Background: an optimization exercise with open tools, aiming at small area. Do not read the settings as production practice. At most, simulation tests tie the RTL to the original design; equivalence was not proved. The series may have gaps, and a smaller design here may also do less where the tests do not look. The RTL of run 4 was laid out without a check of its function. The flow treats the clock pin as an ideal source, which a real chip does not have.

**design.v**
```verilog
module Sync_To_Count 
 #(parameter TOTAL_COLS = 800,
   parameter TOTAL_ROWS = 525)
  (input            i_Clk,
   input            i_Rst,
   input            i_HSync,
   input            i_VSync, 
   output reg       o_HSync,
   output reg       o_VSync,
   output reg [9:0] o_Col_Count,
   output reg [9:0] o_Row_Count);
   wire w_Frame_Start;
  always @(posedge i_Clk)
  begin
    if (i_Rst)
    begin
      o_VSync <= 0;
      o_HSync <= 0;
    end
    else
    begin
      o_VSync <= i_VSync;
      o_HSync <= i_HSync;
    end
  end
  always @(posedge i_Clk)
  begin
    if (i_Rst || w_Frame_Start == 1'b1)
    begin
      o_Col_Count <= 0;
      o_Row_Count <= 0;
    end
    else
    begin
      if (o_Col_Count == TOTAL_COLS-1)
      begin
        if (o_Row_Count == TOTAL_ROWS-1)
        begin
          o_Row_Count <= 0;
        end
        else
        begin
          o_Row_Count <= o_Row_Count + 1;
        end
        o_Col_Count <= 0;
      end
      else
      begin
        o_Col_Count <= o_Col_Count + 1;
      end
    end
  end
  assign w_Frame_Start = (~o_VSync & i_VSync);
endmodule
module VGA_Sync_Pulses 
 #(parameter TOTAL_COLS  = 800, 
   parameter TOTAL_ROWS  = 525,
   parameter ACTIVE_COLS = 640, 
   parameter ACTIVE_ROWS = 480)
  (input            i_Clk, 
   input            i_Rst,
   output           o_HSync,
   output           o_VSync,
   output reg [9:0] o_Col_Count, 
   output reg [9:0] o_Row_Count
  );  
  always @(posedge i_Clk)
  begin
    if (i_Rst)
    begin
      o_Col_Count <= 0;
      o_Row_Count <= 0;
    end
    else if (o_Col_Count == TOTAL_COLS-1)
    begin
      o_Col_Count <= 0;
      if (o_Row_Count == TOTAL_ROWS-1)
        o_Row_Count <= 0;
      else
        o_Row_Count <= o_Row_Count + 1;
    end
    else
      o_Col_Count <= o_Col_Count + 1;
  end
  assign o_HSync = o_Col_Count < ACTIVE_COLS ? 1'b1 : 1'b0;
  assign o_VSync = o_Row_Count < ACTIVE_ROWS ? 1'b1 : 1'b0;
endmodule
module VGA_Sync_Porch #(parameter VIDEO_WIDTH = 3,   
                        parameter TOTAL_COLS  = 3,   
                        parameter TOTAL_ROWS  = 3,   
                        parameter ACTIVE_COLS = 2,
                        parameter ACTIVE_ROWS = 2)
  (input i_Clk,
   input i_Rst,
   input i_HSync,
   input i_VSync,
   input [VIDEO_WIDTH-1:0] i_Red_Video,
   input [VIDEO_WIDTH-1:0] i_Grn_Video,
   input [VIDEO_WIDTH-1:0] i_Blu_Video,
   output reg o_HSync,
   output reg o_VSync,
   output reg [VIDEO_WIDTH-1:0] o_Red_Video,
   output reg [VIDEO_WIDTH-1:0] o_Grn_Video,
   output reg [VIDEO_WIDTH-1:0] o_Blu_Video
   );
  parameter c_FRONT_PORCH_HORZ = 18;
  parameter c_BACK_PORCH_HORZ  = 50;
  parameter c_FRONT_PORCH_VERT = 10;
  parameter c_BACK_PORCH_VERT  = 33;
  wire w_HSync;
  wire w_VSync;
  wire [9:0] w_Col_Count;
  wire [9:0] w_Row_Count;
  reg [VIDEO_WIDTH-1:0] r_Red_Video;
  reg [VIDEO_WIDTH-1:0] r_Grn_Video;
  reg [VIDEO_WIDTH-1:0] r_Blu_Video;
  Sync_To_Count #(.TOTAL_COLS(TOTAL_COLS),
                  .TOTAL_ROWS(TOTAL_ROWS)) UUT 
  (.i_Clk      (i_Clk),
   .i_Rst      (i_Rst),
   .i_HSync    (i_HSync),
   .i_VSync    (i_VSync),
   .o_HSync    (w_HSync),
   .o_VSync    (w_VSync),
   .o_Col_Count(w_Col_Count),
   .o_Row_Count(w_Row_Count)
  );
  always @(posedge i_Clk)
  begin
    if (i_Rst)
    begin
      o_HSync <= 1'b0;
      o_VSync <= 1'b0;
    end
    else
    begin
    if ((w_Col_Count < c_FRONT_PORCH_HORZ + ACTIVE_COLS) || 
        (w_Col_Count > TOTAL_COLS - c_BACK_PORCH_HORZ - 1))
      o_HSync <= 1'b1;
    else
      o_HSync <= w_HSync;
    if ((w_Row_Count < c_FRONT_PORCH_VERT + ACTIVE_ROWS) ||
        (w_Row_Count > TOTAL_ROWS - c_BACK_PORCH_VERT - 1))
      o_VSync <= 1'b1;
    else
      o_VSync <= w_VSync;
    end
  end
  always @(posedge i_Clk)
  begin
    if (i_Rst)
    begin
      r_Red_Video <= 0;
      r_Grn_Video <= 0;
      r_Blu_Video <= 0;
      o_Red_Video <= 0;
      o_Grn_Video <= 0;
      o_Blu_Video <= 0;
    end
    else
    begin
    r_Red_Video <= i_Red_Video;
    r_Grn_Video <= i_Grn_Video;
    r_Blu_Video <= i_Blu_Video;
    o_Red_Video <= r_Red_Video;
    o_Grn_Video <= r_Grn_Video;
    o_Blu_Video <= r_Blu_Video;
    end
  end
endmodule
module Pong
  #(parameter VIDEO_WIDTH = 3,
   parameter TOTAL_COLS  = 800,
   parameter TOTAL_ROWS  = 525,
   parameter ACTIVE_COLS = 640,
   parameter ACTIVE_ROWS = 480)
  (input       i_Clk,
   input       i_Rst,
   input       i_HSync,
   input       i_VSync,
   input       i_Sw1,
   input       i_Sw2,
   input       i_Sw3,
   input       i_Sw4,
   output reg  o_HSync,
   output reg  o_VSync,
   output reg [VIDEO_WIDTH-1:0] o_Red_Video,
   output reg [VIDEO_WIDTH-1:0] o_Grn_Video,
   output reg [VIDEO_WIDTH-1:0] o_Blu_Video,
   output reg [3:0] o_Game_Test
   );
  wire w_VSync;
  wire w_HSync;
  parameter c_LEFT_PONG_PADDLE_LEFT_SIDE = 18;
  parameter c_LEFT_PONG_PADDLE_RIGHT_SIDE  = 28;
  parameter c_RIGHT_PONG_PADDLE_LEFT_SIDE = 510;
  parameter c_RIGHT_PONG_PADDLE_RIGHT_SIDE  = 520;
  parameter c_PONG_PADDLE_HEIGHT = 48;
  parameter c_BALL_RADIUS = 6;
  reg [9:0] r_Height_Left_Paddle;
  reg [9:0] r_Height_Right_Paddle;
  reg [9:0] r_Ball_X_Coord;
  reg [9:0] r_Ball_Y_Coord;
  reg [27:0] r_Ball_Can_Increment;
  parameter c_INCREMENT_TALLY_MARK = 5;
  parameter c_TALLY_MARK_WIDTH = 2;
  parameter c_TALLY_MARK_TOP_Y_COORD = 10;
  parameter c_TALLY_MARK_BOTTOM_Y_COORD = 20;
  parameter c_PLAYER_1_X_COORD_FIRST_TALLY = 100;
  parameter c_PLAYER_2_X_COORD_FIRST_TALLY = 400; 
  reg [2:0] r_Tally_Player_One;
  reg [2:0] r_Tally_Player_Two;
  reg [3:0] r_4_Increments_Left;
  reg [3:0] r_4_Increments_Right;  
  reg [1:0] r_Ball_Delta_X;
  reg [1:0] r_Ball_Delta_Y;
  wire w_Switch_1;
  wire w_Switch_2;
  wire w_Switch_3;
  wire w_Switch_4;
  reg [23:0] r_Left_Paddle_Can_Move_Up;
  reg [23:0] r_Left_Paddle_Can_Move_Down;
  reg [23:0] r_Right_Paddle_Can_Move_Up;
  reg [23:0] r_Right_Paddle_Can_Move_Down;
  reg [2:0] r_Switch_1_Pressed_3_Times_To_Start_Game;
  reg [1:0] r_Game_Started;
  reg [1:0] r_Freeze_Game;
  reg [3:0] r_Game_Test;
  always @(posedge i_Clk)
    if (i_Rst)
        begin
          r_Height_Left_Paddle <= 100;
          r_Height_Right_Paddle <= 422;
          r_4_Increments_Left <= 0;
          r_4_Increments_Right <= 0;
          r_Left_Paddle_Can_Move_Up <= 0;
          r_Left_Paddle_Can_Move_Down <= 0;
          r_Right_Paddle_Can_Move_Up <= 0;
          r_Right_Paddle_Can_Move_Down <= 0;
          r_Switch_1_Pressed_3_Times_To_Start_Game <= 0;
          r_Game_Started <= 0;
          r_Game_Test <= 0;
        end
    else
    begin 
      if(r_Game_Started == 1 )
        begin
          r_Game_Test <= 4'b1111;
          if(i_Sw1 == 1'b1)
            begin
              r_Left_Paddle_Can_Move_Up <= r_Left_Paddle_Can_Move_Up + 1;
              if(r_Left_Paddle_Can_Move_Up == 250000 && r_Height_Left_Paddle - 4 > 0)
                begin
                  r_Height_Left_Paddle <= r_Height_Left_Paddle - 4;
                  r_Left_Paddle_Can_Move_Up <= 0;
                  if(r_Height_Left_Paddle - 4 <= 0)
                    r_4_Increments_Left <= r_4_Increments_Left + 1;
                end
              else if(r_Left_Paddle_Can_Move_Up > 250000)
              	r_Left_Paddle_Can_Move_Up <= 0;
            end
        end
      else
        begin
          if(r_Switch_1_Pressed_3_Times_To_Start_Game < 3)
            if(i_Sw1 == 1)
              begin
                  begin
                      r_Switch_1_Pressed_3_Times_To_Start_Game <= r_Switch_1_Pressed_3_Times_To_Start_Game + 1;
                    if(r_Switch_1_Pressed_3_Times_To_Start_Game  + 1  == 3'b011)
                          r_Game_Started <= 1'b1;
                  end
              end 
        end  
         if(r_Game_Started == 1)
        begin
          if(i_Sw2 == 1'b1) 
            begin
              r_Left_Paddle_Can_Move_Down <= r_Left_Paddle_Can_Move_Down + 1;
              if(r_Left_Paddle_Can_Move_Down == 250000 && (r_Height_Left_Paddle + c_PONG_PADDLE_HEIGHT + 4) < ACTIVE_ROWS)
                begin
                  r_Height_Left_Paddle <= r_Height_Left_Paddle + 4;
                  r_Left_Paddle_Can_Move_Down <= 0;
                end
              else if(r_Left_Paddle_Can_Move_Down > 250000)
              	r_Left_Paddle_Can_Move_Down <= 0;
            end
        end
          if(i_Sw3 == 1'b1)
            begin
              r_Right_Paddle_Can_Move_Up <= r_Right_Paddle_Can_Move_Up + 1;
              if(r_Right_Paddle_Can_Move_Up == 250000 && r_Height_Right_Paddle - 4 > 0)
                begin
                  r_Height_Right_Paddle <= r_Height_Right_Paddle - 4;
                  r_Right_Paddle_Can_Move_Up <= 0;
                end
              else if(r_Right_Paddle_Can_Move_Up > 250000)
              	r_Right_Paddle_Can_Move_Up <= 0;
            end
		if(r_Game_Started == 1)  
        begin
          if(i_Sw4 == 1'b1) 
            begin
              r_Right_Paddle_Can_Move_Down <= r_Right_Paddle_Can_Move_Down + 1;
              if(r_Right_Paddle_Can_Move_Down == 250000 && (r_Height_Right_Paddle + c_PONG_PADDLE_HEIGHT + 4) < ACTIVE_ROWS)
                begin
                  r_Height_Right_Paddle <= r_Height_Right_Paddle + 4;
                  r_Right_Paddle_Can_Move_Down <= 0;
                end
              else if(r_Right_Paddle_Can_Move_Down > 250000)
              	r_Right_Paddle_Can_Move_Down <= 0;
            end
        end        
    end
  always @(posedge i_Clk)
    if (i_Rst)
        begin
          r_Ball_X_Coord <= 320;
          r_Ball_Y_Coord <= 240;
          r_Ball_Can_Increment <= 0;
          r_Ball_Delta_X <= 1;
          r_Ball_Delta_Y <= 1;
          r_Tally_Player_One <= 0;
          r_Tally_Player_Two <= 0;
          r_Freeze_Game <= 0;
        end
    else
    begin 
      r_Ball_Can_Increment <= r_Ball_Can_Increment + 1;
      if(r_Freeze_Game == 0 && r_Ball_Can_Increment == 100000)
        begin
          r_Ball_Can_Increment <= 0;
          if(r_Ball_Delta_X == 0 && r_Ball_Delta_Y == 0)
            begin
              if((r_Ball_X_Coord - 1 <= c_LEFT_PONG_PADDLE_RIGHT_SIDE && r_Ball_X_Coord - 1 >= c_LEFT_PONG_PADDLE_RIGHT_SIDE - 2) && r_Ball_Y_Coord - 1 !== 0 && r_Ball_Y_Coord >= r_Height_Left_Paddle && r_Ball_Y_Coord - 5 <= r_Height_Left_Paddle + c_PONG_PADDLE_HEIGHT )
                  begin
                    r_Ball_Delta_X <= 1;
                    r_Ball_X_Coord <= r_Ball_X_Coord + 2;
                    r_Ball_Y_Coord <= r_Ball_Y_Coord - 1;
                  end  
              else if(r_Ball_Y_Coord - 1 == 0 && r_Ball_X_Coord - 1 !== c_LEFT_PONG_PADDLE_RIGHT_SIDE)
                  begin
                    r_Ball_Delta_Y <= 1;
                    r_Ball_Y_Coord <= r_Ball_Y_Coord + 1;
                    r_Ball_X_Coord <= r_Ball_X_Coord - 2;
                  end
                else if((r_Ball_X_Coord - 1 <= c_LEFT_PONG_PADDLE_RIGHT_SIDE && r_Ball_X_Coord - 1 >= c_LEFT_PONG_PADDLE_RIGHT_SIDE - 2) && r_Ball_Y_Coord - 1 == 0 && r_Ball_Y_Coord >= r_Height_Left_Paddle && r_Ball_Y_Coord - 5 <= r_Height_Left_Paddle + c_PONG_PADDLE_HEIGHT)
                  begin
                    r_Ball_Delta_X <= 1;
                    r_Ball_Delta_Y <= 1;
                    r_Ball_X_Coord <= r_Ball_X_Coord + 2;
                    r_Ball_Y_Coord <= r_Ball_Y_Coord + 1;
                  end
                  else
                    begin
                      r_Ball_X_Coord <= r_Ball_X_Coord - 2;
                      r_Ball_Y_Coord <= r_Ball_Y_Coord - 1;
                    end
            end
          if(r_Ball_Delta_X == 1 && r_Ball_Delta_Y == 0)
            begin
              if((r_Ball_X_Coord + 1 >= c_RIGHT_PONG_PADDLE_LEFT_SIDE && r_Ball_X_Coord + 1 <= c_RIGHT_PONG_PADDLE_LEFT_SIDE + 2) && r_Ball_Y_Coord - 1 !== 0 && r_Ball_Y_Coord >= r_Height_Right_Paddle && r_Ball_Y_Coord - 5 <= r_Height_Right_Paddle + c_PONG_PADDLE_HEIGHT )
                  begin
                    r_Ball_Delta_X <= 0;
                    r_Ball_X_Coord <= r_Ball_X_Coord - 2;
                    r_Ball_Y_Coord <= r_Ball_Y_Coord - 1;
                  end  
              else if(r_Ball_Y_Coord - 1 == 0 && r_Ball_X_Coord + 1 !== c_RIGHT_PONG_PADDLE_LEFT_SIDE)
                  begin
                    r_Ball_Delta_Y <= 1;
                    r_Ball_X_Coord <= r_Ball_X_Coord + 2;
                    r_Ball_Y_Coord <= r_Ball_Y_Coord + 1;
                  end
              else if((r_Ball_X_Coord - 1 >= c_RIGHT_PONG_PADDLE_LEFT_SIDE && r_Ball_X_Coord - 1 <= c_RIGHT_PONG_PADDLE_LEFT_SIDE + 2) && r_Ball_Y_Coord - 1 == 0 && r_Ball_Y_Coord >= r_Height_Right_Paddle && r_Ball_Y_Coord - 5 <= r_Height_Right_Paddle + c_PONG_PADDLE_HEIGHT)
                  begin
                    r_Ball_Delta_X <= 0;
                    r_Ball_Delta_Y <= 1;
                    r_Ball_X_Coord <= r_Ball_X_Coord - 2;
                    r_Ball_Y_Coord <= r_Ball_Y_Coord + 1;
                  end
                else
                    begin
                      r_Ball_X_Coord <= r_Ball_X_Coord + 2;
                      r_Ball_Y_Coord <= r_Ball_Y_Coord - 1;
                    end  
            end
          if(r_Ball_Delta_X == 0 && r_Ball_Delta_Y == 1)
            begin
              if((r_Ball_X_Coord - 1 <= c_LEFT_PONG_PADDLE_RIGHT_SIDE && r_Ball_X_Coord - 1 >= c_LEFT_PONG_PADDLE_RIGHT_SIDE - 2) && r_Ball_Y_Coord + 1 !== ACTIVE_ROWS && r_Ball_Y_Coord >= r_Height_Left_Paddle && r_Ball_Y_Coord - 5 <= r_Height_Left_Paddle + c_PONG_PADDLE_HEIGHT )
                  begin
                    r_Ball_Delta_X <= 1;
                    r_Ball_X_Coord <= r_Ball_X_Coord + 2;
                    r_Ball_Y_Coord <= r_Ball_Y_Coord + 1;
                  end  
              else if(r_Ball_Y_Coord + 1 == ACTIVE_ROWS && r_Ball_X_Coord - 1 !== c_LEFT_PONG_PADDLE_RIGHT_SIDE)
                  begin
                    r_Ball_Delta_Y <= 0;
                    r_Ball_X_Coord <= r_Ball_X_Coord - 2;
                    r_Ball_Y_Coord <= r_Ball_Y_Coord - 1;
                  end
                else if((r_Ball_X_Coord - 1 <= c_LEFT_PONG_PADDLE_RIGHT_SIDE && r_Ball_X_Coord - 1 >= c_LEFT_PONG_PADDLE_RIGHT_SIDE - 2) && r_Ball_Y_Coord + 1 == ACTIVE_ROWS && r_Ball_Y_Coord >= r_Height_Left_Paddle && r_Ball_Y_Coord - 5 <= r_Height_Left_Paddle + c_PONG_PADDLE_HEIGHT)
                  begin
                    r_Ball_Delta_X <= 1;
                    r_Ball_Delta_Y <= 0;
                    r_Ball_X_Coord <= r_Ball_X_Coord + 2;
                    r_Ball_Y_Coord <= r_Ball_Y_Coord - 1;
                  end
                else
                    begin
                      r_Ball_X_Coord <= r_Ball_X_Coord - 2;
                      r_Ball_Y_Coord <= r_Ball_Y_Coord + 1;
                    end  
            end
          if(r_Ball_Delta_X == 1 && r_Ball_Delta_Y == 1)
            begin
              if((r_Ball_X_Coord + 2 >= c_RIGHT_PONG_PADDLE_LEFT_SIDE && r_Ball_X_Coord + 2 <= c_RIGHT_PONG_PADDLE_LEFT_SIDE + 2) && r_Ball_Y_Coord + 1 !== ACTIVE_ROWS && r_Ball_Y_Coord >= r_Height_Right_Paddle && r_Ball_Y_Coord - 5 <= r_Height_Right_Paddle + c_PONG_PADDLE_HEIGHT )
                  begin
                    r_Ball_Delta_X <= 0;
                    r_Ball_X_Coord <= r_Ball_X_Coord - 2;
                    r_Ball_Y_Coord <= r_Ball_Y_Coord + 1;
                  end  
              else if(r_Ball_Y_Coord + 1 == ACTIVE_ROWS && r_Ball_X_Coord + 1 !== c_RIGHT_PONG_PADDLE_LEFT_SIDE)
                  begin
                    r_Ball_Delta_Y <= 0;
                    r_Ball_X_Coord <= r_Ball_X_Coord + 2;
                    r_Ball_Y_Coord <= r_Ball_Y_Coord - 1;
                  end
              else if((r_Ball_X_Coord + 2 <= c_LEFT_PONG_PADDLE_RIGHT_SIDE && r_Ball_X_Coord + 2 >= c_LEFT_PONG_PADDLE_RIGHT_SIDE - 2) && r_Ball_Y_Coord + 1 == ACTIVE_ROWS && r_Ball_Y_Coord >= r_Height_Right_Paddle && r_Ball_Y_Coord - 5 <= r_Height_Right_Paddle + c_PONG_PADDLE_HEIGHT)
                  begin
                    r_Ball_Delta_X <= 0;
                    r_Ball_Delta_Y <= 0;
                    r_Ball_X_Coord <= r_Ball_X_Coord - 2;
                    r_Ball_Y_Coord <= r_Ball_Y_Coord - 1;
                  end
                else
                    begin
                      r_Ball_X_Coord <= r_Ball_X_Coord + 2;
                      r_Ball_Y_Coord <= r_Ball_Y_Coord + 1;
                    end  
            end
          if(r_Ball_X_Coord == 0 || r_Ball_X_Coord == ACTIVE_COLS)
            begin
              if(r_Ball_X_Coord == 0) 
               	begin
              		r_Tally_Player_Two <= r_Tally_Player_Two + 1;
                  if(r_Tally_Player_Two + 1 == 5)
                    begin
                      r_Tally_Player_One <= 0;   
                      r_Tally_Player_Two <= 0;
                      r_Ball_X_Coord <= 320;
  					         r_Ball_Y_Coord <= 240;
                      r_Ball_Delta_X <= 0;
	                  r_Ball_Delta_Y <= 0;
                    end
                  else
                    begin
                      r_Ball_X_Coord <= 320;
  					  r_Ball_Y_Coord <= 240;
                      r_Ball_Delta_X <= 0;
	                  r_Ball_Delta_Y <= 0;
                    end
                end
              else if(r_Ball_X_Coord ==  ACTIVE_COLS)
                begin
                  r_Tally_Player_One <= r_Tally_Player_One + 1;
                  if(r_Tally_Player_One + 1 == 5)
                    begin
                      r_Tally_Player_One <= 0;   
                      r_Tally_Player_Two <= 0;
                      r_Ball_X_Coord <= 320;
  					  r_Ball_Y_Coord <= 240;
                      r_Ball_Delta_X <= 1;
                      r_Ball_Delta_Y <= 0;
                    end
                  else
                    begin
                      r_Ball_X_Coord <= 320;
  					  r_Ball_Y_Coord <= 240;
                      r_Ball_Delta_X <= 1;
	                  r_Ball_Delta_Y <= 0;
                    end
                end
            end 
       end
    end
  wire [VIDEO_WIDTH-1:0] Pattern_Red[0:15];
  wire [VIDEO_WIDTH-1:0] Pattern_Grn[0:15];
  wire [VIDEO_WIDTH-1:0] Pattern_Blu[0:15];
  wire [9:0] w_Col_Count;
  wire [9:0] w_Row_Count;
  wire [6:0] w_Bar_Width;
  wire [2:0] w_Bar_Select;
  Sync_To_Count #(.TOTAL_COLS(TOTAL_COLS),
                  .TOTAL_ROWS(TOTAL_ROWS))
  UUT (.i_Clk      (i_Clk),
       .i_Rst      (i_Rst),
       .i_HSync    (i_HSync),
       .i_VSync    (i_VSync),
       .o_HSync    (w_HSync),
       .o_VSync    (w_VSync),
       .o_Col_Count(w_Col_Count),
       .o_Row_Count(w_Row_Count)
      );
  always @(posedge i_Clk)
  begin
    if (i_Rst)
    begin
      o_VSync <= 0;
      o_HSync <= 0;
    end
    else
    begin
    o_VSync <= w_VSync;
    o_HSync <= w_HSync;
    end
  end
  assign Pattern_Red[0] = 
    (((c_LEFT_PONG_PADDLE_LEFT_SIDE - 1) <= w_Col_Count && w_Col_Count <= (c_LEFT_PONG_PADDLE_RIGHT_SIDE - 1) )  && ( (w_Row_Count - 5 >= r_Height_Left_Paddle) && w_Row_Count - 5 <= (r_Height_Left_Paddle + c_PONG_PADDLE_HEIGHT)))                   
    ||  (((c_RIGHT_PONG_PADDLE_LEFT_SIDE - 1) <= w_Col_Count && w_Col_Count <= (c_RIGHT_PONG_PADDLE_RIGHT_SIDE - 1) )  && ( (w_Row_Count - 5 >= r_Height_Right_Paddle) && w_Row_Count - 5 <= (r_Height_Right_Paddle + c_PONG_PADDLE_HEIGHT)))
    	|| (
          (w_Col_Count == r_Ball_X_Coord && w_Row_Count == r_Ball_Y_Coord) 
        || (w_Col_Count == r_Ball_X_Coord - 1 && w_Row_Count == r_Ball_Y_Coord) 
        || (w_Col_Count == r_Ball_X_Coord + 1 && w_Row_Count == r_Ball_Y_Coord) 
        || (w_Col_Count == r_Ball_X_Coord && w_Row_Count == r_Ball_Y_Coord - 1)
        || (w_Col_Count == r_Ball_X_Coord && w_Row_Count == r_Ball_Y_Coord + 1) 
        || (w_Col_Count == r_Ball_X_Coord - 1 && w_Row_Count == r_Ball_Y_Coord + 1) 
        || (w_Col_Count == r_Ball_X_Coord + 1 && w_Row_Count == r_Ball_Y_Coord + 1) 
        || (w_Col_Count == r_Ball_X_Coord - 1 && w_Row_Count == r_Ball_Y_Coord - 1)
        || (w_Col_Count == r_Ball_X_Coord + 1 && w_Row_Count == r_Ball_Y_Coord - 1) 
        || (r_Tally_Player_One >= 1 && w_Col_Count >= c_PLAYER_1_X_COORD_FIRST_TALLY && w_Col_Count <= (c_PLAYER_1_X_COORD_FIRST_TALLY + c_TALLY_MARK_WIDTH)  && c_TALLY_MARK_TOP_Y_COORD <= w_Row_Count && w_Row_Count <= c_TALLY_MARK_BOTTOM_Y_COORD)  
        || (r_Tally_Player_One >= 2 && w_Col_Count >= (1*c_INCREMENT_TALLY_MARK) + c_PLAYER_1_X_COORD_FIRST_TALLY && w_Col_Count <= (1*c_INCREMENT_TALLY_MARK) + (c_PLAYER_1_X_COORD_FIRST_TALLY + c_TALLY_MARK_WIDTH)  && c_TALLY_MARK_TOP_Y_COORD <= w_Row_Count && w_Row_Count <= c_TALLY_MARK_BOTTOM_Y_COORD)   
        || (r_Tally_Player_One >= 3 && w_Col_Count >= (2*c_INCREMENT_TALLY_MARK) + c_PLAYER_1_X_COORD_FIRST_TALLY && w_Col_Count <= (2*c_INCREMENT_TALLY_MARK) + (c_PLAYER_1_X_COORD_FIRST_TALLY + c_TALLY_MARK_WIDTH)  && c_TALLY_MARK_TOP_Y_COORD <= w_Row_Count && w_Row_Count <= c_TALLY_MARK_BOTTOM_Y_COORD)   
        || (r_Tally_Player_One >= 4 && w_Col_Count >= (3*c_INCREMENT_TALLY_MARK) + c_PLAYER_1_X_COORD_FIRST_TALLY && w_Col_Count <= (3*c_INCREMENT_TALLY_MARK) + (c_PLAYER_1_X_COORD_FIRST_TALLY + c_TALLY_MARK_WIDTH)  && c_TALLY_MARK_TOP_Y_COORD <= w_Row_Count && w_Row_Count <= c_TALLY_MARK_BOTTOM_Y_COORD)
        || (r_Tally_Player_Two >= 1 && w_Col_Count >= c_PLAYER_2_X_COORD_FIRST_TALLY && w_Col_Count <= (c_PLAYER_2_X_COORD_FIRST_TALLY + c_TALLY_MARK_WIDTH)  && c_TALLY_MARK_TOP_Y_COORD <= w_Row_Count && w_Row_Count <= c_TALLY_MARK_BOTTOM_Y_COORD)  
        || (r_Tally_Player_Two >= 2 && w_Col_Count >= (1*c_INCREMENT_TALLY_MARK) + c_PLAYER_2_X_COORD_FIRST_TALLY && w_Col_Count <= (1*c_INCREMENT_TALLY_MARK) + (c_PLAYER_2_X_COORD_FIRST_TALLY + c_TALLY_MARK_WIDTH)  && c_TALLY_MARK_TOP_Y_COORD <= w_Row_Count && w_Row_Count <= c_TALLY_MARK_BOTTOM_Y_COORD)   
        || (r_Tally_Player_Two >= 3 && w_Col_Count >= (2*c_INCREMENT_TALLY_MARK) + c_PLAYER_2_X_COORD_FIRST_TALLY && w_Col_Count <= (2*c_INCREMENT_TALLY_MARK) + (c_PLAYER_2_X_COORD_FIRST_TALLY + c_TALLY_MARK_WIDTH)  && c_TALLY_MARK_TOP_Y_COORD <= w_Row_Count && w_Row_Count <= c_TALLY_MARK_BOTTOM_Y_COORD)   
        || (r_Tally_Player_Two >= 4 && w_Col_Count >= (3*c_INCREMENT_TALLY_MARK) + c_PLAYER_2_X_COORD_FIRST_TALLY && w_Col_Count <= (3*c_INCREMENT_TALLY_MARK) + (c_PLAYER_2_X_COORD_FIRST_TALLY + c_TALLY_MARK_WIDTH)  && c_TALLY_MARK_TOP_Y_COORD <= w_Row_Count && w_Row_Count <= c_TALLY_MARK_BOTTOM_Y_COORD)     
           )
   ?
                          {VIDEO_WIDTH{1'b1}} : 0;
  assign Pattern_Grn[0] = Pattern_Red[0];
  assign Pattern_Blu[0] = Pattern_Red[0];
  always @(posedge i_Clk)
  begin
    if (i_Rst)
      begin
        o_Red_Video <= 0;
        o_Grn_Video <= 0;
        o_Blu_Video <= 0;
        o_Game_Test <= 0;
      end
    else if(r_Game_Started == 1)
      begin
        o_Red_Video <= Pattern_Red[0];
        o_Grn_Video <= Pattern_Grn[0];
        o_Blu_Video <= Pattern_Blu[0];
        o_Game_Test <= r_Game_Test;
      end
  end
endmodule
module Pong_Top
  (input  i_Clk,        
   input  i_Rst,        
   input i_Switch_1,
   input i_Switch_2,
   input i_Switch_3,
   input i_Switch_4,
   output o_VGA_HSync,
   output o_VGA_VSync,
   output [2:0] o_VGA_Red,
   output [2:0] o_VGA_Grn,
   output [2:0] o_VGA_Blu,
   output [3:0] o_Game_Test,
   output o_LED_1,
   output o_LED_2,
   output o_LED_3,
   output o_LED_4
   );
  parameter c_VIDEO_WIDTH = 3;
  parameter c_TOTAL_COLS  = 800;
  parameter c_TOTAL_ROWS  = 525;
  parameter c_ACTIVE_COLS = 640;
  parameter c_ACTIVE_ROWS = 480;
  wire [c_VIDEO_WIDTH-1:0] w_Red_Video_TP, w_Red_Video_Porch;
  wire [c_VIDEO_WIDTH-1:0] w_Grn_Video_TP, w_Grn_Video_Porch;
  wire [c_VIDEO_WIDTH-1:0] w_Blu_Video_TP, w_Blu_Video_Porch;
  wire w_HSync_Start, w_VSync_Start;
  wire w_HSync_TP, w_VSync_TP;
  wire w_HSync_Porch, w_VSync_Porch;
  wire [3:0] w_Game_Test;
  wire [3:0] w_Switch = {i_Switch_4, i_Switch_3, i_Switch_2, i_Switch_1};
  reg  [3:0] r_Switch;
  reg  [3:0] r_Signal_Switch;
  reg  [3:0] r_LED;
  always @(posedge i_Clk)
    begin
      if (i_Rst)
        begin
          r_Switch        <= 4'b0000;
          r_Signal_Switch <= 4'b0000;
          r_LED           <= 4'b0000;
        end
      else
        begin
          r_Switch        <= w_Switch;
          r_Signal_Switch <= w_Switch & r_Switch;
          r_LED           <= r_LED ^ (w_Switch & r_Switch);
        end
    end
  assign o_LED_1 = r_LED[0];
  assign o_LED_2 = r_LED[1];
  assign o_LED_3 = r_LED[2];
  assign o_LED_4 = r_LED[3];
  VGA_Sync_Pulses #(.TOTAL_COLS(c_TOTAL_COLS),
                    .TOTAL_ROWS(c_TOTAL_ROWS),
                    .ACTIVE_COLS(c_ACTIVE_COLS),
                    .ACTIVE_ROWS(c_ACTIVE_ROWS)) VGA_Sync_Pulses_Inst
  (.i_Clk(i_Clk),
   .i_Rst(i_Rst),
   .o_HSync(w_HSync_Start),
   .o_VSync(w_VSync_Start),
   .o_Col_Count(),
   .o_Row_Count()
  );
  Pong  #(.VIDEO_WIDTH(c_VIDEO_WIDTH),
          .TOTAL_COLS(c_TOTAL_COLS),
          .TOTAL_ROWS(c_TOTAL_ROWS),
          .ACTIVE_COLS(c_ACTIVE_COLS),
          .ACTIVE_ROWS(c_ACTIVE_ROWS))
  Test_Pattern_Gen_Inst
   (.i_Clk(i_Clk),
    .i_Rst(i_Rst),
    .i_HSync(w_HSync_Start),
    .i_VSync(w_VSync_Start),
    .i_Sw1(r_Signal_Switch[0]),
    .i_Sw2(r_Signal_Switch[1]),
    .i_Sw3(r_Signal_Switch[2]),
    .i_Sw4(r_Signal_Switch[3]),
    .o_HSync(w_HSync_TP),
    .o_VSync(w_VSync_TP),
    .o_Red_Video(w_Red_Video_TP),
    .o_Grn_Video(w_Grn_Video_TP),
    .o_Blu_Video(w_Blu_Video_TP),
    .o_Game_Test(w_Game_Test)
    );
  VGA_Sync_Porch  #(.VIDEO_WIDTH(c_VIDEO_WIDTH),
                    .TOTAL_COLS(c_TOTAL_COLS),
                    .TOTAL_ROWS(c_TOTAL_ROWS),
                    .ACTIVE_COLS(c_ACTIVE_COLS),
                    .ACTIVE_ROWS(c_ACTIVE_ROWS))
  VGA_Sync_Porch_Inst
   (.i_Clk(i_Clk),
    .i_Rst(i_Rst),
    .i_HSync(w_HSync_TP),
    .i_VSync(w_VSync_TP),
    .i_Red_Video(w_Red_Video_TP),
    .i_Grn_Video(w_Grn_Video_TP),
    .i_Blu_Video(w_Blu_Video_TP),
    .o_HSync(w_HSync_Porch),
    .o_VSync(w_VSync_Porch),
    .o_Red_Video(w_Red_Video_Porch),
    .o_Grn_Video(w_Grn_Video_Porch),
    .o_Blu_Video(w_Blu_Video_Porch)
    );
  assign o_VGA_HSync = w_HSync_Porch;
  assign o_VGA_VSync = w_VSync_Porch;
  assign o_VGA_Red   = w_Red_Video_Porch;
  assign o_VGA_Grn   = w_Grn_Video_Porch;
  assign o_VGA_Blu   = w_Blu_Video_Porch;
  assign o_Game_Test = w_Game_Test;
endmodule
```
**run.sh**
```bash
#!/bin/bash
# synth_recipe.tcl (not shown) runs the flow's synth.tcl, then flattens the netlist and writes it again
# the make line also repeats each setting of config.mk as NAME=value (left out here)
make -C /OpenROAD-flow-scripts/flow DESIGN_CONFIG=/design/flow/config.mk WORK_HOME=/design/flow/orfs CLKGATE_MAP_FILE= SYNTH_SCRIPT=/design/flow/synth_recipe.tcl finish
```
**config.mk**
```make
export PLATFORM = sky130hd
export DESIGN_NAME = Pong_Top
export DESIGN_NICKNAME = Pong_Top
export VERILOG_FILES = /design/flow/design.v
export SDC_FILE = /design/flow/constraint.sdc
export NUM_CORES = 4
export LEC_CHECK = 0
export CAP_MARGIN = 20
export CORE_MARGIN = 2
export CORE_UTILIZATION = 40
export SLEW_MARGIN = 20
```
**constraint.sdc**
```tcl
create_clock -name core_clock -period 20.0 [get_ports {i_Clk}]
set_input_delay 4.0000 -clock core_clock [delete_from_list [all_inputs] [get_ports {i_Clk}]]
set_output_delay 4.0000 -clock core_clock [all_outputs]
set_load 0.01 [all_outputs]
```
Fig. 1: run 1, clock wires, drivers and flops
(3 px per um)
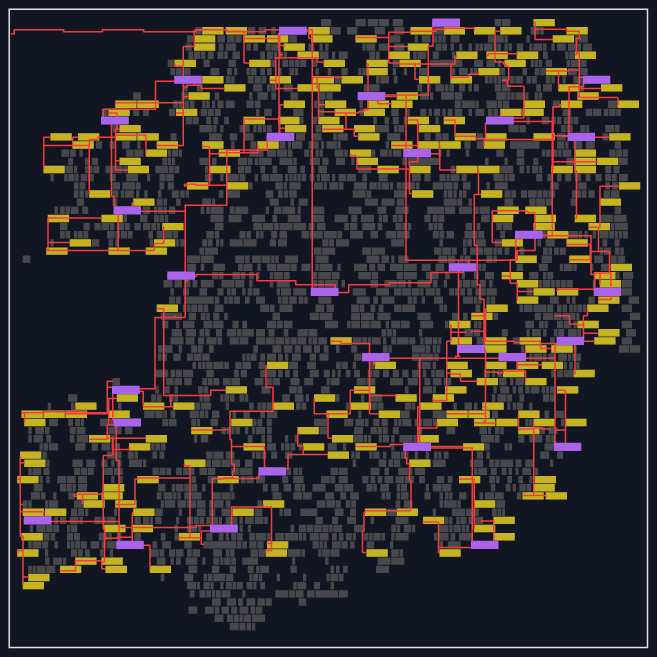
- yellow: flip-flops (count 258)
- purple: clock-net drivers (count 29)
- red: clock wires (length 3800 um)
- flops lie: spread over the die
- routed clock nets: 30
Clock Skews: 23.25 ps
Skew-Pair Late Insertion Delay: 590 ps

Fig. 2: run 1, worst path highlighted
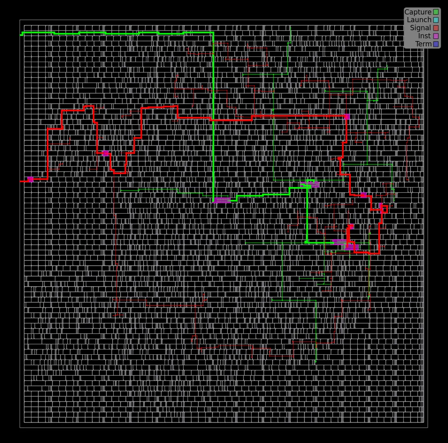
Core Util, Final: 43.88%
setup TNS after final layout: 0 ps

==> reports/results.ini, run 1 <==
[logic_synthesis]
ys.flop_type = dfxtp_1
seq_area_frac_synth_pct = 29.76
synth-warning-count = 5

[final_layout]
largest_register = Test_Pattern_Gen_Inst.r_Ball_Can_Increment
multiInputGateArea_um2 = 11290
final_nets = 2277
largestClassByArea = multi-input gates

[floorplanning]
fp.dieW_um = 212.3

[placed_design]
portBuffers = 24
dpl.hpwl_um = 30610

[setup_path]
path_class = input port to flop
cp.required_ps = 20450
crit_start = i_Rst
r2r_slack_ps = 15170
cp_max_fo = 60
rr_startpoint = Test_Pattern_Gen_Inst.r_Ball_Y_Coord[0]$_SDFFE_PP0P_

[global_route]
grt_pass1_wl_um = 71990
grt-ovfl-total = 0
grt_max_degree = 61

[min_path]
worstHoldStart = Test_Pattern_Gen_Inst.o_HSync$_SDFF_PP0_
hold_depth = 1

[sta]
finalSetupViolations = 0
fin_crit_sh_pct = 29.06
fmax_mhz = 172.1

[status]
status = complete, no violations

Fig. 3: run 1, the clock tree on the layout
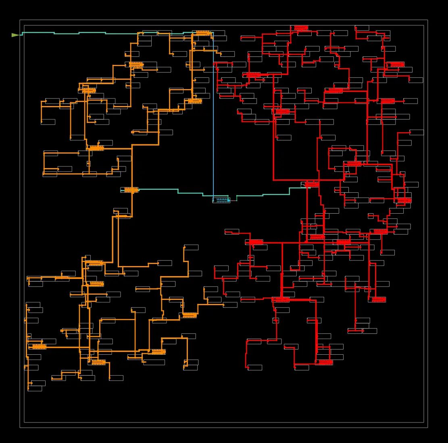
TritonCTS buffer count: 29
Clock Tree Root: clkbuf_16
seq_cells: 258
H-tree Lvls: 1

==> run 1: cell usage after synthesis (34+ instances only) <==
library cell,n
nand4_1,50
dfxtp_1,258
clkbuf_1,82
o21ai_0,96
nor3_1,68
inv_1,88
a21oi_1,107
nand3_1,98
xnor2_1,93
nor2_1,299
and3_1,56
ha_1,122
nand2_1,140
nand2b_1,37
xor2_1,95
and2_1,34
==> run 1: cell usage in the layout, fill, tap and decap left out, types with 18 or more instances in the layout <==
cell,n
a211oi_1,24
a21oi_1,107
a31oi_1,27
and2_1,34
and3_1,56
clkbuf_16,29
clkdlybuf4s50_1,23
dfxtp_1,258
ha_1,122
inv_1,88
mux2i_1,23
nand2_1,140
nand2b_1,37
nand3_1,98
nand4_1,50
nor2_1,299
nor2b_1,30
nor3_1,68
nor4_1,31
o21ai_0,96
or3_1,18
xnor2_1,93
xor2_1,95
==> run 1: critical path, stage by stage <==
cell and delay, ps:
buf_4 190, buf_4 530, buf_4 630, a21o_1 250
nor2_1 100, nor2_1 430, nor2_1 110
==> run 1: routing by layer <==
layer	wire length, um	vias to the layer above	track usage (%)
met5	0	-	0
met4	1241	0	6.125
met3	2370	89	2.378
met2	19530	435	31.02
met1	20320	7277	25.96
li1	-	7745	-
Fig. 4: run 1, routed metal per tile
(2 px per um) The die is cut into 21 by 21 equal tiles; black is low, pale yellow is high, scaled to the fullest tile. Values are wire area over tile area, all layers added.
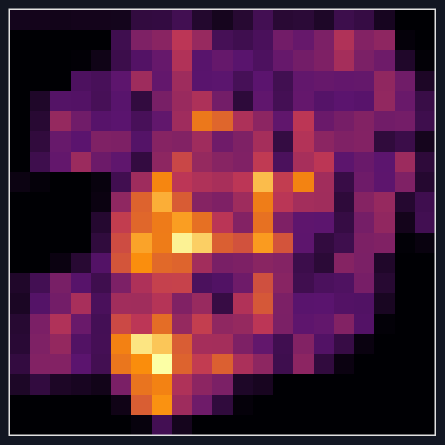

## Run 2: files that changed since run 1, shown whole
==> design.v <==
module Pong_Top
  #(parameter BALL_N = 100000,   
    parameter PAD_N  = 250000)   
  (input  i_Clk,        
   input  i_Rst,        
   input i_Switch_1,
   input i_Switch_2,
   input i_Switch_3,
   input i_Switch_4,
   output o_VGA_HSync,
   output o_VGA_VSync,
   output [2:0] o_VGA_Red,
   output [2:0] o_VGA_Grn,
   output [2:0] o_VGA_Blu,
   output [3:0] o_Game_Test,
   output o_LED_1,
   output o_LED_2,
   output o_LED_3,
   output o_LED_4
   );
  wire [3:0] w_Switch = {i_Switch_4, i_Switch_3, i_Switch_2, i_Switch_1};
  reg  [3:0] r_Switch;
  reg  [3:0] r_Sig;
  reg  [3:0] r_LED;
  always @(posedge i_Clk)
    if (i_Rst)
      begin
        r_Switch <= 4'b0000;
        r_Sig    <= 4'b0000;
        r_LED    <= 4'b0000;
      end
    else
      begin
        r_Switch <= w_Switch;
        r_Sig    <= w_Switch & r_Switch;
        r_LED    <= r_LED ^ (w_Switch & r_Switch);
      end
  assign o_LED_1 = r_LED[0];
  assign o_LED_2 = r_LED[1];
  assign o_LED_3 = r_LED[2];
  assign o_LED_4 = r_LED[3];
  reg  [9:0] r_Col;
  reg  [9:0] r_Row;
  wire w_Col_End = r_Col == 799;
  wire w_Row_End = r_Row == 524;
  always @(posedge i_Clk)
    if (i_Rst)
      begin
        r_Col <= 799;
        r_Row <= 524;
      end
    else if (w_Col_End)
      begin
        r_Col <= 0;
        r_Row <= w_Row_End ? 10'd0 : r_Row + 1'b1;
      end
    else
      r_Col <= r_Col + 1'b1;
  reg r_HSync, r_VSync;
  always @(posedge i_Clk)
    if (i_Rst)
      begin
        r_HSync <= 1'b0;
        r_VSync <= 1'b0;
      end
    else
      begin
        r_HSync <= !(r_Col >= 660 && r_Col <= 751);
        r_VSync <= !((r_Row == 490 && r_Col >= 2) || r_Row == 491 ||
                     (r_Row == 492 && r_Col < 2));
      end
  assign o_VGA_HSync = r_HSync;
  assign o_VGA_VSync = r_VSync;
  reg  [1:0] r_Start_Cnt;
  wire w_Started = &r_Start_Cnt;
  reg  [1:0] r_Test;        
  always @(posedge i_Clk)
    if (i_Rst)
      begin
        r_Start_Cnt <= 2'd0;
        r_Test      <= 2'b00;
      end
    else
      begin
        if (r_Sig[0] && !w_Started)
          r_Start_Cnt <= r_Start_Cnt + 1'b1;
        r_Test <= {r_Test[0], w_Started};
      end
  assign o_Game_Test = {4{r_Test[1]}};
  reg  [6:0] r_Left;       
  reg  [7:0] r_Right;      
  reg  [17:0] r_LU, r_LD, r_RU, r_RD;
  wire w_LU_Go = r_Sig[0] && w_Started;
  wire w_LD_Go = r_Sig[1] && w_Started;
  wire w_RU_Go = r_Sig[2];
  wire w_RD_Go = r_Sig[3] && w_Started;
  wire w_LU_At = r_LU == PAD_N;
  wire w_LD_At = r_LD == PAD_N;
  wire w_RU_At = r_RU == PAD_N;
  wire w_RD_At = r_RD == PAD_N;
  wire w_LU_Over = r_LU > PAD_N;
  wire w_LD_Over = r_LD > PAD_N;
  wire w_RU_Over = r_RU > PAD_N;
  wire w_RD_Over = r_RD > PAD_N;
  wire w_LU_Move = w_LU_Go && w_LU_At && r_Left >= 2;
  wire w_LD_Move = w_LD_Go && w_LD_At && r_Left <= 106;
  wire w_RU_Move = w_RU_Go && w_RU_At;
  wire w_RD_Move = w_RD_Go && w_RD_At && r_Right <= 106;
  always @(posedge i_Clk)
    if (i_Rst)
      begin
        r_Left  <= 7'd25;
        r_Right <= 8'd105;
        r_LU <= 0;
        r_LD <= 0;
        r_RU <= 0;
        r_RD <= 0;
      end
    else
      begin
        if (w_LD_Move)
          r_Left <= r_Left + 1'b1;
        else if (w_LU_Move)
          r_Left <= r_Left - 1'b1;
        if (w_RD_Move)
          r_Right <= r_Right + 1'b1;
        else if (w_RU_Move)
          r_Right <= r_Right - 1'b1;
        if (w_LU_Go)
          r_LU <= (w_LU_Move || w_LU_Over) ? 18'd0 : r_LU + 1'b1;
        if (w_LD_Go)
          r_LD <= (w_LD_Move || w_LD_Over) ? 18'd0 : r_LD + 1'b1;
        if (w_RU_Go)
          r_RU <= (w_RU_Move || w_RU_Over) ? 18'd0 : r_RU + 1'b1;
        if (w_RD_Go)
          r_RD <= (w_RD_Move || w_RD_Over) ? 18'd0 : r_RD + 1'b1;
      end
  wire [9:0] w_HL = {1'b0, r_Left, 2'b00};
  wire [9:0] w_HR = {r_Right, 2'b10};
  reg  [16:0] r_Ball_Cnt;
  reg  [8:0]  r_BX;         
  reg  [8:0]  r_BY;
  reg         r_DX, r_DY;
  reg  [2:0]  r_T1, r_T2;
  wire w_Tick = r_Ball_Cnt == BALL_N;
  wire [10:0] w_YL = {2'b00, r_BY} - {1'b0, w_HL};
  wire [10:0] w_YR = {2'b00, r_BY} - {1'b0, w_HR};
  wire w_Y5   = r_BY >= 5;
  wire w_InL  = w_Y5 && !w_YL[10] && w_YL <= 53;
  wire w_InR  = w_Y5 && !w_YR[10] && w_YR <= 53;
  wire w_Top  = r_BY == 1;
  wire w_Bot  = r_BY == 479;
  wire w_Hit  = r_DX ? (r_DY ? ((r_BX == 254 || r_BX == 255) && !w_Bot && w_InR)
                             : (r_BX == 255 && w_InR))
                     : (r_BX == 14 && w_InL && !(r_DY && w_Bot));
  wire w_Wall = r_DY ? w_Bot : w_Top;
  wire w_DX_N = r_DX ^ w_Hit;
  wire w_DY_N = r_DY ^ (!w_Hit && w_Wall);
  always @(posedge i_Clk)
    if (i_Rst)
      begin
        r_Ball_Cnt <= 0;
        r_BX <= 9'd160;
        r_BY <= 9'd240;
        r_DX <= 1'b1;
        r_DY <= 1'b1;
        r_T1 <= 3'd0;
        r_T2 <= 3'd0;
      end
    else if (w_Tick)
      begin
        r_Ball_Cnt <= 0;
        if (r_BX == 0)
          begin
            r_T2 <= (r_T2 == 4) ? 3'd0 : r_T2 + 1'b1;
            if (r_T2 == 4)
              r_T1 <= 3'd0;
            r_BX <= 9'd160;
            r_BY <= 9'd240;
            r_DX <= 1'b0;
            r_DY <= 1'b0;
          end
        else if (r_BX == 320)
          begin
            r_T1 <= (r_T1 == 4) ? 3'd0 : r_T1 + 1'b1;
            if (r_T1 == 4)
              r_T2 <= 3'd0;
            r_BX <= 9'd160;
            r_BY <= 9'd240;
            r_DX <= 1'b1;
            r_DY <= 1'b0;
          end
        else
          begin
            r_DX <= w_DX_N;
            r_DY <= w_DY_N;
            r_BX <= w_DX_N ? r_BX + 1'b1 : r_BX - 1'b1;
            r_BY <= w_DY_N ? r_BY + 1'b1 : r_BY - 1'b1;
          end
      end
    else
      r_Ball_Cnt <= r_Ball_Cnt + 1'b1;
  wire [10:0] w_RL = {1'b0, r_Row} - {1'b0, w_HL};
  wire [10:0] w_RR = {1'b0, r_Row} - {1'b0, w_HR};
  wire w_Pad_L = r_Col >= 17  && r_Col <= 27  && !w_RL[10] && w_RL >= 5 && w_RL <= 53;
  wire w_Pad_R = r_Col >= 509 && r_Col <= 519 && !w_RR[10] && w_RR >= 5 && w_RR <= 53;
  wire [10:0] w_BXF = {1'b0, r_BX, 1'b0};
  wire [10:0] w_BYF = {2'b00, r_BY};
  wire w_Ball_C = ({1'b0, r_Col} == w_BXF) || ({1'b0, r_Col} + 1 == w_BXF) ||
                  ({1'b0, r_Col} == w_BXF + 1);
  wire w_Ball_R = ({1'b0, r_Row} == w_BYF) || ({1'b0, r_Row} + 1 == w_BYF) ||
                  ({1'b0, r_Row} == w_BYF + 1);
  wire w_Ball = w_Ball_C && w_Ball_R;
  wire w_Tally_Row = r_Row >= 10 && r_Row <= 20;
  wire w_Tally =
    w_Tally_Row &&
    ((r_T1 >= 1 && r_Col >= 100 && r_Col <= 102) ||
     (r_T1 >= 2 && r_Col >= 105 && r_Col <= 107) ||
     (r_T1 >= 3 && r_Col >= 110 && r_Col <= 112) ||
     (r_T1 >= 4 && r_Col >= 115 && r_Col <= 117) ||
     (r_T2 >= 1 && r_Col >= 400 && r_Col <= 402) ||
     (r_T2 >= 2 && r_Col >= 405 && r_Col <= 407) ||
     (r_T2 >= 3 && r_Col >= 410 && r_Col <= 412) ||
     (r_T2 >= 4 && r_Col >= 415 && r_Col <= 417));
  wire w_Pixel = w_Pad_L || w_Pad_R || w_Ball || w_Tally;
  reg [2:0] r_Video;
  always @(posedge i_Clk)
    if (i_Rst)
      r_Video <= 3'b000;
    else
      r_Video <= {r_Video[1:0], w_Started && w_Pixel};
  assign o_VGA_Red = {3{r_Video[2]}};
  assign o_VGA_Grn = {3{r_Video[2]}};
  assign o_VGA_Blu = {3{r_Video[2]}};
endmodule
Fig. 5: run 2, routed metal per tile
(2 px per um) The die is cut into 34 by 34 equal tiles; black is low, pale yellow is high, scaled to the fullest tile. Values are wire area over tile area, all layers added.
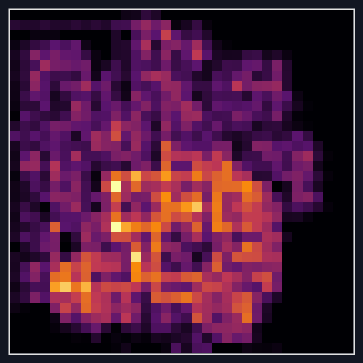
- densest ninth of the die: center
- fullest tile: 0.64
- emptiest ninth of the die: north-east
- nearly empty tiles: 26%
- mean over tiles: 0.14
- tiles over half the peak: 11%

Fig. 6: run 2, clock wires, drivers and flops
(4 px per um)
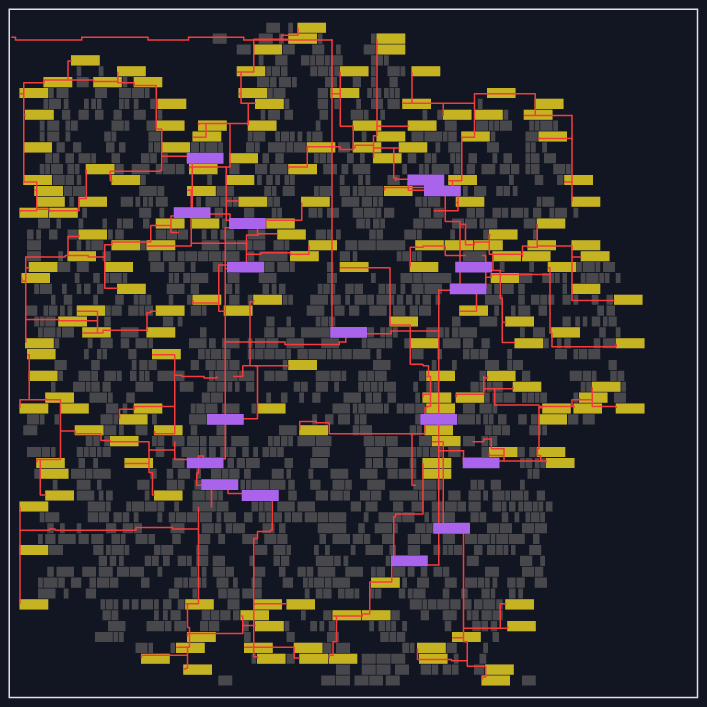
- yellow: flip-flops (count 171)
- purple: clock-net drivers (count 17)
- red: clock wires (length 2400 um)
- flops lie: spread over the die
- routed clock nets: 18
Clock Skews: 13.59 ps
Skew-Pair Late Insertion Delay: 430 ps

==> run 2 against run 1 <==
  * Still clean on timing, DRC and antenna
  * Non-clock buffer count is 12 lower
  * Sequential cell count decreased by 87
  * First-iteration DRC count down 46%
  * Die area decreased by 35%
  * Synthesized area shrank 35%
  * Largest cell class unchanged
  * Highest routed layer unchanged
==> reports/results.ini, run 2 <==
[floorplanning]
fp.dieW_um = 171.7  ; -19%
fp-row-count = 61
io_pins = 25

[final_layout]
seq_cells = 171  ; -34%
clock_area_share_pct = 4.935
num-multi-input-gates = 1114
largestClassByArea = multi-input gates
final_nets = 1491  ; -35%
final_cell_mix = nor2_1 (210), dfxtp_1 (171), nand2_1 (124)
final_common_cell = nor2_1

[setup_path]
cp_top_family = buffers and inverters
crit_start = r_Video[2]$_SDFF_PP0_
crit_path_max_incr_delay_ps = 590  ; -40 ps
r2r_slack_ps = 14840  ; -330 ps
cp.required_ps = 16000  ; -4450 ps
crit_cells = 1  ; -6
crit_chain = clkdlybuf4s50_1
crit_buf_inv = 1  ; -2
path_class = flop to output port
endpoint_kind = output port
slowest_stage = clkdlybuf4s50_1
cp_max_fo = 9  ; -85%

[min_path]
worstHoldStart = r_Test[0]$_SDFF_PP0_
hold_path_end = r_Test[1]$_SDFF_PP0_
hold_depth = 1  ; unchanged

[global_route]
grt_usage_pct = 18.73
grt_pass1_wl_um = 44740  ; -38%
grt_max_degree = 49  ; -20%
grt-ovfl-total = 0  ; unchanged

[clocking]
numCtsBuffers = 17  ; -41%
path_clk_slew_ps = 70
root_buffer = clkbuf_16

[route]
drtPass1Iterations = 6
drt-total-wl_um = 26710

[placed_design]
portBuffers = 24  ; unchanged
dpl.hpwl_um = 19460  ; -36%

[status]
status = complete, no violations

[sta]
fin_crit_sh_pct = 27.29  ; -1.8 points
rsz0062_at_grt = false
fmax_mhz = 183.2  ; +6.5%
finalSetupViolations = 0  ; unchanged

[logic_synthesis]
ys.flop_type = dfxtp_1
synth-warning-count = 1  ; -4
synth_common_cells = nor2_1 (210), dfxtp_1 (171), nand2_1 (124)

run 2: cell types whose count changed after synthesis, sizes merged, moves of 19 or more:
cell,previous run,this run
nor2,300,210
dfxtp,258,171
o21ai,101,52
ha,122,78
a21oi,108,66
nand3,99,58
clkbuf,82,48
nor3,71,38
nand2b,37,8
and2,36,9
nand4,50,25
buf,49,28
inv,88,67
xor2,95,76
run 2: routing by layer:
layer	global-route usage, %	vias up	wire length, um
li1	-	4942	-
met2	30.14	174	11990
met3	2.554	35	1004
met5	0	-	0
met1	25.70	4542	13100
met4	6.411	0	613
run 2: metrics by stage:
step	instance area [um2]	utilization, %	std cells	setup slack, ps
floorplan	11250	-	1429	15040
finish	12220	44.10	1791	14540
global route	12220	44.10	1791	14470
global placement	11620	41.93	1759	14380
detailed placement	11620	41.93	1759	14350
CTS	12220	44.10	1791	14510
run 2: logic make-up after synthesis:
logic type | after synthesis | synth area share [%]
AO/OA/AOI/OAI | 258 | 15.12
XOR/XNOR | 152 | 11.83
adder cells (fa/ha/maj) | 85 | 9.920
buffers and inverters | 144 | 5.583
flip-flops | 171 | 30.43
multiplexers | 12 | 1.068
AND/OR/NAND/NOR | 607 | 26.05
Fig. 7: run 2, power grid
(2 px per um) Pins as bars on the die edge. Tap cells in gray.
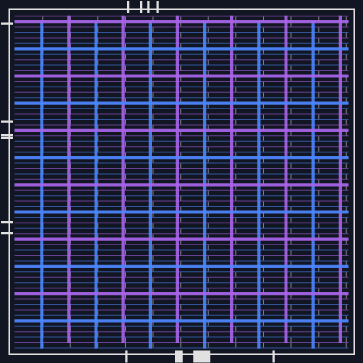

==> run 3: a larger rewrite; changed files in full <==
==> design.v <==
module Pong_Top
  #(parameter [16:0] BALL_AT  = 17'h0a8d7,   
    parameter [17:0] PAD_AT   = 18'h0de83,   
    parameter [17:0] PAD_OVER = 18'h1bd06)   
  (input  i_Clk,        
   input  i_Rst,        
   input i_Switch_1,
   input i_Switch_2,
   input i_Switch_3,
   input i_Switch_4,
   output o_VGA_HSync,
   output o_VGA_VSync,
   output [2:0] o_VGA_Red,
   output [2:0] o_VGA_Grn,
   output [2:0] o_VGA_Blu,
   output [3:0] o_Game_Test,
   output o_LED_1,
   output o_LED_2,
   output o_LED_3,
   output o_LED_4
   );
  wire [3:0] w_Switch = {i_Switch_4, i_Switch_3, i_Switch_2, i_Switch_1};
  reg  [3:0] r_Switch;
  reg  [3:0] r_Sig;
  reg  [3:0] r_LED;
  always @(posedge i_Clk)
    if (i_Rst)
      begin
        r_Switch <= 4'b0000;
        r_Sig    <= 4'b0000;
        r_LED    <= 4'b0000;
      end
    else
      begin
        r_Switch <= w_Switch;
        r_Sig    <= w_Switch & r_Switch;
        r_LED    <= r_LED ^ (w_Switch & r_Switch);
      end
  assign o_LED_1 = r_LED[0];
  assign o_LED_2 = r_LED[1];
  assign o_LED_3 = r_LED[2];
  assign o_LED_4 = r_LED[3];
  reg  [9:0] r_Col;
  reg  [9:0] r_Row;
  wire [9:0] w_Col_Inc = r_Col + 1'b1;
  wire [9:0] w_Row_Inc = r_Row + 1'b1;
  wire w_Col_End = &{r_Col[9:8], r_Col[4:0]};
  wire w_Row_End = r_Row[9] & r_Row[3] & r_Row[2];
  always @(posedge i_Clk)
    if (i_Rst)
      begin
        r_Col <= 10'd799;
        r_Row <= 10'd524;
      end
    else if (w_Col_End)
      begin
        r_Col <= 10'd0;
        r_Row <= w_Row_End ? 10'd0 : w_Row_Inc;
      end
    else
      r_Col <= w_Col_Inc;
  reg r_HSync, r_VSync;
  always @(posedge i_Clk)
    if (i_Rst)
      begin
        r_HSync <= 1'b0;
        r_VSync <= 1'b0;
      end
    else
      begin
        r_HSync <= !(r_Col >= 660 && r_Col <= 751);
        r_VSync <= !((r_Row == 490 && r_Col >= 2) || r_Row == 491 ||
                     (r_Row == 492 && r_Col < 2));
      end
  assign o_VGA_HSync = r_HSync;
  assign o_VGA_VSync = r_VSync;
  reg  [1:0] r_Start_Cnt;
  wire w_Started = &r_Start_Cnt;
  reg  [1:0] r_Test;        
  always @(posedge i_Clk)
    if (i_Rst)
      begin
        r_Start_Cnt <= 2'd0;
        r_Test      <= 2'b00;
      end
    else
      begin
        if (r_Sig[0] && !w_Started)
          r_Start_Cnt <= r_Start_Cnt + 1'b1;
        r_Test <= {r_Test[0], w_Started};
      end
  assign o_Game_Test = {4{r_Test[1]}};
  reg  [6:0]  r_Left;       
  reg  [7:0]  r_Right;      
  reg  [17:0] r_LU, r_LD, r_RU, r_RD;
  wire w_LU_Go = r_Sig[0] && w_Started;
  wire w_LD_Go = r_Sig[1] && w_Started;
  wire w_RU_Go = r_Sig[2];
  wire w_RD_Go = r_Sig[3] && w_Started;
  wire w_LU_Move = w_LU_Go && r_LU == PAD_AT && r_Left >= 2;
  wire w_LD_Move = w_LD_Go && r_LD == PAD_AT && r_Left <= 106;
  wire w_RU_Move = w_RU_Go && r_RU == PAD_AT;
  wire w_RD_Move = w_RD_Go && r_RD == PAD_AT && r_Right <= 106;
  wire w_LU_Clr = i_Rst || (w_LU_Go && (w_LU_Move || r_LU == PAD_OVER));
  wire w_LD_Clr = i_Rst || (w_LD_Go && (w_LD_Move || r_LD == PAD_OVER));
  wire w_RU_Clr = i_Rst || (w_RU_Go && (w_RU_Move || r_RU == PAD_OVER));
  wire w_RD_Clr = i_Rst || (w_RD_Go && (w_RD_Move || r_RD == PAD_OVER));
  always @(posedge i_Clk)
    begin
      r_LU <= w_LU_Clr ? 18'd0 : w_LU_Go ? {r_LU[16:0], ~(r_LU[17] ^ r_LU[10])} : r_LU;
      r_LD <= w_LD_Clr ? 18'd0 : w_LD_Go ? {r_LD[16:0], ~(r_LD[17] ^ r_LD[10])} : r_LD;
      r_RU <= w_RU_Clr ? 18'd0 : w_RU_Go ? {r_RU[16:0], ~(r_RU[17] ^ r_RU[10])} : r_RU;
      r_RD <= w_RD_Clr ? 18'd0 : w_RD_Go ? {r_RD[16:0], ~(r_RD[17] ^ r_RD[10])} : r_RD;
    end
  wire w_L_En = w_LD_Move || w_LU_Move;
  wire w_R_En = w_RD_Move || w_RU_Move;
  wire [7:0] w_L_T, w_R_T;    
  assign w_L_T[0] = w_L_En;
  assign w_R_T[0] = w_R_En;
  genvar gi;
  generate
    for (gi = 0; gi < 7; gi = gi + 1) begin : g_lt
      assign w_L_T[gi+1] = w_L_T[gi] & (r_Left[gi] ~^ w_LD_Move);
    end
    for (gi = 0; gi < 7; gi = gi + 1) begin : g_rt
      assign w_R_T[gi+1] = w_R_T[gi] & (r_Right[gi] ~^ w_RD_Move);
    end
  endgenerate
  always @(posedge i_Clk)
    if (i_Rst)
      begin
        r_Left  <= 7'd25;
        r_Right <= 8'd105;
      end
    else
      begin
        r_Left  <= r_Left ^ w_L_T[6:0];
        r_Right <= r_Right ^ w_R_T[7:0];
      end
  reg  [16:0] r_Ball_Cnt;
  reg  [8:0]  r_BX;         
  reg  [8:0]  r_BY;
  reg         r_DX, r_DY;
  reg  [2:0]  r_T1, r_T2;
  wire w_Tick = r_Ball_Cnt == BALL_AT;
  always @(posedge i_Clk)
    r_Ball_Cnt <= (i_Rst || w_Tick) ? 17'd0 : {r_Ball_Cnt[15:0], ~(r_Ball_Cnt[16] ^ r_Ball_Cnt[13])};
  wire [7:0] w_KB = r_DX ? r_Right : {1'b0, r_Left};
  wire [8:0] w_EB = {2'b00, r_BY[8:2]} - {1'b0, w_KB};
  wire w_EB_Lo = w_EB[8:4] == 5'd0;
  wire w_Y5   = r_BY >= 5;
  wire w_InL  = w_EB_Lo && (w_EB[3:0] <= 12 || (w_EB[3:0] == 13 && !r_BY[1]));
  wire w_InR  = w_EB_Lo && ((w_EB[3:0] >= 1 && w_EB[3:0] <= 13) || (w_EB[3:0] == 0 && r_BY[1]));
  wire w_Top  = r_BY == 1;
  wire w_Bot  = r_BY == 479;
  wire w_Hit  = w_Y5 && (r_DX ? (r_DY ? ((r_BX == 254 || r_BX == 255) && !w_Bot && w_InR)
                                      : (r_BX == 255 && w_InR))
                              : (r_BX == 14 && w_InL && !(r_DY && w_Bot)));
  wire w_Wall = r_DY ? w_Bot : w_Top;
  wire w_DX_N = r_DX ^ w_Hit;
  wire w_DY_N = r_DY ^ (!w_Hit && w_Wall);
  wire w_Score_2 = r_BX == 0;       
  wire w_Score_1 = r_BX == 320;     
  wire w_Score   = w_Score_2 || w_Score_1;
  wire w_Step    = w_Tick && !w_Score;
  wire w_Restart = i_Rst || (w_Tick && w_Score);
  wire [8:0] w_X_T, w_Y_T;
  assign w_X_T[0] = w_Step;
  assign w_Y_T[0] = w_Step;
  generate
    for (gi = 0; gi < 8; gi = gi + 1) begin : g_bt
      assign w_X_T[gi+1] = w_X_T[gi] & (r_BX[gi] ~^ w_DX_N);
      assign w_Y_T[gi+1] = w_Y_T[gi] & (r_BY[gi] ~^ w_DY_N);
    end
  endgenerate
  always @(posedge i_Clk)
    if (w_Restart)
      begin
        r_BX <= 9'd160;
        r_BY <= 9'd240;
      end
    else
      begin
        r_BX <= r_BX ^ w_X_T;
        r_BY <= r_BY ^ w_Y_T;
      end
  always @(posedge i_Clk)
    if (i_Rst)
      begin
        r_DX <= 1'b1;
        r_DY <= 1'b1;
        r_T1 <= 3'd0;
        r_T2 <= 3'd0;
      end
    else if (w_Tick)
      begin
        if (w_Score_2)
          begin
            r_T2 <= (r_T2 == 4) ? 3'd0 : r_T2 + 1'b1;
            if (r_T2 == 4)
              r_T1 <= 3'd0;
            r_DX <= 1'b0;
            r_DY <= 1'b0;
          end
        else if (w_Score_1)
          begin
            r_T1 <= (r_T1 == 4) ? 3'd0 : r_T1 + 1'b1;
            if (r_T1 == 4)
              r_T2 <= 3'd0;
            r_DX <= 1'b1;
            r_DY <= 1'b0;
          end
        else
          begin
            r_DX <= w_DX_N;
            r_DY <= w_DY_N;
          end
      end
  wire w_Sel_R = r_Col[9] | r_Col[8];
  wire [7:0] w_KP = w_Sel_R ? r_Right : {1'b0, r_Left};
  wire [8:0] w_EP = {1'b0, r_Row[9:2]} - {1'b0, w_KP};
  wire [3:0] w_EP4 = w_EP[3:0];
  wire w_EP_Lo = w_EP[8:4] == 5'd0;
  wire w_VL = w_EP_Lo && ((w_EP4 >= 2 && w_EP4 <= 12) || (w_EP4 == 1 && r_Row[1:0] != 0) ||
                          (w_EP4 == 13 && !r_Row[1]));
  wire w_VR = w_EP_Lo && ((w_EP4 >= 2 && w_EP4 <= 13) || (w_EP4 == 1 && r_Row[1:0] == 3));
  wire w_Pad_L = r_Col >= 17  && r_Col <= 27  && w_VL;
  wire w_Pad_R = r_Col >= 509 && r_Col <= 519 && w_VR;
  wire w_Ball_C = (r_Col[9:1] == r_BX) || (r_Col[0] && w_Col_Inc[9:1] == r_BX);
  wire [9:0] w_BY_Inc = r_BY + 1'b1;
  wire w_Ball_R = (r_Row == r_BY) || (w_Row_Inc == r_BY) || (r_Row == w_BY_Inc);
  wire w_Ball = w_Ball_C && w_Ball_R;
  wire w_Tally_Row = r_Row >= 10 && r_Row <= 20;
  wire w_Tally =
    w_Tally_Row &&
    ((r_T1 >= 1 && r_Col >= 100 && r_Col <= 102) ||
     (r_T1 >= 2 && r_Col >= 105 && r_Col <= 107) ||
     (r_T1 >= 3 && r_Col >= 110 && r_Col <= 112) ||
     (r_T1 >= 4 && r_Col >= 115 && r_Col <= 117) ||
     (r_T2 >= 1 && r_Col >= 400 && r_Col <= 402) ||
     (r_T2 >= 2 && r_Col >= 405 && r_Col <= 407) ||
     (r_T2 >= 3 && r_Col >= 410 && r_Col <= 412) ||
     (r_T2 >= 4 && r_Col >= 415 && r_Col <= 417));
  wire w_Pixel = w_Pad_L || w_Pad_R || w_Ball || w_Tally;
  reg [2:0] r_Video;
  always @(posedge i_Clk)
    if (i_Rst)
      r_Video <= 3'b000;
    else
      r_Video <= {r_Video[1:0], w_Started && w_Pixel};
  assign o_VGA_Red = {3{r_Video[2]}};
  assign o_VGA_Grn = {3{r_Video[2]}};
  assign o_VGA_Blu = {3{r_Video[2]}};
endmodule
Fig. 8: run 3, power grid
(2 px per um) Pins as bars on the die edge. Tap cells in gray.
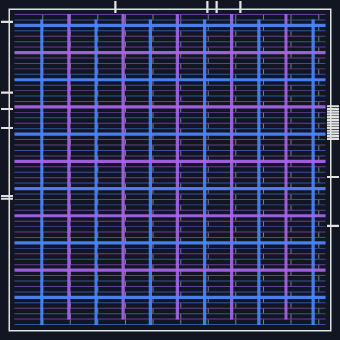
- blue: VSS
- purple: VDD
- tap cells: 324
- signal pins: 25
core area: 24110 um2

==> run 3 against run 2 <==
  * Still clean
  * Clock-buffer cell count increased by 3
  * Worst setup slack worse by 99 ps
  * Global-route usage down 1.8 points
  * Synthesized area shrank 13%
  * Core utilization is 0.33 points lower
  * Highest routed layer unchanged
==> reports/results.ini, run 3 <==
[global_route]
grt-ovfl-total = 0  ; unchanged
grt_pass1_wl_um = 36310  ; -19%
grt_max_degree = 42  ; -14%

[clocking]
numCtsBuffers = 17  ; unchanged
path_clk_slew_ps = 70  ; about the same
root_buffer = clkbuf_16
clk_latency_ps = 420  ; about the same

[final_layout]
clock_area_share_pct = 5.620  ; +0.68 points
largestClassByArea = multi-input gates
final_common_cell = nand2_1
final_cell_mix = nand2_1 (189), dfxtp_1 (171), nor2_1 (92), a21oi_1 (92), xnor2_1 (51)
num-multi-input-gates = 916  ; -18%
fin_area_um2 = 10550  ; -14%
final_nets = 1198  ; -20%

[status]
status = complete, no violations

[placed_design]
dpl.hpwl_um = 14900  ; -23%

[logic_synthesis]
ys.flop_type = dfxtp_1
synth_common_cells = nand2_1 (189), dfxtp_1 (171), a21oi_1 (92), nor2_1 (92), clkbuf_1 (65)

[sta]
fin_crit_sh_pct = 27.79  ; +0.50 points
fin_ws_ps = 14440  ; -99.40 ps

[setup_path]
path_class = input port to flop
crit_chain = buf_2 -> buf_4 -> a311o_1 -> nor2b_1 -> o21ai_0 -> o31ai_1
cp_top_family = buffers and inverters
r2r_slack_ps = 16030  ; +1190 ps
cp.required_ps = 20300  ; +4300 ps

[min_path]
hold_path_end = r_Video[2]$_SDFF_PP0_

Fig. 9: run 3, clock wires, drivers and flops
(4 px per um)
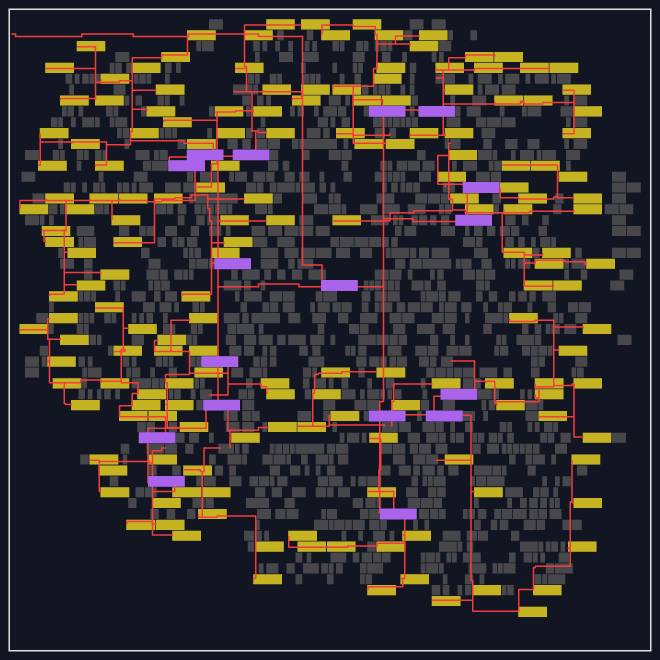
- yellow: flip-flops (count 171)
- purple: clock-net drivers (count 17)
- red: clock wires (length 2210 um)
- routed clock nets: 18

-- run 3: cell count changes in the layout (fill, tap and decap cells not counted), moves of 10 or more --
cell | before | now
xor2_1 | 76 | 33
and3_1 | 39 | 18
xnor2_1 | 76 | 51
a211oi_1 | 15 | 5
inv_1 | 67 | 26
nand2_1 | 124 | 189
mux2i_1 | 12 | 40
and2_1 | 9 | 21
nand3_1 | 58 | 31
ha_1 | 78 | 33
nor4_1 | 19 | 9
a21oi_1 | 66 | 92
o21ai_0 | 50 | 34
nor2_1 | 210 | 92
-- run 3: cell families (layout without fill, tap and decap cells) --
kind of cell / count (synthesis) / in the layout / synth area share (%)
AND/OR/NAND/NOR: 517 / 517 / 26.92
AO/OA/AOI/OAI: 237 / 237 / 15.90
flip-flops: 171 / 171 / 35.17
buffers and inverters: 120 / 83 / 5.335
XOR/XNOR: 84 / 84 / 7.559
multiplexers: 43 / 43 / 4.461
adder cells (fa/ha/maj): 35 / 35 / 4.654
-- run 3: layer usage --
layer  part of all wire [%]  vias to the layer above  track usage (%)
li1                       -                     4130                -
met1                     52                     3802            24.28
met2                     44                      121            26.27
met3                    3.0                       22            2.545
met4                    1.5                        0            5.364
met5                      0                        -                0
Fig. 10: run 3, worst path highlighted
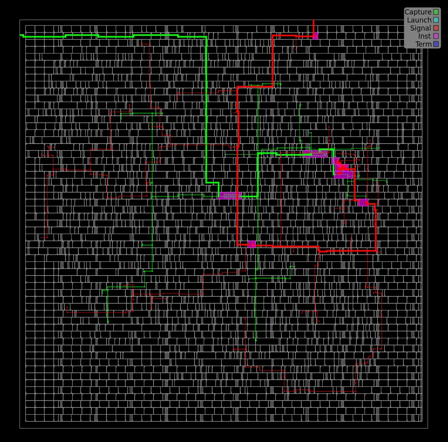

## Run 4: what changed since run 3
--- a/design.v
+++ b/design.v
@@ -228,6 +228,6 @@
   wire w_Pad_R = r_Col >= 509 && r_Col <= 519 && w_VR;
   wire w_Ball_C = (r_Col[9:1] == r_BX) || (r_Col[0] && w_Col_Inc[9:1] == r_BX);
-  wire [9:0] w_BY_Inc = r_BY + 1'b1;
-  wire w_Ball_R = (r_Row == r_BY) || (w_Row_Inc == r_BY) || (r_Row == w_BY_Inc);
+  wire [10:0] w_DYB = {1'b0, w_Row_Inc} - {2'b00, r_BY};
+  wire w_Ball_R = w_DYB[10:2] == 9'd0 && w_DYB[1:0] != 2'd3;
   wire w_Ball = w_Ball_C && w_Ball_R;
   wire w_Tally_Row = r_Row >= 10 && r_Row <= 20;
==> flow/run.sh (new file) <==
#!/bin/bash
# Own layout flow: the standard synthesis, then its combinational logic
# mapped again for area with ABC (the registers stay exactly as the standard
# synthesis made them), then the standard layout steps with a clock tree
# of smaller buffers. Each tool's output goes to a log file in this folder.
set -euo pipefail
W=$PWD
P=${FLOW_PLATFORM:-sky130hd}
R=$W/orfs/results/$P/Pong_Top/base
L=$W/orfs/logs/$P/Pong_Top/base
YOSYS=$FLOW_HOME/../tools/install/yosys/bin/yosys
LIB=$FLOW_HOME/platforms/$P/lib/sky130_fd_sc_hd__tt_025C_1v80.lib

# 1. the standard synthesis
bash standard.sh synth > log_std_synth.txt 2>&1
cp "$R/1_2_yosys.v" std_1_2_yosys.v

# 2. combinational cell models from the liberty file
"$YOSYS" -q -l log_cells.txt -p "read_liberty -ignore_miss_func $LIB; write_verilog -noattr cells_all.v"
python3 flow/combcells.py cells_all.v cells_comb.v > log_combcells.txt 2>&1

# 3. map the combinational logic again, keeping the cells the platform marks
#    don't-use out as the standard synthesis does
DU=$(grep -o -- '-dont_use [A-Za-z0-9_]*' "$L/1_2_yosys.log" | sort -u | tr '\n' ' ')
cat > resyn.ys <<EOS
read_liberty -lib $LIB
read_verilog -sv std_1_2_yosys.v
hierarchy -top $FLOW_TOP
tee -o resyn_before.txt stat -liberty $LIB
techmap -map cells_comb.v
techmap
opt -purge
abc -liberty $LIB -script $W/flow/abc_area.script $DU
opt_clean
setundef -zero
hilomap -singleton -hicell sky130_fd_sc_hd__conb_1 HI -locell sky130_fd_sc_hd__conb_1 LO
insbuf -buf sky130_fd_sc_hd__buf_4 A X
splitnets
opt_clean -purge
check -assert -mapped
tee -o resyn_after.txt stat -liberty $LIB
write_verilog -noattr -nohex -nodec resyn_1_2_yosys.v
EOS
"$YOSYS" -l log_resyn.txt -s resyn.ys > /dev/null
cp resyn_1_2_yosys.v "$R/1_2_yosys.v"
touch "$R/1_2_yosys.v"

# 4. the standard layout from the new netlist on; the clock tree uses
#    clkbuf_4 with smaller sink clusters and no dummy loads
export CTS_ARGS="-sink_clustering_enable -repair_clock_nets -buf_list sky130_fd_sc_hd__clkbuf_8 -dont_use_dummy_load"
bash standard.sh > log_std_layout.txt 2>&1
==> flow/abc_area.script (new file) <==
&get -n
&st
&syn2
&dch
&nf
&st
&deepsyn -T 60
&dch -f
&nf -R 1000
&put
==> flow/combcells.py (new file) <==
#!/usr/bin/env python3
"""Keep only the combinational cell models from a Yosys dump of the liberty
file (write_verilog of read_liberty), for techmapping the standard
synthesis's gates back to generic logic. Flip-flops and latches stay cells."""
import re, sys
src = open(sys.argv[1]).read()
keep = []
for body, name in re.findall(r'(module (\S+)\(.*?endmodule\n)', src, re.S):
    if 'always' in body or ' reg ' in body:
        continue
    keep.append(body)
open(sys.argv[2], 'w').write('\n'.join(keep))
print(len(keep), 'combinational cell models')
==> standard.sh (new file) <==
#!/bin/bash
# synth_recipe.tcl (not shown) runs the flow's synth.tcl, then flattens the netlist and writes it again
# the make line also repeats each setting of config.mk as NAME=value (left out here)
make -C /OpenROAD-flow-scripts/flow DESIGN_CONFIG=/design/flow/config.mk WORK_HOME=/design/flow/orfs CLKGATE_MAP_FILE= SYNTH_SCRIPT=/design/flow/synth_recipe.tcl "${@:-finish}"
removed: run.sh
Fig. 11: run 4, worst path highlighted
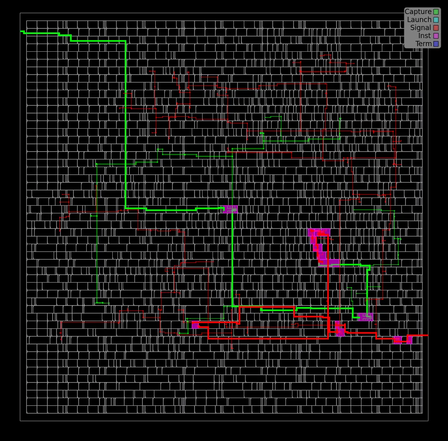
Core Util, Final: 44.49%
Period minus WS final: 5915 ps
Setup WS post-layout: 14080 ps

Fig. 12: run 4, routed metal per tile
(2 px per um) The die is cut into 29 by 29 equal tiles; black is low, pale yellow is high, scaled to the fullest tile. Values are wire area over tile area, all layers added.
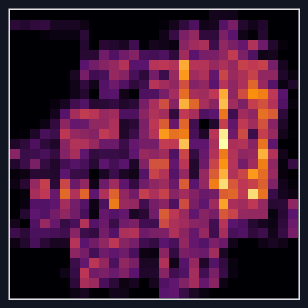
- nearly empty tiles: 24%
- fullest tile: 0.59
- mean over tiles: 0.13
- tiles over half the peak: 9.9%
- densest ninth of the die: east

==> run 4 against run 3 <==
  * Global-route usage is 0.89 points higher
  * Synthesized area fell by 19%
  * Cell area shrank 18%
  * Highest routed layer unchanged
  * Still clean on timing, DRC and antenna
  * Largest cell class unchanged
==> reports/results.ini, run 4 <==
[logic_synthesis]
synth-warning-count = 1

[clocking]
path_clk_slew_ps = 70  ; about the same
numCtsBuffers = 17  ; unchanged
root_buffer = clkbuf_8
clk_latency_ps = 470  ; +50 ps
clockBufferDepth = 2

[global_route]
grt_pass1_wl_um = 29860  ; -18%
grt-ovfl-total = 0  ; unchanged
grt_max_degree = 54  ; +29%

[placed_design]
dpl.hpwl_um = 12220  ; -18%

[final_layout]
final_common_cell = dfxtp_1
final_cell_mix = dfxtp_1 (171), nor2_1 (88), a22o_1 (74)
final_nets = 928  ; -23%
fin_area_um2 = 8630  ; -18%
multiInputGateArea_um2 = 4285

[setup_path]
r2r_slack_ps = 16410  ; +380 ps
path_class = input port to flop
crit_chain = buf_2 -> buf_4 -> clkinv_1 -> buf_4 -> and3_1 -> o21ai_0 -> a2111oi_0 -> nand4_1 -> nor3_1 -> o2111ai_1 -> o221ai_1
crit_path_max_incr_delay_ps = 420
cp.required_ps = 20360  ; +60 ps

[route]
drt-total-wl_um = 17790
final_antenna_net_count = 0
vias_per_cell = 5.543
drtPass1Iterations = 5

[status]
status = complete, no violations

[floorplanning]
placeableCoreArea_um2 = 19400  ; -20%
io_pins = 25

[sta]
hold_viol = 0
finClkSkew_ps = 47.09
fin_crit_sh_pct = 29.58  ; +1.8 points

[min_path]
hold_path_end = r_Test[1]$_SDFF_PP0_

## run 4: cell type report
| cell class | count | area share [%] |
|---|---|---|
| Tap cell | 265 | 3.842 |
| Inverter | 16 | 0.6960 |
| Sequential cell | 171 | 39.67 |
| Multi-Input combinational cell | 684 | 49.66 |
| Clock buffer | 17 | 2.711 |
| Timing Repair Buffer | 32 | 3.422 |
## run 4: worst max-delay path by stage
stage	cells after the start	to
finish	11	r_Video[0]$_SDFF_PP0_
global route	11	r_Video[0]$_SDFF_PP0_
CTS	8	r_RD[6]$_SDFFE_PP0P_
detailed placement	8	r_RD[1]$_SDFFE_PP0P_
global placement	8	r_RD[2]$_SDFFE_PP0P_
floorplan	5	r_LU[10]$_SDFFE_PP0P_
## run 4: worst max-delay path: cells and delay by family
family                 cells  cell delay, ps
and+or+nand+nor            3             740
AOI/OAI and AO/OA          4             730
buffers and inverters      4             800
## run 4: routing by layer
layer	share of wire [%]	GRT usage [%]
met1	51	25.29
met2	43	26.79
met4	2.2	6.694
met3	3.7	3.609
met5	0	0
Fig. 13: run 4, power grid
(2 px per um) Pins as bars on the die edge. Tap cells in gray.
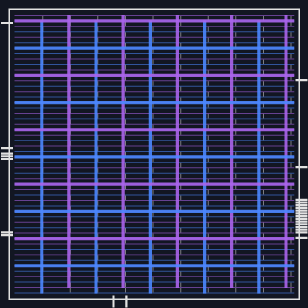

## Run 5: what changed since run 4
--- a/design.v
+++ b/design.v
@@ -75,20 +75,14 @@
   assign o_VGA_HSync = r_HSync;
   assign o_VGA_VSync = r_VSync;
-  reg  [1:0] r_Start_Cnt;
-  wire w_Started = &r_Start_Cnt;
-  reg  [1:0] r_Test;        
-  always @(posedge i_Clk)
-    if (i_Rst)
-      begin
-        r_Start_Cnt <= 2'd0;
-        r_Test      <= 2'b00;
-      end
-    else
-      begin
-        if (r_Sig[0] && !w_Started)
-          r_Start_Cnt <= r_Start_Cnt + 1'b1;
-        r_Test <= {r_Test[0], w_Started};
-      end
-  assign o_Game_Test = {4{r_Test[1]}};
+  reg  [2:0] r_Start;
+  wire w_Started = r_Start[2];
+  always @(posedge i_Clk)
+    if (i_Rst)
+      r_Start <= 3'b000;
+    else if (r_Start[2])
+      r_Start <= {1'b1, r_Start[0], 1'b1};
+    else if (r_Sig[0])
+      r_Start <= r_Start[1] ? 3'b100 : {2'b00, 1'b1} << r_Start[0];
+  assign o_Game_Test = {4{r_Start[1] & r_Start[2]}};
   reg  [6:0]  r_Left;       
   reg  [7:0]  r_Right;      
--- a/flow/run.sh
+++ b/flow/run.sh
@@ -46,6 +46,7 @@
 touch "$R/1_2_yosys.v"
 
-# 4. the standard layout from the new netlist on; the clock tree uses
-#    clkbuf_4 with smaller sink clusters and no dummy loads
+# 4. the standard layout from the new netlist on: the clock tree and the
+#    port buffers use smaller cells, and the clock tree has no dummy loads
 export CTS_ARGS="-sink_clustering_enable -repair_clock_nets -buf_list sky130_fd_sc_hd__clkbuf_8 -dont_use_dummy_load"
+export BUFFER_PORTS_ARGS="-buffer_cell sky130_fd_sc_hd__buf_1"
 bash standard.sh > log_std_layout.txt 2>&1
Fig. 14: run 5, power grid
(2 px per um) Pins as bars on the die edge. Tap cells in gray.
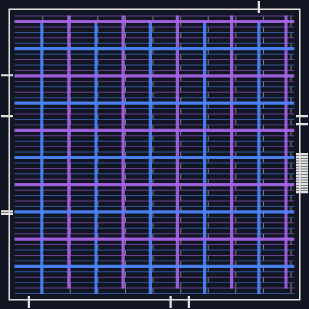
- blue: VSS
- purple: VDD
- met5 straps: 10
- tap cells: 265
- met4 straps: 10
- signal pins: 25
Die Span X: 144.5 um
core area: 19400 um2
Die Y: 144.5 um

Fig. 15: run 5, clock wires, drivers and flops
(4 px per um)
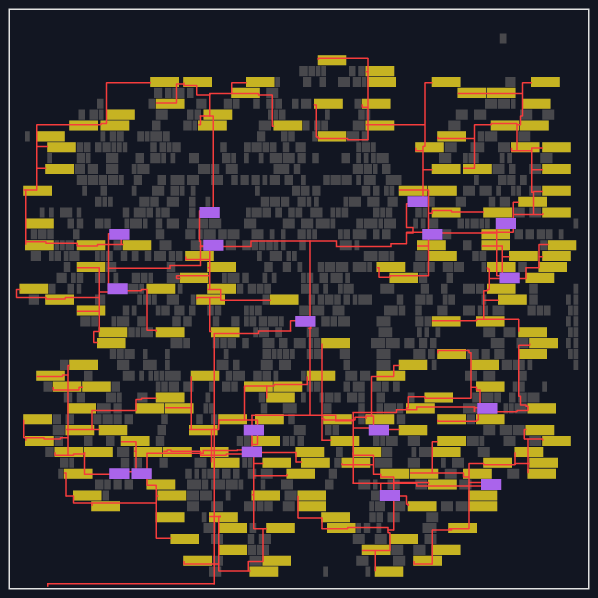
Skew-Pair Late Insertion Delay: 460 ps

==> run 5 against run 4 <==
  * Synthesized cell count grew 2.1%
  * Register-to-register slack lost 960 ps
  * Largest cell class unchanged
  * Clock-buffer cell count is the same
  * Sequential share of layout area grew 0.30 points
  * Cell count grew 1.4%
  * Die area grew 0.40%
  * Critical path type unchanged
  * First-iteration DRC count shrank 19%
  * Global-route usage grew 0.16 points
==> reports/results.ini, run 5 <==
[min_path]
hold_path_end = r_Video[2]$_SDFF_PP0_

[logic_synthesis]
synth-warning-count = 1  ; unchanged
syn_nets = 909

[final_layout]
fin_area_um2 = 8516  ; -1.3%
final_common_cell = dfxtp_1
utilization_pct = 43.90  ; -0.59 points
final_cell_mix = dfxtp_1 (170), nor2_1 (80), nand2_1 (70)
final_nets = 945  ; +1.8%

[route]
final_antenna_net_count = 0  ; unchanged
vias_per_cell = 5.710  ; +3.0%
drtPass1Iterations = 5  ; unchanged
drt-total-wl_um = 18180  ; +2.2%

[global_route]
grt-ovfl-total = 0  ; unchanged
grt_usage_pct = 18.01
grt_pass1_wl_um = 30150  ; +0.97%
grt_max_degree = 55  ; +1.9%

[clocking]
post_cts_buffers = 0
numCtsBuffers = 17  ; unchanged
path_clk_slew_ps = 70  ; about the same
clockBufferDepth = 2  ; unchanged

[status]
status = complete, no violations

[setup_path]
path_class = input port to flop
cp_top_family = buffers and inverters
cp.required_ps = 20340  ; -20 ps
crit_path_max_incr_delay_ps = 970  ; +550 ps
crit_buf_inv = 4  ; unchanged
crit_chain = clkbuf_2 -> buf_4 -> clkinv_1 -> o21ai_0 -> buf_4 -> a21oi_1 -> o21a_1

[floorplanning]
io_pins = 25  ; unchanged

[sta]
hold_viol = 0  ; unchanged
fin_crit_sh_pct = 30.53  ; +0.96 points
finClkSkew_ps = 32.07  ; -15.02 ps
fin_crit_ps = 6106  ; +191.1 ps
fin_ws_ps = 13890  ; -191.1 ps

[placed_design]
dpl.hpwl_um = 12630  ; +3.3%

run 5: routing by layer:
layer	up-vias	GRT usage [%]	wire length, um
li1	3467	-	-
met1	3221	25.36	9086
met2	156	27.29	7992
met3	19	4.338	885
met4	0	5.416	213
met5	-	0	0
run 5: how the worst max path moves through the flow:
stage / endpoint / cells past startpoint
global route: r_T2[1]$_SDFFE_PP0P_ / 6
global placement: r_T2[1]$_SDFFE_PP0P_ / 6
CTS: r_T2[1]$_SDFFE_PP0P_ / 6
finish: r_BX[4]$_SDFF_PP0_ / 7
floorplan: r_RD[17]$_SDFFE_PP0P_ / 3
detailed placement: r_T2[1]$_SDFFE_PP0P_ / 6
run 5: final cells by class:
| cell class | instances | area [um2] | share of cell area (%) |
|---|---|---|---|
| tap | 265 | 331.6 | 3.894 |
| timing repair buffer | 30 | 136.4 | 1.602 |
| sequential | 170 | 3403 | 39.96 |
| clock buffer | 17 | 234.0 | 2.748 |
| inverter | 22 | 82.58 | 0.9697 |
| multi-input combinational | 698 | 4328 | 50.82 |
Fig. 16: run 5, routed metal per tile
(2 px per um) The die is cut into 29 by 29 equal tiles; black is low, pale yellow is high, scaled to the fullest tile. Values are wire area over tile area, all layers added.
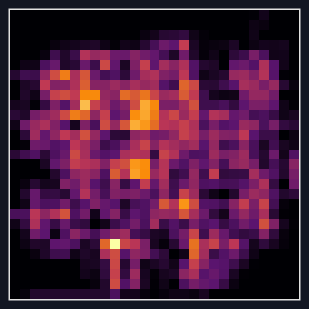

## Run 6: what changed since run 5
==> flow/abc_area.script (replaced) <==
&get -n
&st
&syn2
&dch
&nf
&st
&deepsyn -T 60
&put
dch -f
amap -F 10 -A 30 -C 1000
Fig. 17: run 6, routed metal per tile
(2 px per um) The die is cut into 29 by 29 equal tiles; black is low, pale yellow is high, scaled to the fullest tile. Values are wire area over tile area, all layers added.
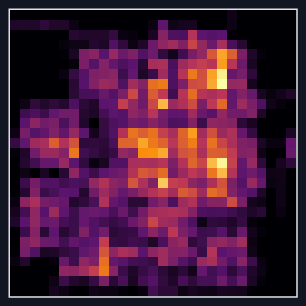
- densest ninth of the die: center
- mean over tiles: 0.15
- emptiest ninth of the die: north-west
- fullest tile: 0.67

==> run 6 against run 5 <==
  * First-iteration DRC count rose by 47%
  * Still clean
  * Synthesized area fell by 1.9%
  * Sequential cell count stayed put
  * Synthesized cell count is 11% higher
  * Largest cell class unchanged
==> reports/results.ini, run 6 <==
[status]
status = complete, no violations

[setup_path]
crit_chain = clkbuf_2 -> buf_4 -> nor2_1 -> clkinv_1 -> nand2_1 -> clkinv_1 -> o21ai_0 -> clkinv_1 -> o32ai_1
path_class = input port to flop
cp_top_family = buffers and inverters
cp.required_ps = 20340  ; about the same

[clocking]
clk_latency_ps = 460  ; about the same

[sta]
fin_crit_sh_pct = 29.26  ; -1.3 points
hold_viol = 0  ; unchanged

[logic_synthesis]
syn_nets = 1012  ; +11%

[floorplanning]
placeableCoreArea_um2 = 18830  ; -2.9%
die_h_um = 143.1  ; -0.94%

[placed_design]
dpl.hpwl_um = 14010  ; +11%

[final_layout]
seq_area_share_pct = 40.84  ; +0.88 points
regArea_um2 = 3403  ; unchanged
final_common_cell = clkinv_1
final_cell_mix = clkinv_1 (183), dfxtp_1 (170), nor2_1 (115)
num-multi-input-gates = 640  ; -8.3%
final_nets = 1047  ; +11%
signal_buffer_area_fraction_pct = 1.547  ; -0.055 points

[route]
drtPass1Iterations = 5  ; unchanged

Fig. 18: run 6, the clock tree on the layout
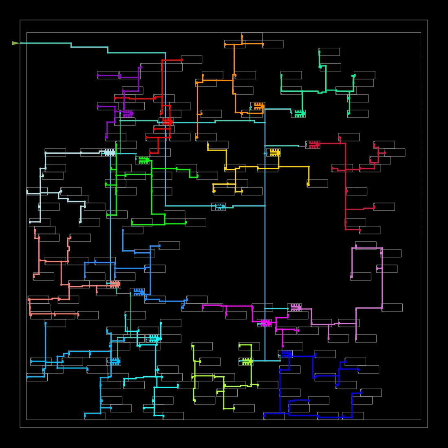
Sink Count: 170
seq_cells: 170
H-tree Lvls: 4
Clock Tree Root: clkbuf_8

[run 6: cell count changes in the layout (fill, tap and decap cells not counted), moves of 13 or more]
cell,before,now
nor2_1,80,115
mux2i_1,13,0
o22ai_1,7,103
o21ai_0,66,79
xnor2_1,23,0
and2_0,14,0
a21oi_1,62,49
and3_1,29,8
clkinv_1,22,183
a22o_1,68,0
nand4_1,8,25
xor2_1,18,0
[run 6: worst paths after layout]
check / start / cells after the start / end / slack (ps)
setup / recovery: i_Rst / 9 / r_T1[2]$_SDFFE_PP0P_ / 14150
hold reg to reg: r_Ball_Cnt[10]$_SDFF_PP0_ / 2 / r_Ball_Cnt[11]$_SDFF_PP0_ / 420
setup reg to reg: r_DX$_SDFFE_PP1P_ / 18 / r_BX[8]$_SDFF_PP0_ / 15430
hold / removal: r_Ball_Cnt[10]$_SDFF_PP0_ / 2 / r_Ball_Cnt[11]$_SDFF_PP0_ / 420
[run 6: metal layers]
metal / up-vias / wire [um] / global-route usage [%]
met5: - / 0 / 0
met4: 0 / 429 / 7.035
met3: 30 / 1008 / 3.387
met2: 209 / 7905 / 27.88
met1: 3315 / 9782 / 28.94
li1: 3733 / - / -
Fig. 19: run 6, worst path highlighted
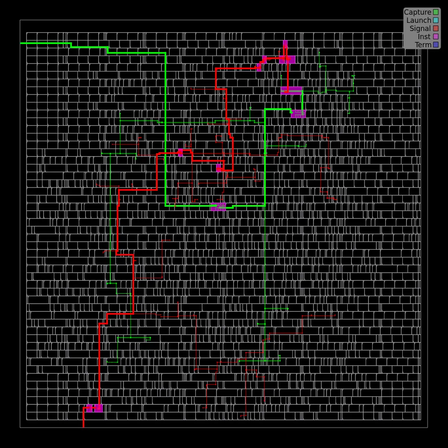

## Run 7: what changed since run 6
--- a/flow/run.sh
+++ b/flow/run.sh
@@ -48,5 +48,5 @@
 # 4. the standard layout from the new netlist on: the clock tree and the
 #    port buffers use smaller cells, and the clock tree has no dummy loads
-export CTS_ARGS="-sink_clustering_enable -repair_clock_nets -buf_list sky130_fd_sc_hd__clkbuf_8 -dont_use_dummy_load"
+export CTS_ARGS="-sink_clustering_enable -repair_clock_nets -buf_list {sky130_fd_sc_hd__clkbuf_4 sky130_fd_sc_hd__clkbuf_8} -dont_use_dummy_load"
 export BUFFER_PORTS_ARGS="-buffer_cell sky130_fd_sc_hd__buf_1"
 bash standard.sh > log_std_layout.txt 2>&1
--- a/config.mk
+++ b/config.mk
@@ -8,4 +8,5 @@
 export CAP_MARGIN = 20
 export CORE_MARGIN = 2
-export CORE_UTILIZATION = 40
+export CORE_UTILIZATION = 70
+export PLACE_DENSITY = 0.8
 export SLEW_MARGIN = 20
Fig. 20: run 7, worst path highlighted
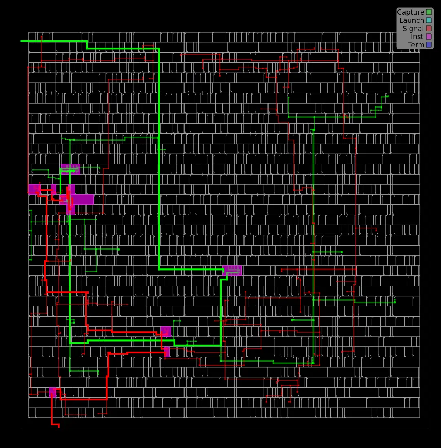
Period minus WS final: 6377 ps
Setup WS post-layout: 13620 ps

==> run 7 against run 6 <==
  * Synthesized area grew 0.32%
  * Sequential cell count is the same
==> reports/results.ini, run 7 <==
[status]
status = complete, no violations

[setup_path]
cp.required_ps = 20390  ; +50 ps
crit_start = i_Rst
rr_startpoint = r_Ball_Cnt[0]$_SDFF_PP0_
crit_end = r_T1[2]$_SDFFE_PP0P_
r2r_slack_ps = 15150  ; -280 ps
cp.arrival_ps = 6770
path_class = input port to flop
r2r_cells = 15  ; -3
worst_r2r_endpoint = r_BY[7]$_SDFF_PP1_

[final_layout]
diodes = 0
final_nets = 1049  ; +0.19%
final_cell_mix = clkinv_1 (185), dfxtp_1 (170), nor2_1 (127)
regArea_um2 = 3403  ; unchanged
final_common_cell = clkinv_1

[min_path]
hold_path_class = flop to flop
hold_depth = 2  ; unchanged
hold_path_end = r_Ball_Cnt[13]$_SDFF_PP0_
worstHoldStart = r_Ball_Cnt[12]$_SDFF_PP0_

[logic_synthesis]
synth-warning-count = 1
syn_nets = 1016  ; +0.40%

[clocking]
post_cts_buffers = 0
cts_sinks = 170  ; unchanged
numCtsBuffers = 17
root_buffer = clkbuf_8
h-tree-depth = 4  ; unchanged
clk_latency_ps = 460  ; about the same

[route]
drtPass1Iterations = 5  ; unchanged
vias = 7473
wl_per_cell_um = 15.76
drc = 0

[global_route]
grt-ovfl-total = 0

[floorplanning]
placeableCoreArea_um2 = 10840  ; -42%
die_h_um = 109.3  ; -24%
start_util_pct = 71.65

[placed_design]
dpl.hpwl_um = 13500  ; -3.6%

[sta]
fin_crit_sh_pct = 31.89  ; +2.6 points
hold_viol = 0  ; unchanged

Fig. 21: run 7, met2 routing
(8 px per um)
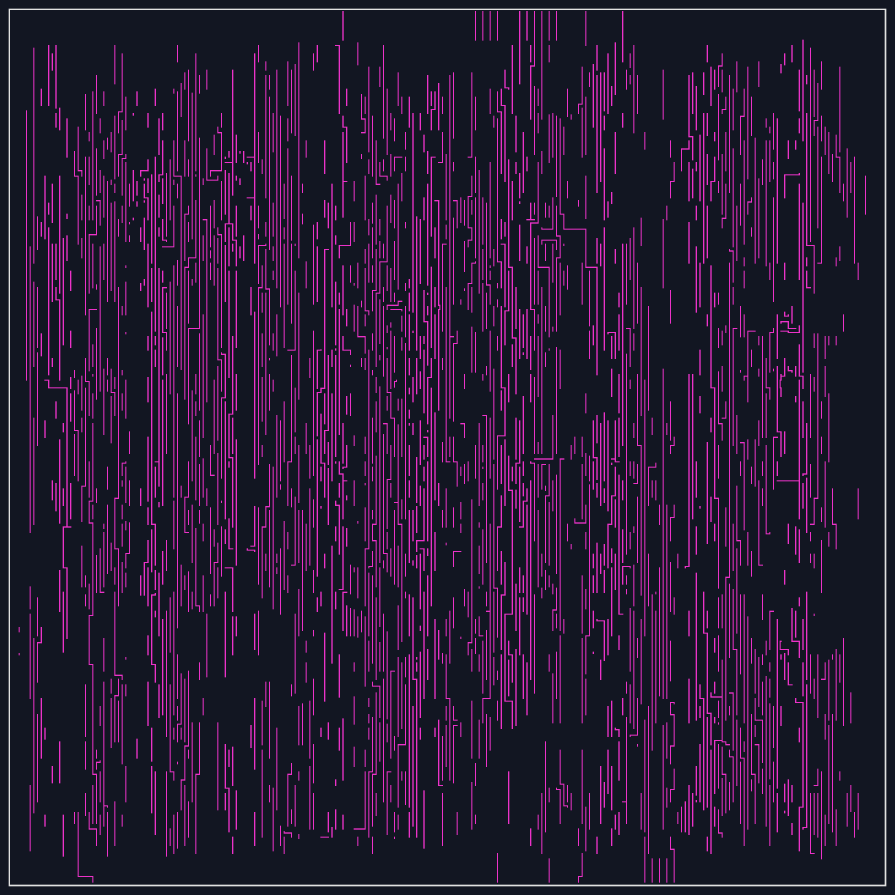
- nets with wire on the layer: 919
- wire length on this layer: 9130 um
- share of all routed wire: 49%
- main direction: vertical
- longest straight run: 42.8 um
drt total wl: 18620 um
met2 usage: 56.22%

-- run 7: metrics by stage --
step,hold WS (ps),cells
floorplan,396.5,1010
CTS,427.2,1181
finish,424.4,1181
detailed placement,413.1,1164
global placement,408.0,1164
global route,440.6,1181
-- run 7: per-layer routing --
| metal | up-vias | global-route usage (%) | part of all wire (%) |
|---|---|---|---|
| met4 | 0 | 11.84 | 2.2 |
| met1 | 3429 | 40.26 | 44 |
| met2 | 257 | 56.22 | 49 |
| met3 | 42 | 6.817 | 5.3 |
| met5 | - | 0 | 0 |
| li1 | 3745 | - | - |
-- run 7: worst max-delay path, stage by stage --
cell and delay [ps]:
clkbuf_2 650, clkinv_1 890, buf_4 480, o311ai_0 160, nand2_1 190, nor3_1 210, a21oi_1 60, o22ai_1 100
-- run 7: layout make-up --
cell class | instances | share of cell area (%)
tap | 140 | 2.133
clock buffer | 17 | 2.849
inverter | 185 | 8.456
timing repair buffer | 27 | 1.387
multi-input combinational | 642 | 43.73
sequential | 170 | 41.44
Fig. 22: run 7, routed metal per tile
(3 px per um) The die is cut into 22 by 22 equal tiles; black is low, pale yellow is high, scaled to the fullest tile. Values are wire area over tile area, all layers added.
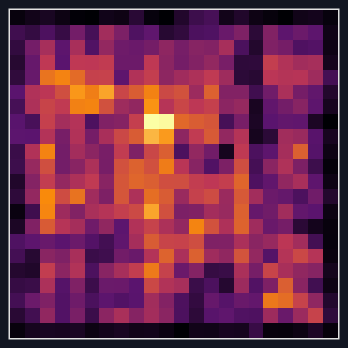

## Run 8: what changed since run 7
--- a/flow/run.sh
+++ b/flow/run.sh
@@ -23,5 +23,7 @@
 #    don't-use out as the standard synthesis does
 DU=$(grep -o -- '-dont_use [A-Za-z0-9_]*' "$L/1_2_yosys.log" | sort -u | tr '\n' ' ')
-cat > resyn.ys <<EOS
+for S in 0 1 2 3; do
+  sed "s/@SEED@/$S/" flow/abc_area.script > abc_$S.script
+  cat > resyn_$S.ys <<EOS
 read_liberty -lib $LIB
 read_verilog -sv std_1_2_yosys.v
@@ -31,5 +33,5 @@
 techmap
 opt -purge
-abc -liberty $LIB -script $W/flow/abc_area.script $DU
+abc -liberty $LIB -script $W/abc_$S.script $DU
 opt_clean
 setundef -zero
@@ -39,14 +41,28 @@
 opt_clean -purge
 check -assert -mapped
-tee -o resyn_after.txt stat -liberty $LIB
-write_verilog -noattr -nohex -nodec resyn_1_2_yosys.v
+tee -o resyn_after_$S.txt stat -liberty $LIB
+write_verilog -noattr -nohex -nodec resyn_$S.v
 EOS
-"$YOSYS" -l log_resyn.txt -s resyn.ys > /dev/null
-cp resyn_1_2_yosys.v "$R/1_2_yosys.v"
+  "$YOSYS" -l log_resyn_$S.txt -s resyn_$S.ys > /dev/null &
+done
+wait
+# keep the smallest of the four seeds' netlists
+BEST=$(for S in 0 1 2 3; do
+  a=$(grep -o "Chip area for module .*: [0-9.]*" resyn_after_$S.txt 2>/dev/null | awk "{print \$NF}" || true); [ -n "$a" ] || a=1e9
+  echo "$a $S"
+done | sort -g | head -1 | awk '{print $2}')
+echo "seed $BEST" > resyn_choice.txt
+cp resyn_$BEST.v "$R/1_2_yosys.v"
 touch "$R/1_2_yosys.v"
 
 # 4. the standard layout from the new netlist on: the clock tree and the
 #    port buffers use smaller cells, and the clock tree has no dummy loads
-export CTS_ARGS="-sink_clustering_enable -repair_clock_nets -buf_list {sky130_fd_sc_hd__clkbuf_4 sky130_fd_sc_hd__clkbuf_8} -dont_use_dummy_load"
+export CTS_ARGS="-sink_clustering_enable -repair_clock_nets -buf_list sky130_fd_sc_hd__clkbuf_8 -dont_use_dummy_load"
 export BUFFER_PORTS_ARGS="-buffer_cell sky130_fd_sc_hd__buf_1"
+bash standard.sh cts > log_std_to_cts.txt 2>&1
+
+# 5. each leaf clock buffer gets the smallest size that keeps its flip-flops'
+#    clock slew low, then the standard layout runs on to the end
+CTS_DB="$R/4_cts.odb" CTS_SDC="$R/4_cts.sdc" \
+  openroad -no_init -exit flow/clk_resize.tcl > log_clk_resize.txt 2>&1
 bash standard.sh > log_std_layout.txt 2>&1
==> flow/abc_area.script (replaced) <==
&get -n
&st
&syn2
&dch
&nf
&st
&deepsyn -T 60 -S @SEED@
&put
dch -f
amap -F 10 -A 30 -C 1000
==> flow/clk_resize.tcl (new file) <==
set lib_dir $::env(FLOW_HOME)/platforms/$::env(FLOW_PLATFORM)/lib
read_liberty $lib_dir/sky130_fd_sc_hd__tt_025C_1v80.lib
read_db $::env(CTS_DB)
read_sdc $::env(CTS_SDC)
source $::env(FLOW_HOME)/platforms/$::env(FLOW_PLATFORM)/setRC.tcl
estimate_parasitics -placement
set limit 0.118
proc leaf_slew { inst } {
  set opin [get_pins -of_objects $inst -filter "direction == output"]
  set net [get_nets -of_objects $opin]
  set w 0
  set ff 0
  foreach p [get_pins -of_objects $net -filter "direction == input"] {
    if { [string match "*df*" [get_property [get_cells -of_objects $p] ref_name]] } { incr ff }
    set s [get_property $p slew_max]
    if { $s > $w } { set w $s }
  }
  return [list $ff $w]
}
foreach inst [get_cells clkbuf_*] {
  set m [get_property $inst ref_name]
  if { ![string match "*clkbuf_8" $m] } { continue }
  lassign [leaf_slew $inst] ff w
  if { $ff == 0 } { continue }
  set done 0
  foreach cand {sky130_fd_sc_hd__clkbuf_2 sky130_fd_sc_hd__clkbuf_4} {
    replace_cell $inst $cand
    estimate_parasitics -placement
    lassign [leaf_slew $inst] ff w2
    if { $w2 <= $limit } {
      puts "[get_full_name $inst]: $m -> $cand, $ff sinks, slew [format %.3f $w] -> [format %.3f $w2]"
      set done 1
      break
    }
  }
  if { !$done } {
    replace_cell $inst $m
    estimate_parasitics -placement
    puts "[get_full_name $inst]: kept $m, $ff sinks, slew [format %.3f $w]"
  }
}
check_placement -verbose
write_db $::env(CTS_DB)
--- a/config.mk
+++ b/config.mk
@@ -8,5 +8,4 @@
 export CAP_MARGIN = 20
 export CORE_MARGIN = 2
-export CORE_UTILIZATION = 70
-export PLACE_DENSITY = 0.8
+export CORE_UTILIZATION = 40
 export SLEW_MARGIN = 20
Fig. 23: run 8, routed metal per tile
(2 px per um) The die is cut into 29 by 29 equal tiles; black is low, pale yellow is high, scaled to the fullest tile. Values are wire area over tile area, all layers added.
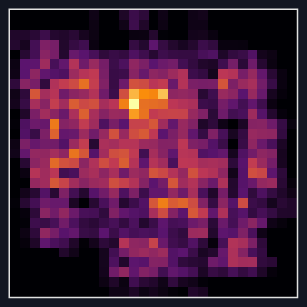
- mean over tiles: 0.15
- densest ninth of the die: center
- emptiest ninth of the die: south-west
- nearly empty tiles: 22%
- tiles over half the peak: 8.8%
post-DR wirelength/cell: 14.81 um
routed via count: 7132
drt total wl: 19280 um
gr usage total: 19.37%

Fig. 24: run 8, worst path highlighted
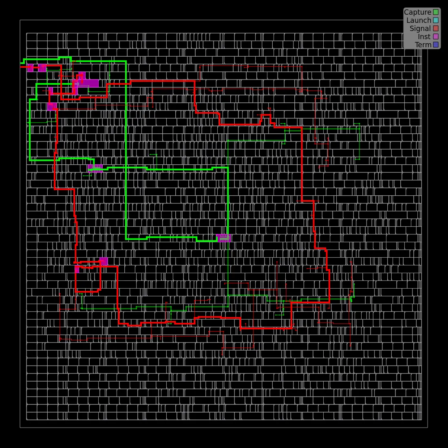
Core Util, Final: 44.03%
Setup WS post-layout: 14000 ps
non-filler cells, final: 1302
Period minus WS final: 6004 ps

==> run 8 against run 7 <==
  * Still clean on timing, DRC and antenna
  * Critical endpoint unchanged
  * Fmax rose by 6.2%
  * Critical path type unchanged
  * Via count fell by 4.6%
  * Clock skew is 19 ps higher
  * Cell count rose by 10%
  * First-iteration DRC count is 54% lower
  * Worst setup slack improved by 370 ps
  * Highest routed layer unchanged
  * Wire length is 3.6% higher
  * Core utilization is 32 points lower
==> reports/results.ini, run 8 <==
[route]
drc = 0  ; unchanged
top_layer = met4
wl_met3_um = 778  ; -21%
drtPass1Iterations = 5  ; unchanged
routed-wl-met2_um = 8755  ; -4.1%

[clocking]
numCtsBuffers = 17  ; unchanged
clk_latency_ps = 450  ; about the same
post_cts_buffers = 0  ; unchanged
root_buffer = clkbuf_8
cts_sinks = 170  ; unchanged
h-tree-depth = 4  ; unchanged

[setup_path]
crit_cells = 9  ; +1
path_class = input port to flop
r2r_slack_ps = 15210  ; +60 ps
slowest_stage = clkinv_1
worst_r2r_endpoint = r_BY[7]$_SDFF_PP1_
cp.arrival_ps = 6360  ; -410 ps
cp.required_ps = 20360  ; -30 ps
r2r_cells = 15  ; unchanged
crit_path_max_incr_delay_ps = 670  ; -220 ps
cp_top_family = buffers and inverters
crit_end = r_T1[2]$_SDFFE_PP0P_
crit_chain = clkbuf_2 -> buf_4 -> clkinv_1 -> buf_4 -> o311ai_0 -> nand2_1 -> nor3_1 -> a21oi_1 -> o22ai_1
crit_buf_inv = 4  ; +1
crit_start = i_Rst
path_common_cell = buf_4
rr_startpoint = r_Ball_Cnt[0]$_SDFF_PP0_

[global_route]
grt-ovfl-total = 0  ; unchanged
grt_util_met3_pct = 4.165  ; -2.7 points
gr-usage-met1_pct = 26.41  ; -14 points
busiest_layer = met2
grtUsageMet2_pct = 31.00  ; -25 points

[min_path]
hold_path_class = flop to flop
worstHoldStart = r_Ball_Cnt[10]$_SDFF_PP0_
hold_depth = 2  ; unchanged

[sta]
whs_ps = 423.6  ; -0.7700 ps
hold_viol = 0  ; unchanged

[floorplanning]
start_util_pct = 41.11  ; -31 points
placeableCoreArea_um2 = 18890  ; +74%
die_h_um = 143.4  ; +31%
fp.dieArea_um2 = 20550

[logic_synthesis]
avgSynthCellArea_um2 = 7.691
syn_nets = 1016  ; unchanged
synth-warning-count = 1  ; unchanged

[placed_design]
dpl.hpwl_um = 14200  ; +5.2%

[final_layout]
final_common_cell = clkinv_1
final_nets = 1050  ; +0.095%
syn_to_final_growth_pct = 7.104

[status]
status = complete, no violations

[run 8: through the flow]
stage / setup slack, ps / cells
2_1_floorplan: 14480 / 1010
3_3_place_gp: 13550 / 1285
3_5_place_dp: 13500 / 1285
4_1_cts: 13990 / 1302
5_1_grt: 13750 / 1302
6_report: 14000 / 1302
[run 8: worst min-delay path: cells and delay by family (launching register included)]
family                 cells  cell delay (ps)
buffers and inverters      1               40
flip-flops                 1              310
AND/OR/NAND/NOR            1               30
[run 8: final cells by class]
class / instances / area, um2 / share of cell area [%]
Sequential cell: 170 / 3403 / 40.91
Clock buffer: 17 / 183.9 / 2.211
Tap cell: 260 / 325.3 / 3.910
Inverter: 185 / 694.4 / 8.347
Multi-Input combinational cell: 642 / 3591 / 43.16
Timing Repair Buffer: 28 / 121.4 / 1.459
Fig. 25: run 8, the clock tree on the layout
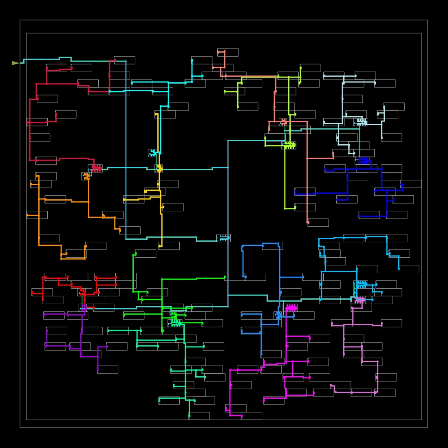

## Run 9: what changed since run 8
--- a/design.v
+++ b/design.v
@@ -191,6 +191,6 @@
         if (w_Score_2)
           begin
-            r_T2 <= (r_T2 == 4) ? 3'd0 : r_T2 + 1'b1;
-            if (r_T2 == 4)
+            r_T2 <= r_T2[2] ? 3'd0 : r_T2 + 1'b1;
+            if (r_T2[2])
               r_T1 <= 3'd0;
             r_DX <= 1'b0;
@@ -199,6 +199,6 @@
         else if (w_Score_1)
           begin
-            r_T1 <= (r_T1 == 4) ? 3'd0 : r_T1 + 1'b1;
-            if (r_T1 == 4)
+            r_T1 <= r_T1[2] ? 3'd0 : r_T1 + 1'b1;
+            if (r_T1[2])
               r_T2 <= 3'd0;
             r_DX <= 1'b1;
@@ -228,12 +228,12 @@
   wire w_Tally =
     w_Tally_Row &&
-    ((r_T1 >= 1 && r_Col >= 100 && r_Col <= 102) ||
-     (r_T1 >= 2 && r_Col >= 105 && r_Col <= 107) ||
-     (r_T1 >= 3 && r_Col >= 110 && r_Col <= 112) ||
-     (r_T1 >= 4 && r_Col >= 115 && r_Col <= 117) ||
-     (r_T2 >= 1 && r_Col >= 400 && r_Col <= 402) ||
-     (r_T2 >= 2 && r_Col >= 405 && r_Col <= 407) ||
-     (r_T2 >= 3 && r_Col >= 410 && r_Col <= 412) ||
-     (r_T2 >= 4 && r_Col >= 415 && r_Col <= 417));
+    ((|r_T1 && r_Col >= 100 && r_Col <= 102) ||
+     ((r_T1[2] | r_T1[1]) && r_Col >= 105 && r_Col <= 107) ||
+     ((r_T1[2] | (r_T1[1] & r_T1[0])) && r_Col >= 110 && r_Col <= 112) ||
+     (r_T1[2] && r_Col >= 115 && r_Col <= 117) ||
+     (|r_T2 && r_Col >= 400 && r_Col <= 402) ||
+     ((r_T2[2] | r_T2[1]) && r_Col >= 405 && r_Col <= 407) ||
+     ((r_T2[2] | (r_T2[1] & r_T2[0])) && r_Col >= 410 && r_Col <= 412) ||
+     (r_T2[2] && r_Col >= 415 && r_Col <= 417));
   wire w_Pixel = w_Pad_L || w_Pad_R || w_Ball || w_Tally;
   reg [2:0] r_Video;
==> flow/abc_area.script (replaced) <==
&get -n
&st
&syn2
&dch
&nf
&st
&deepsyn -T 150 -S @SEED@
&put
dch -f
amap -F 10 -A 30 -C 1000
Fig. 26: run 9, the clock tree on the layout
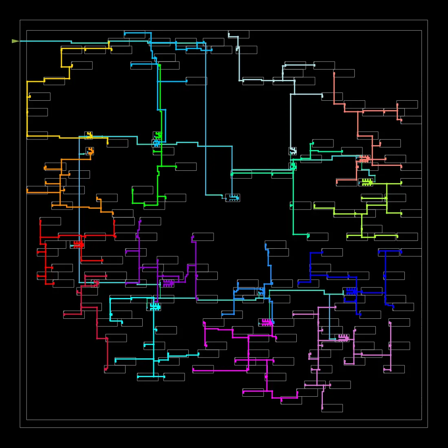
TritonCTS buffer count: 17

Fig. 27: run 9, power grid
(3 px per um) Pins as bars on the die edge. Tap cells in gray.
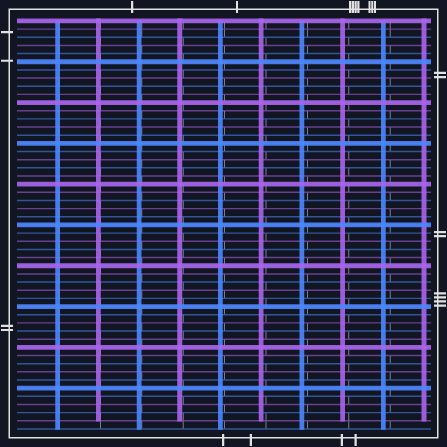
- blue: VSS
- purple: VDD
- tap cells: 234
- met5 straps: 10
- met4 straps: 10
- rows: 50
- met1 rails: 51
Die Y: 142.4 um
core area: 18770 um2

==> run 9 against run 8 <==
  * Sequential cell count is the same
  * Cell area is 1.7% lower
  * Core utilization down 0.44 points
  * Critical path type unchanged
  * Worst setup slack gained 140 ps
  * Worst hold slack lost 0.62 ps
  * Clock skew fell by 3.6 ps
==> reports/results.ini, run 9 <==
[clocking]
clk_latency_ps = 460  ; about the same
post_cts_buffers = 0  ; unchanged
h-tree-depth = 4  ; unchanged

[setup_path]
cp.required_ps = 20360  ; about the same
path_class = input port to flop
r2r_slack_ps = 15050  ; -160 ps
cp.arrival_ps = 6230  ; -130 ps

[route]
drc = 0  ; unchanged
vias = 7175  ; +0.60%
routed-wl-met2_um = 8609  ; -1.7%
wl_met3_um = 891  ; +15%
drt-total-wl_um = 19170  ; -0.55%

[final_layout]
final_nets = 1022  ; -2.7%
final_common_cell = dfxtp_1
final_cell_count_no_fill = 1248  ; -4.1%

[sta]
fin_crit_ps = 5868  ; -136.3 ps
whs_ps = 423.0  ; -0.6160 ps
fin_ws_ps = 14130  ; +136.3 ps
hold_viol = 0  ; unchanged

[logic_synthesis]
syn_nets = 985  ; -3.1%

[status]
status = complete, no violations

[placed_design]
dpl.hpwl_um = 13970  ; -1.6%

[global_route]
grt_usage_pct = 19.17  ; -0.20 points
gr-usage-met1_pct = 26.61  ; +0.20 points

[min_path]
hold_depth = 2  ; unchanged

[floorplanning]
fp.dieArea_um2 = 20270  ; -1.4%

## run 9: cell type report
type                            instances  area share (%)
Clock buffer                           17           2.248
Timing Repair Buffer                   31           1.759
Sequential cell                       170           41.60
Multi-Input combinational cell        627           43.06
Tap cell                              234           3.579
Inverter                              169           7.753
## run 9: stage by stage
step	utilization [%]
after floorplan	-
after global placement	42.61
after detailed placement	42.61
after CTS	43.86
after global routing	43.59
final	43.59
## run 9: how the worst max path moves through the flow
stage                                  endpoint  startpoint  cells after the start
after floorplan            r_T1[1]$_SDFFE_PP0P_       i_Rst                      6
after global placement    r_RU[16]$_SDFFE_PP0P_       i_Rst                      6
after detailed placement   r_T1[1]$_SDFFE_PP0P_       i_Rst                      8
after CTS                  r_T1[2]$_SDFFE_PP0P_       i_Rst                      8
after global routing       r_T1[2]$_SDFFE_PP0P_       i_Rst                      8
final                      r_T1[2]$_SDFFE_PP0P_       i_Rst                      8
## run 9: worst max-delay path, stage by stage
cell	delay (ps)
clkbuf_2	70
buf_4	430
clkinv_1	550
o21ai_0	270
clkinv_1	270
nor2_1	240
nand2_1	100
o32ai_1	230
## Run 10: what changed since run 9
--- a/flow/run.sh
+++ b/flow/run.sh
@@ -23,5 +23,5 @@
 #    don't-use out as the standard synthesis does
 DU=$(grep -o -- '-dont_use [A-Za-z0-9_]*' "$L/1_2_yosys.log" | sort -u | tr '\n' ' ')
-for S in 0 1 2 3; do
+for S in 0 1 2 3 4 5 6 7; do
   sed "s/@SEED@/$S/" flow/abc_area.script > abc_$S.script
   cat > resyn_$S.ys <<EOS
@@ -45,8 +45,9 @@
 EOS
   "$YOSYS" -l log_resyn_$S.txt -s resyn_$S.ys > /dev/null &
+  if [ "$S" = 3 ]; then wait; fi
 done
 wait
-# keep the smallest of the four seeds' netlists
-BEST=$(for S in 0 1 2 3; do
+# keep the smallest of the eight seeds' netlists
+BEST=$(for S in 0 1 2 3 4 5 6 7; do
   a=$(grep -o "Chip area for module .*: [0-9.]*" resyn_after_$S.txt 2>/dev/null | awk "{print \$NF}" || true); [ -n "$a" ] || a=1e9
   echo "$a $S"
==> flow/abc_area.script (replaced) <==
&get -n
&st
&syn2
&dch
&nf
&st
&deepsyn -T 90 -S @SEED@
&put
dch -f
amap -F 10 -A 30 -C 1000
Fig. 28: run 10, met2 routing
(6 px per um)
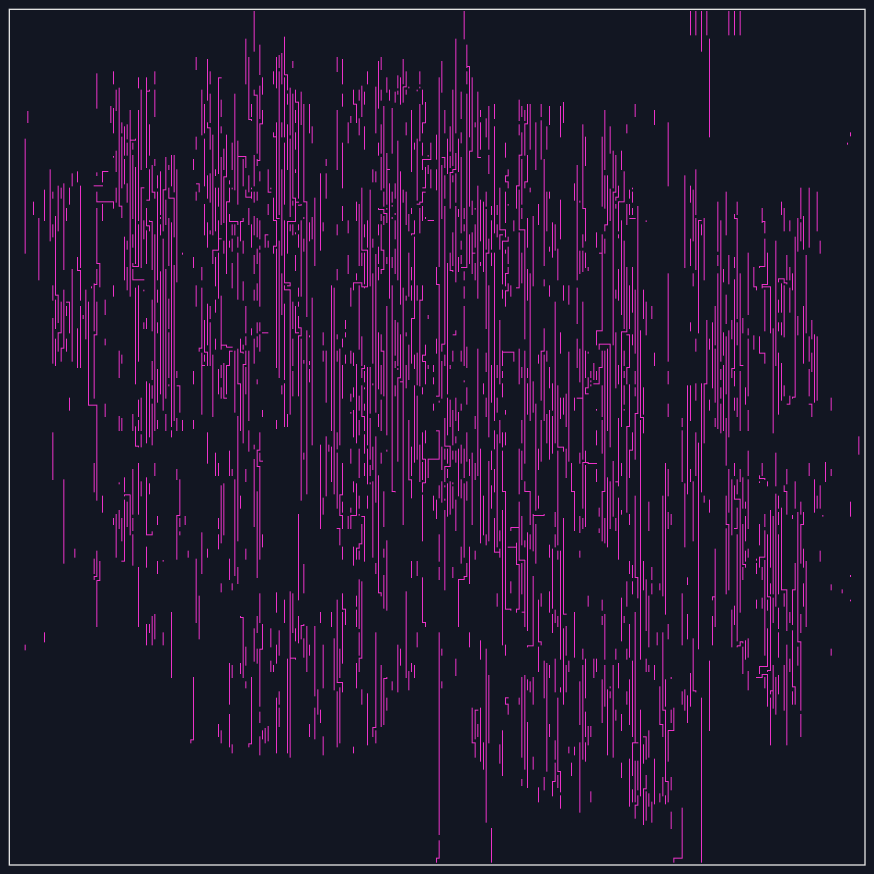
- nets with wire on the layer: 840
- longest straight run: 39.8 um
- wire length on this layer: 8610 um
- main direction: vertical

==> run 10 against run 9 <==
  * Highest routed layer unchanged
  * Critical endpoint unchanged
  * Die area did not move
  * Worst setup slack is the same
  * Synthesized cell count unchanged
  * Largest cell class unchanged
==> reports/results.ini, run 10 <==
[route]
drc = 0  ; unchanged
vias = 7175  ; unchanged
routed-wl-met2_um = 8609  ; unchanged
wl_met3_um = 891  ; unchanged
drt-total-wl_um = 19170  ; unchanged

[setup_path]
cp.arrival_ps = 6230  ; about the same
path_class = input port to flop
cp.required_ps = 20360  ; about the same

[clocking]
clk_latency_ps = 460  ; about the same
numCtsBuffers = 17  ; unchanged

[floorplanning]
die_h_um = 142.4  ; unchanged
placeableCoreArea_um2 = 18770  ; unchanged

[logic_synthesis]
syn_nets = 985  ; unchanged

[global_route]
grt_usage_pct = 19.17  ; unchanged

[sta]
whs_ps = 423.0  ; unchanged
fin_ws_ps = 14130  ; unchanged

[final_layout]
final_common_cell = dfxtp_1
utilization_pct = 43.59  ; unchanged

[placed_design]
dpl.hpwl_um = 13970  ; unchanged

[status]
status = complete, no violations

Fig. 29: run 10, worst path highlighted
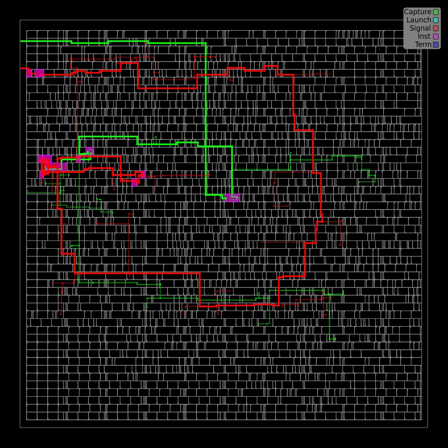
Period minus WS final: 5868 ps
non-filler cells, final: 1248

[run 10: worst max path at each step]
stage / to / slack, ps / cells after the start / startpoint
2_1_floorplan: r_T1[1]$_SDFFE_PP0P_ / 14050 / 6 / i_Rst
3_3_place_gp: r_RU[16]$_SDFFE_PP0P_ / 13800 / 6 / i_Rst
3_5_place_dp: r_T1[1]$_SDFFE_PP0P_ / 13750 / 8 / i_Rst
4_1_cts: r_T1[2]$_SDFFE_PP0P_ / 14180 / 8 / i_Rst
5_1_grt: r_T1[2]$_SDFFE_PP0P_ / 13960 / 8 / i_Rst
6_report: r_T1[2]$_SDFFE_PP0P_ / 14130 / 8 / i_Rst
[run 10: metal layers]
layer	track usage, %	up-vias
met4	4.950	0
met5	0	-
met1	26.61	3300
met2	30.23	163
li1	-	3690
met3	4.307	22
[run 10: worst max-delay path: stages]
cell,delay [ps]
clkbuf_2,70
buf_4,430
clkinv_1,550
o21ai_0,270
clkinv_1,270
nor2_1,240
nand2_1,100
o32ai_1,230
[run 10: layout make-up]
class | count | area (um2)
fill | 1917 | 10590
multi-input combinational | 627 | 3523
sequential | 170 | 3403
inverter | 169 | 634.4
tap | 234 | 292.8
clock buffer | 17 | 183.9
timing repair buffer | 31 | 143.9

==> separate check: timing with driven ports <==
Ports are ideal in the flow. The routed layouts listed here were re-timed in OpenROAD.
Step 1, drivers: a clkbuf_16 drives i_Clk and a buf_2 each remaining input, both assumed.
Step 2 adds t to the input delays and takes it off the output delays; t is the mean of the earliest and latest rising clock arrival at the registers after step 1. Input paths then give back, and output paths get back, about the clock's delay inside the block.
Slacks: no drivers / after step 1 / after step 2; pairs: no drivers / after step 1.
run	t (ns)	setup WS [ns]	worst setup path at the end
run 1	0.629	14.189 / 14.218 / 13.589	input to register
run 2	0.474	14.542 / 14.494 / 14.334	input to register
run 3	0.467	14.442 / 14.465 / 13.999	input to register
run 4	0.482	14.085 / 14.101 / 13.619	input to register
run 5	0.487	13.894 / 13.906 / 13.419	input to register
run 6	0.483	14.149 / 14.163 / 13.680	input to register
run 7	0.492	13.623 / 13.640 / 13.148	input to register
run 8	0.474	13.996 / 14.016 / 13.542	input to register
run 9	0.478	14.132 / 14.149 / 13.672	input to register
run 10	0.478	14.132 / 14.149 / 13.672	input to register
After both steps every run listed still meets setup and hold. The setup slack of run 1, which loses most, moves by +0.029 ns with the drivers and by -0.600 ns with both steps.
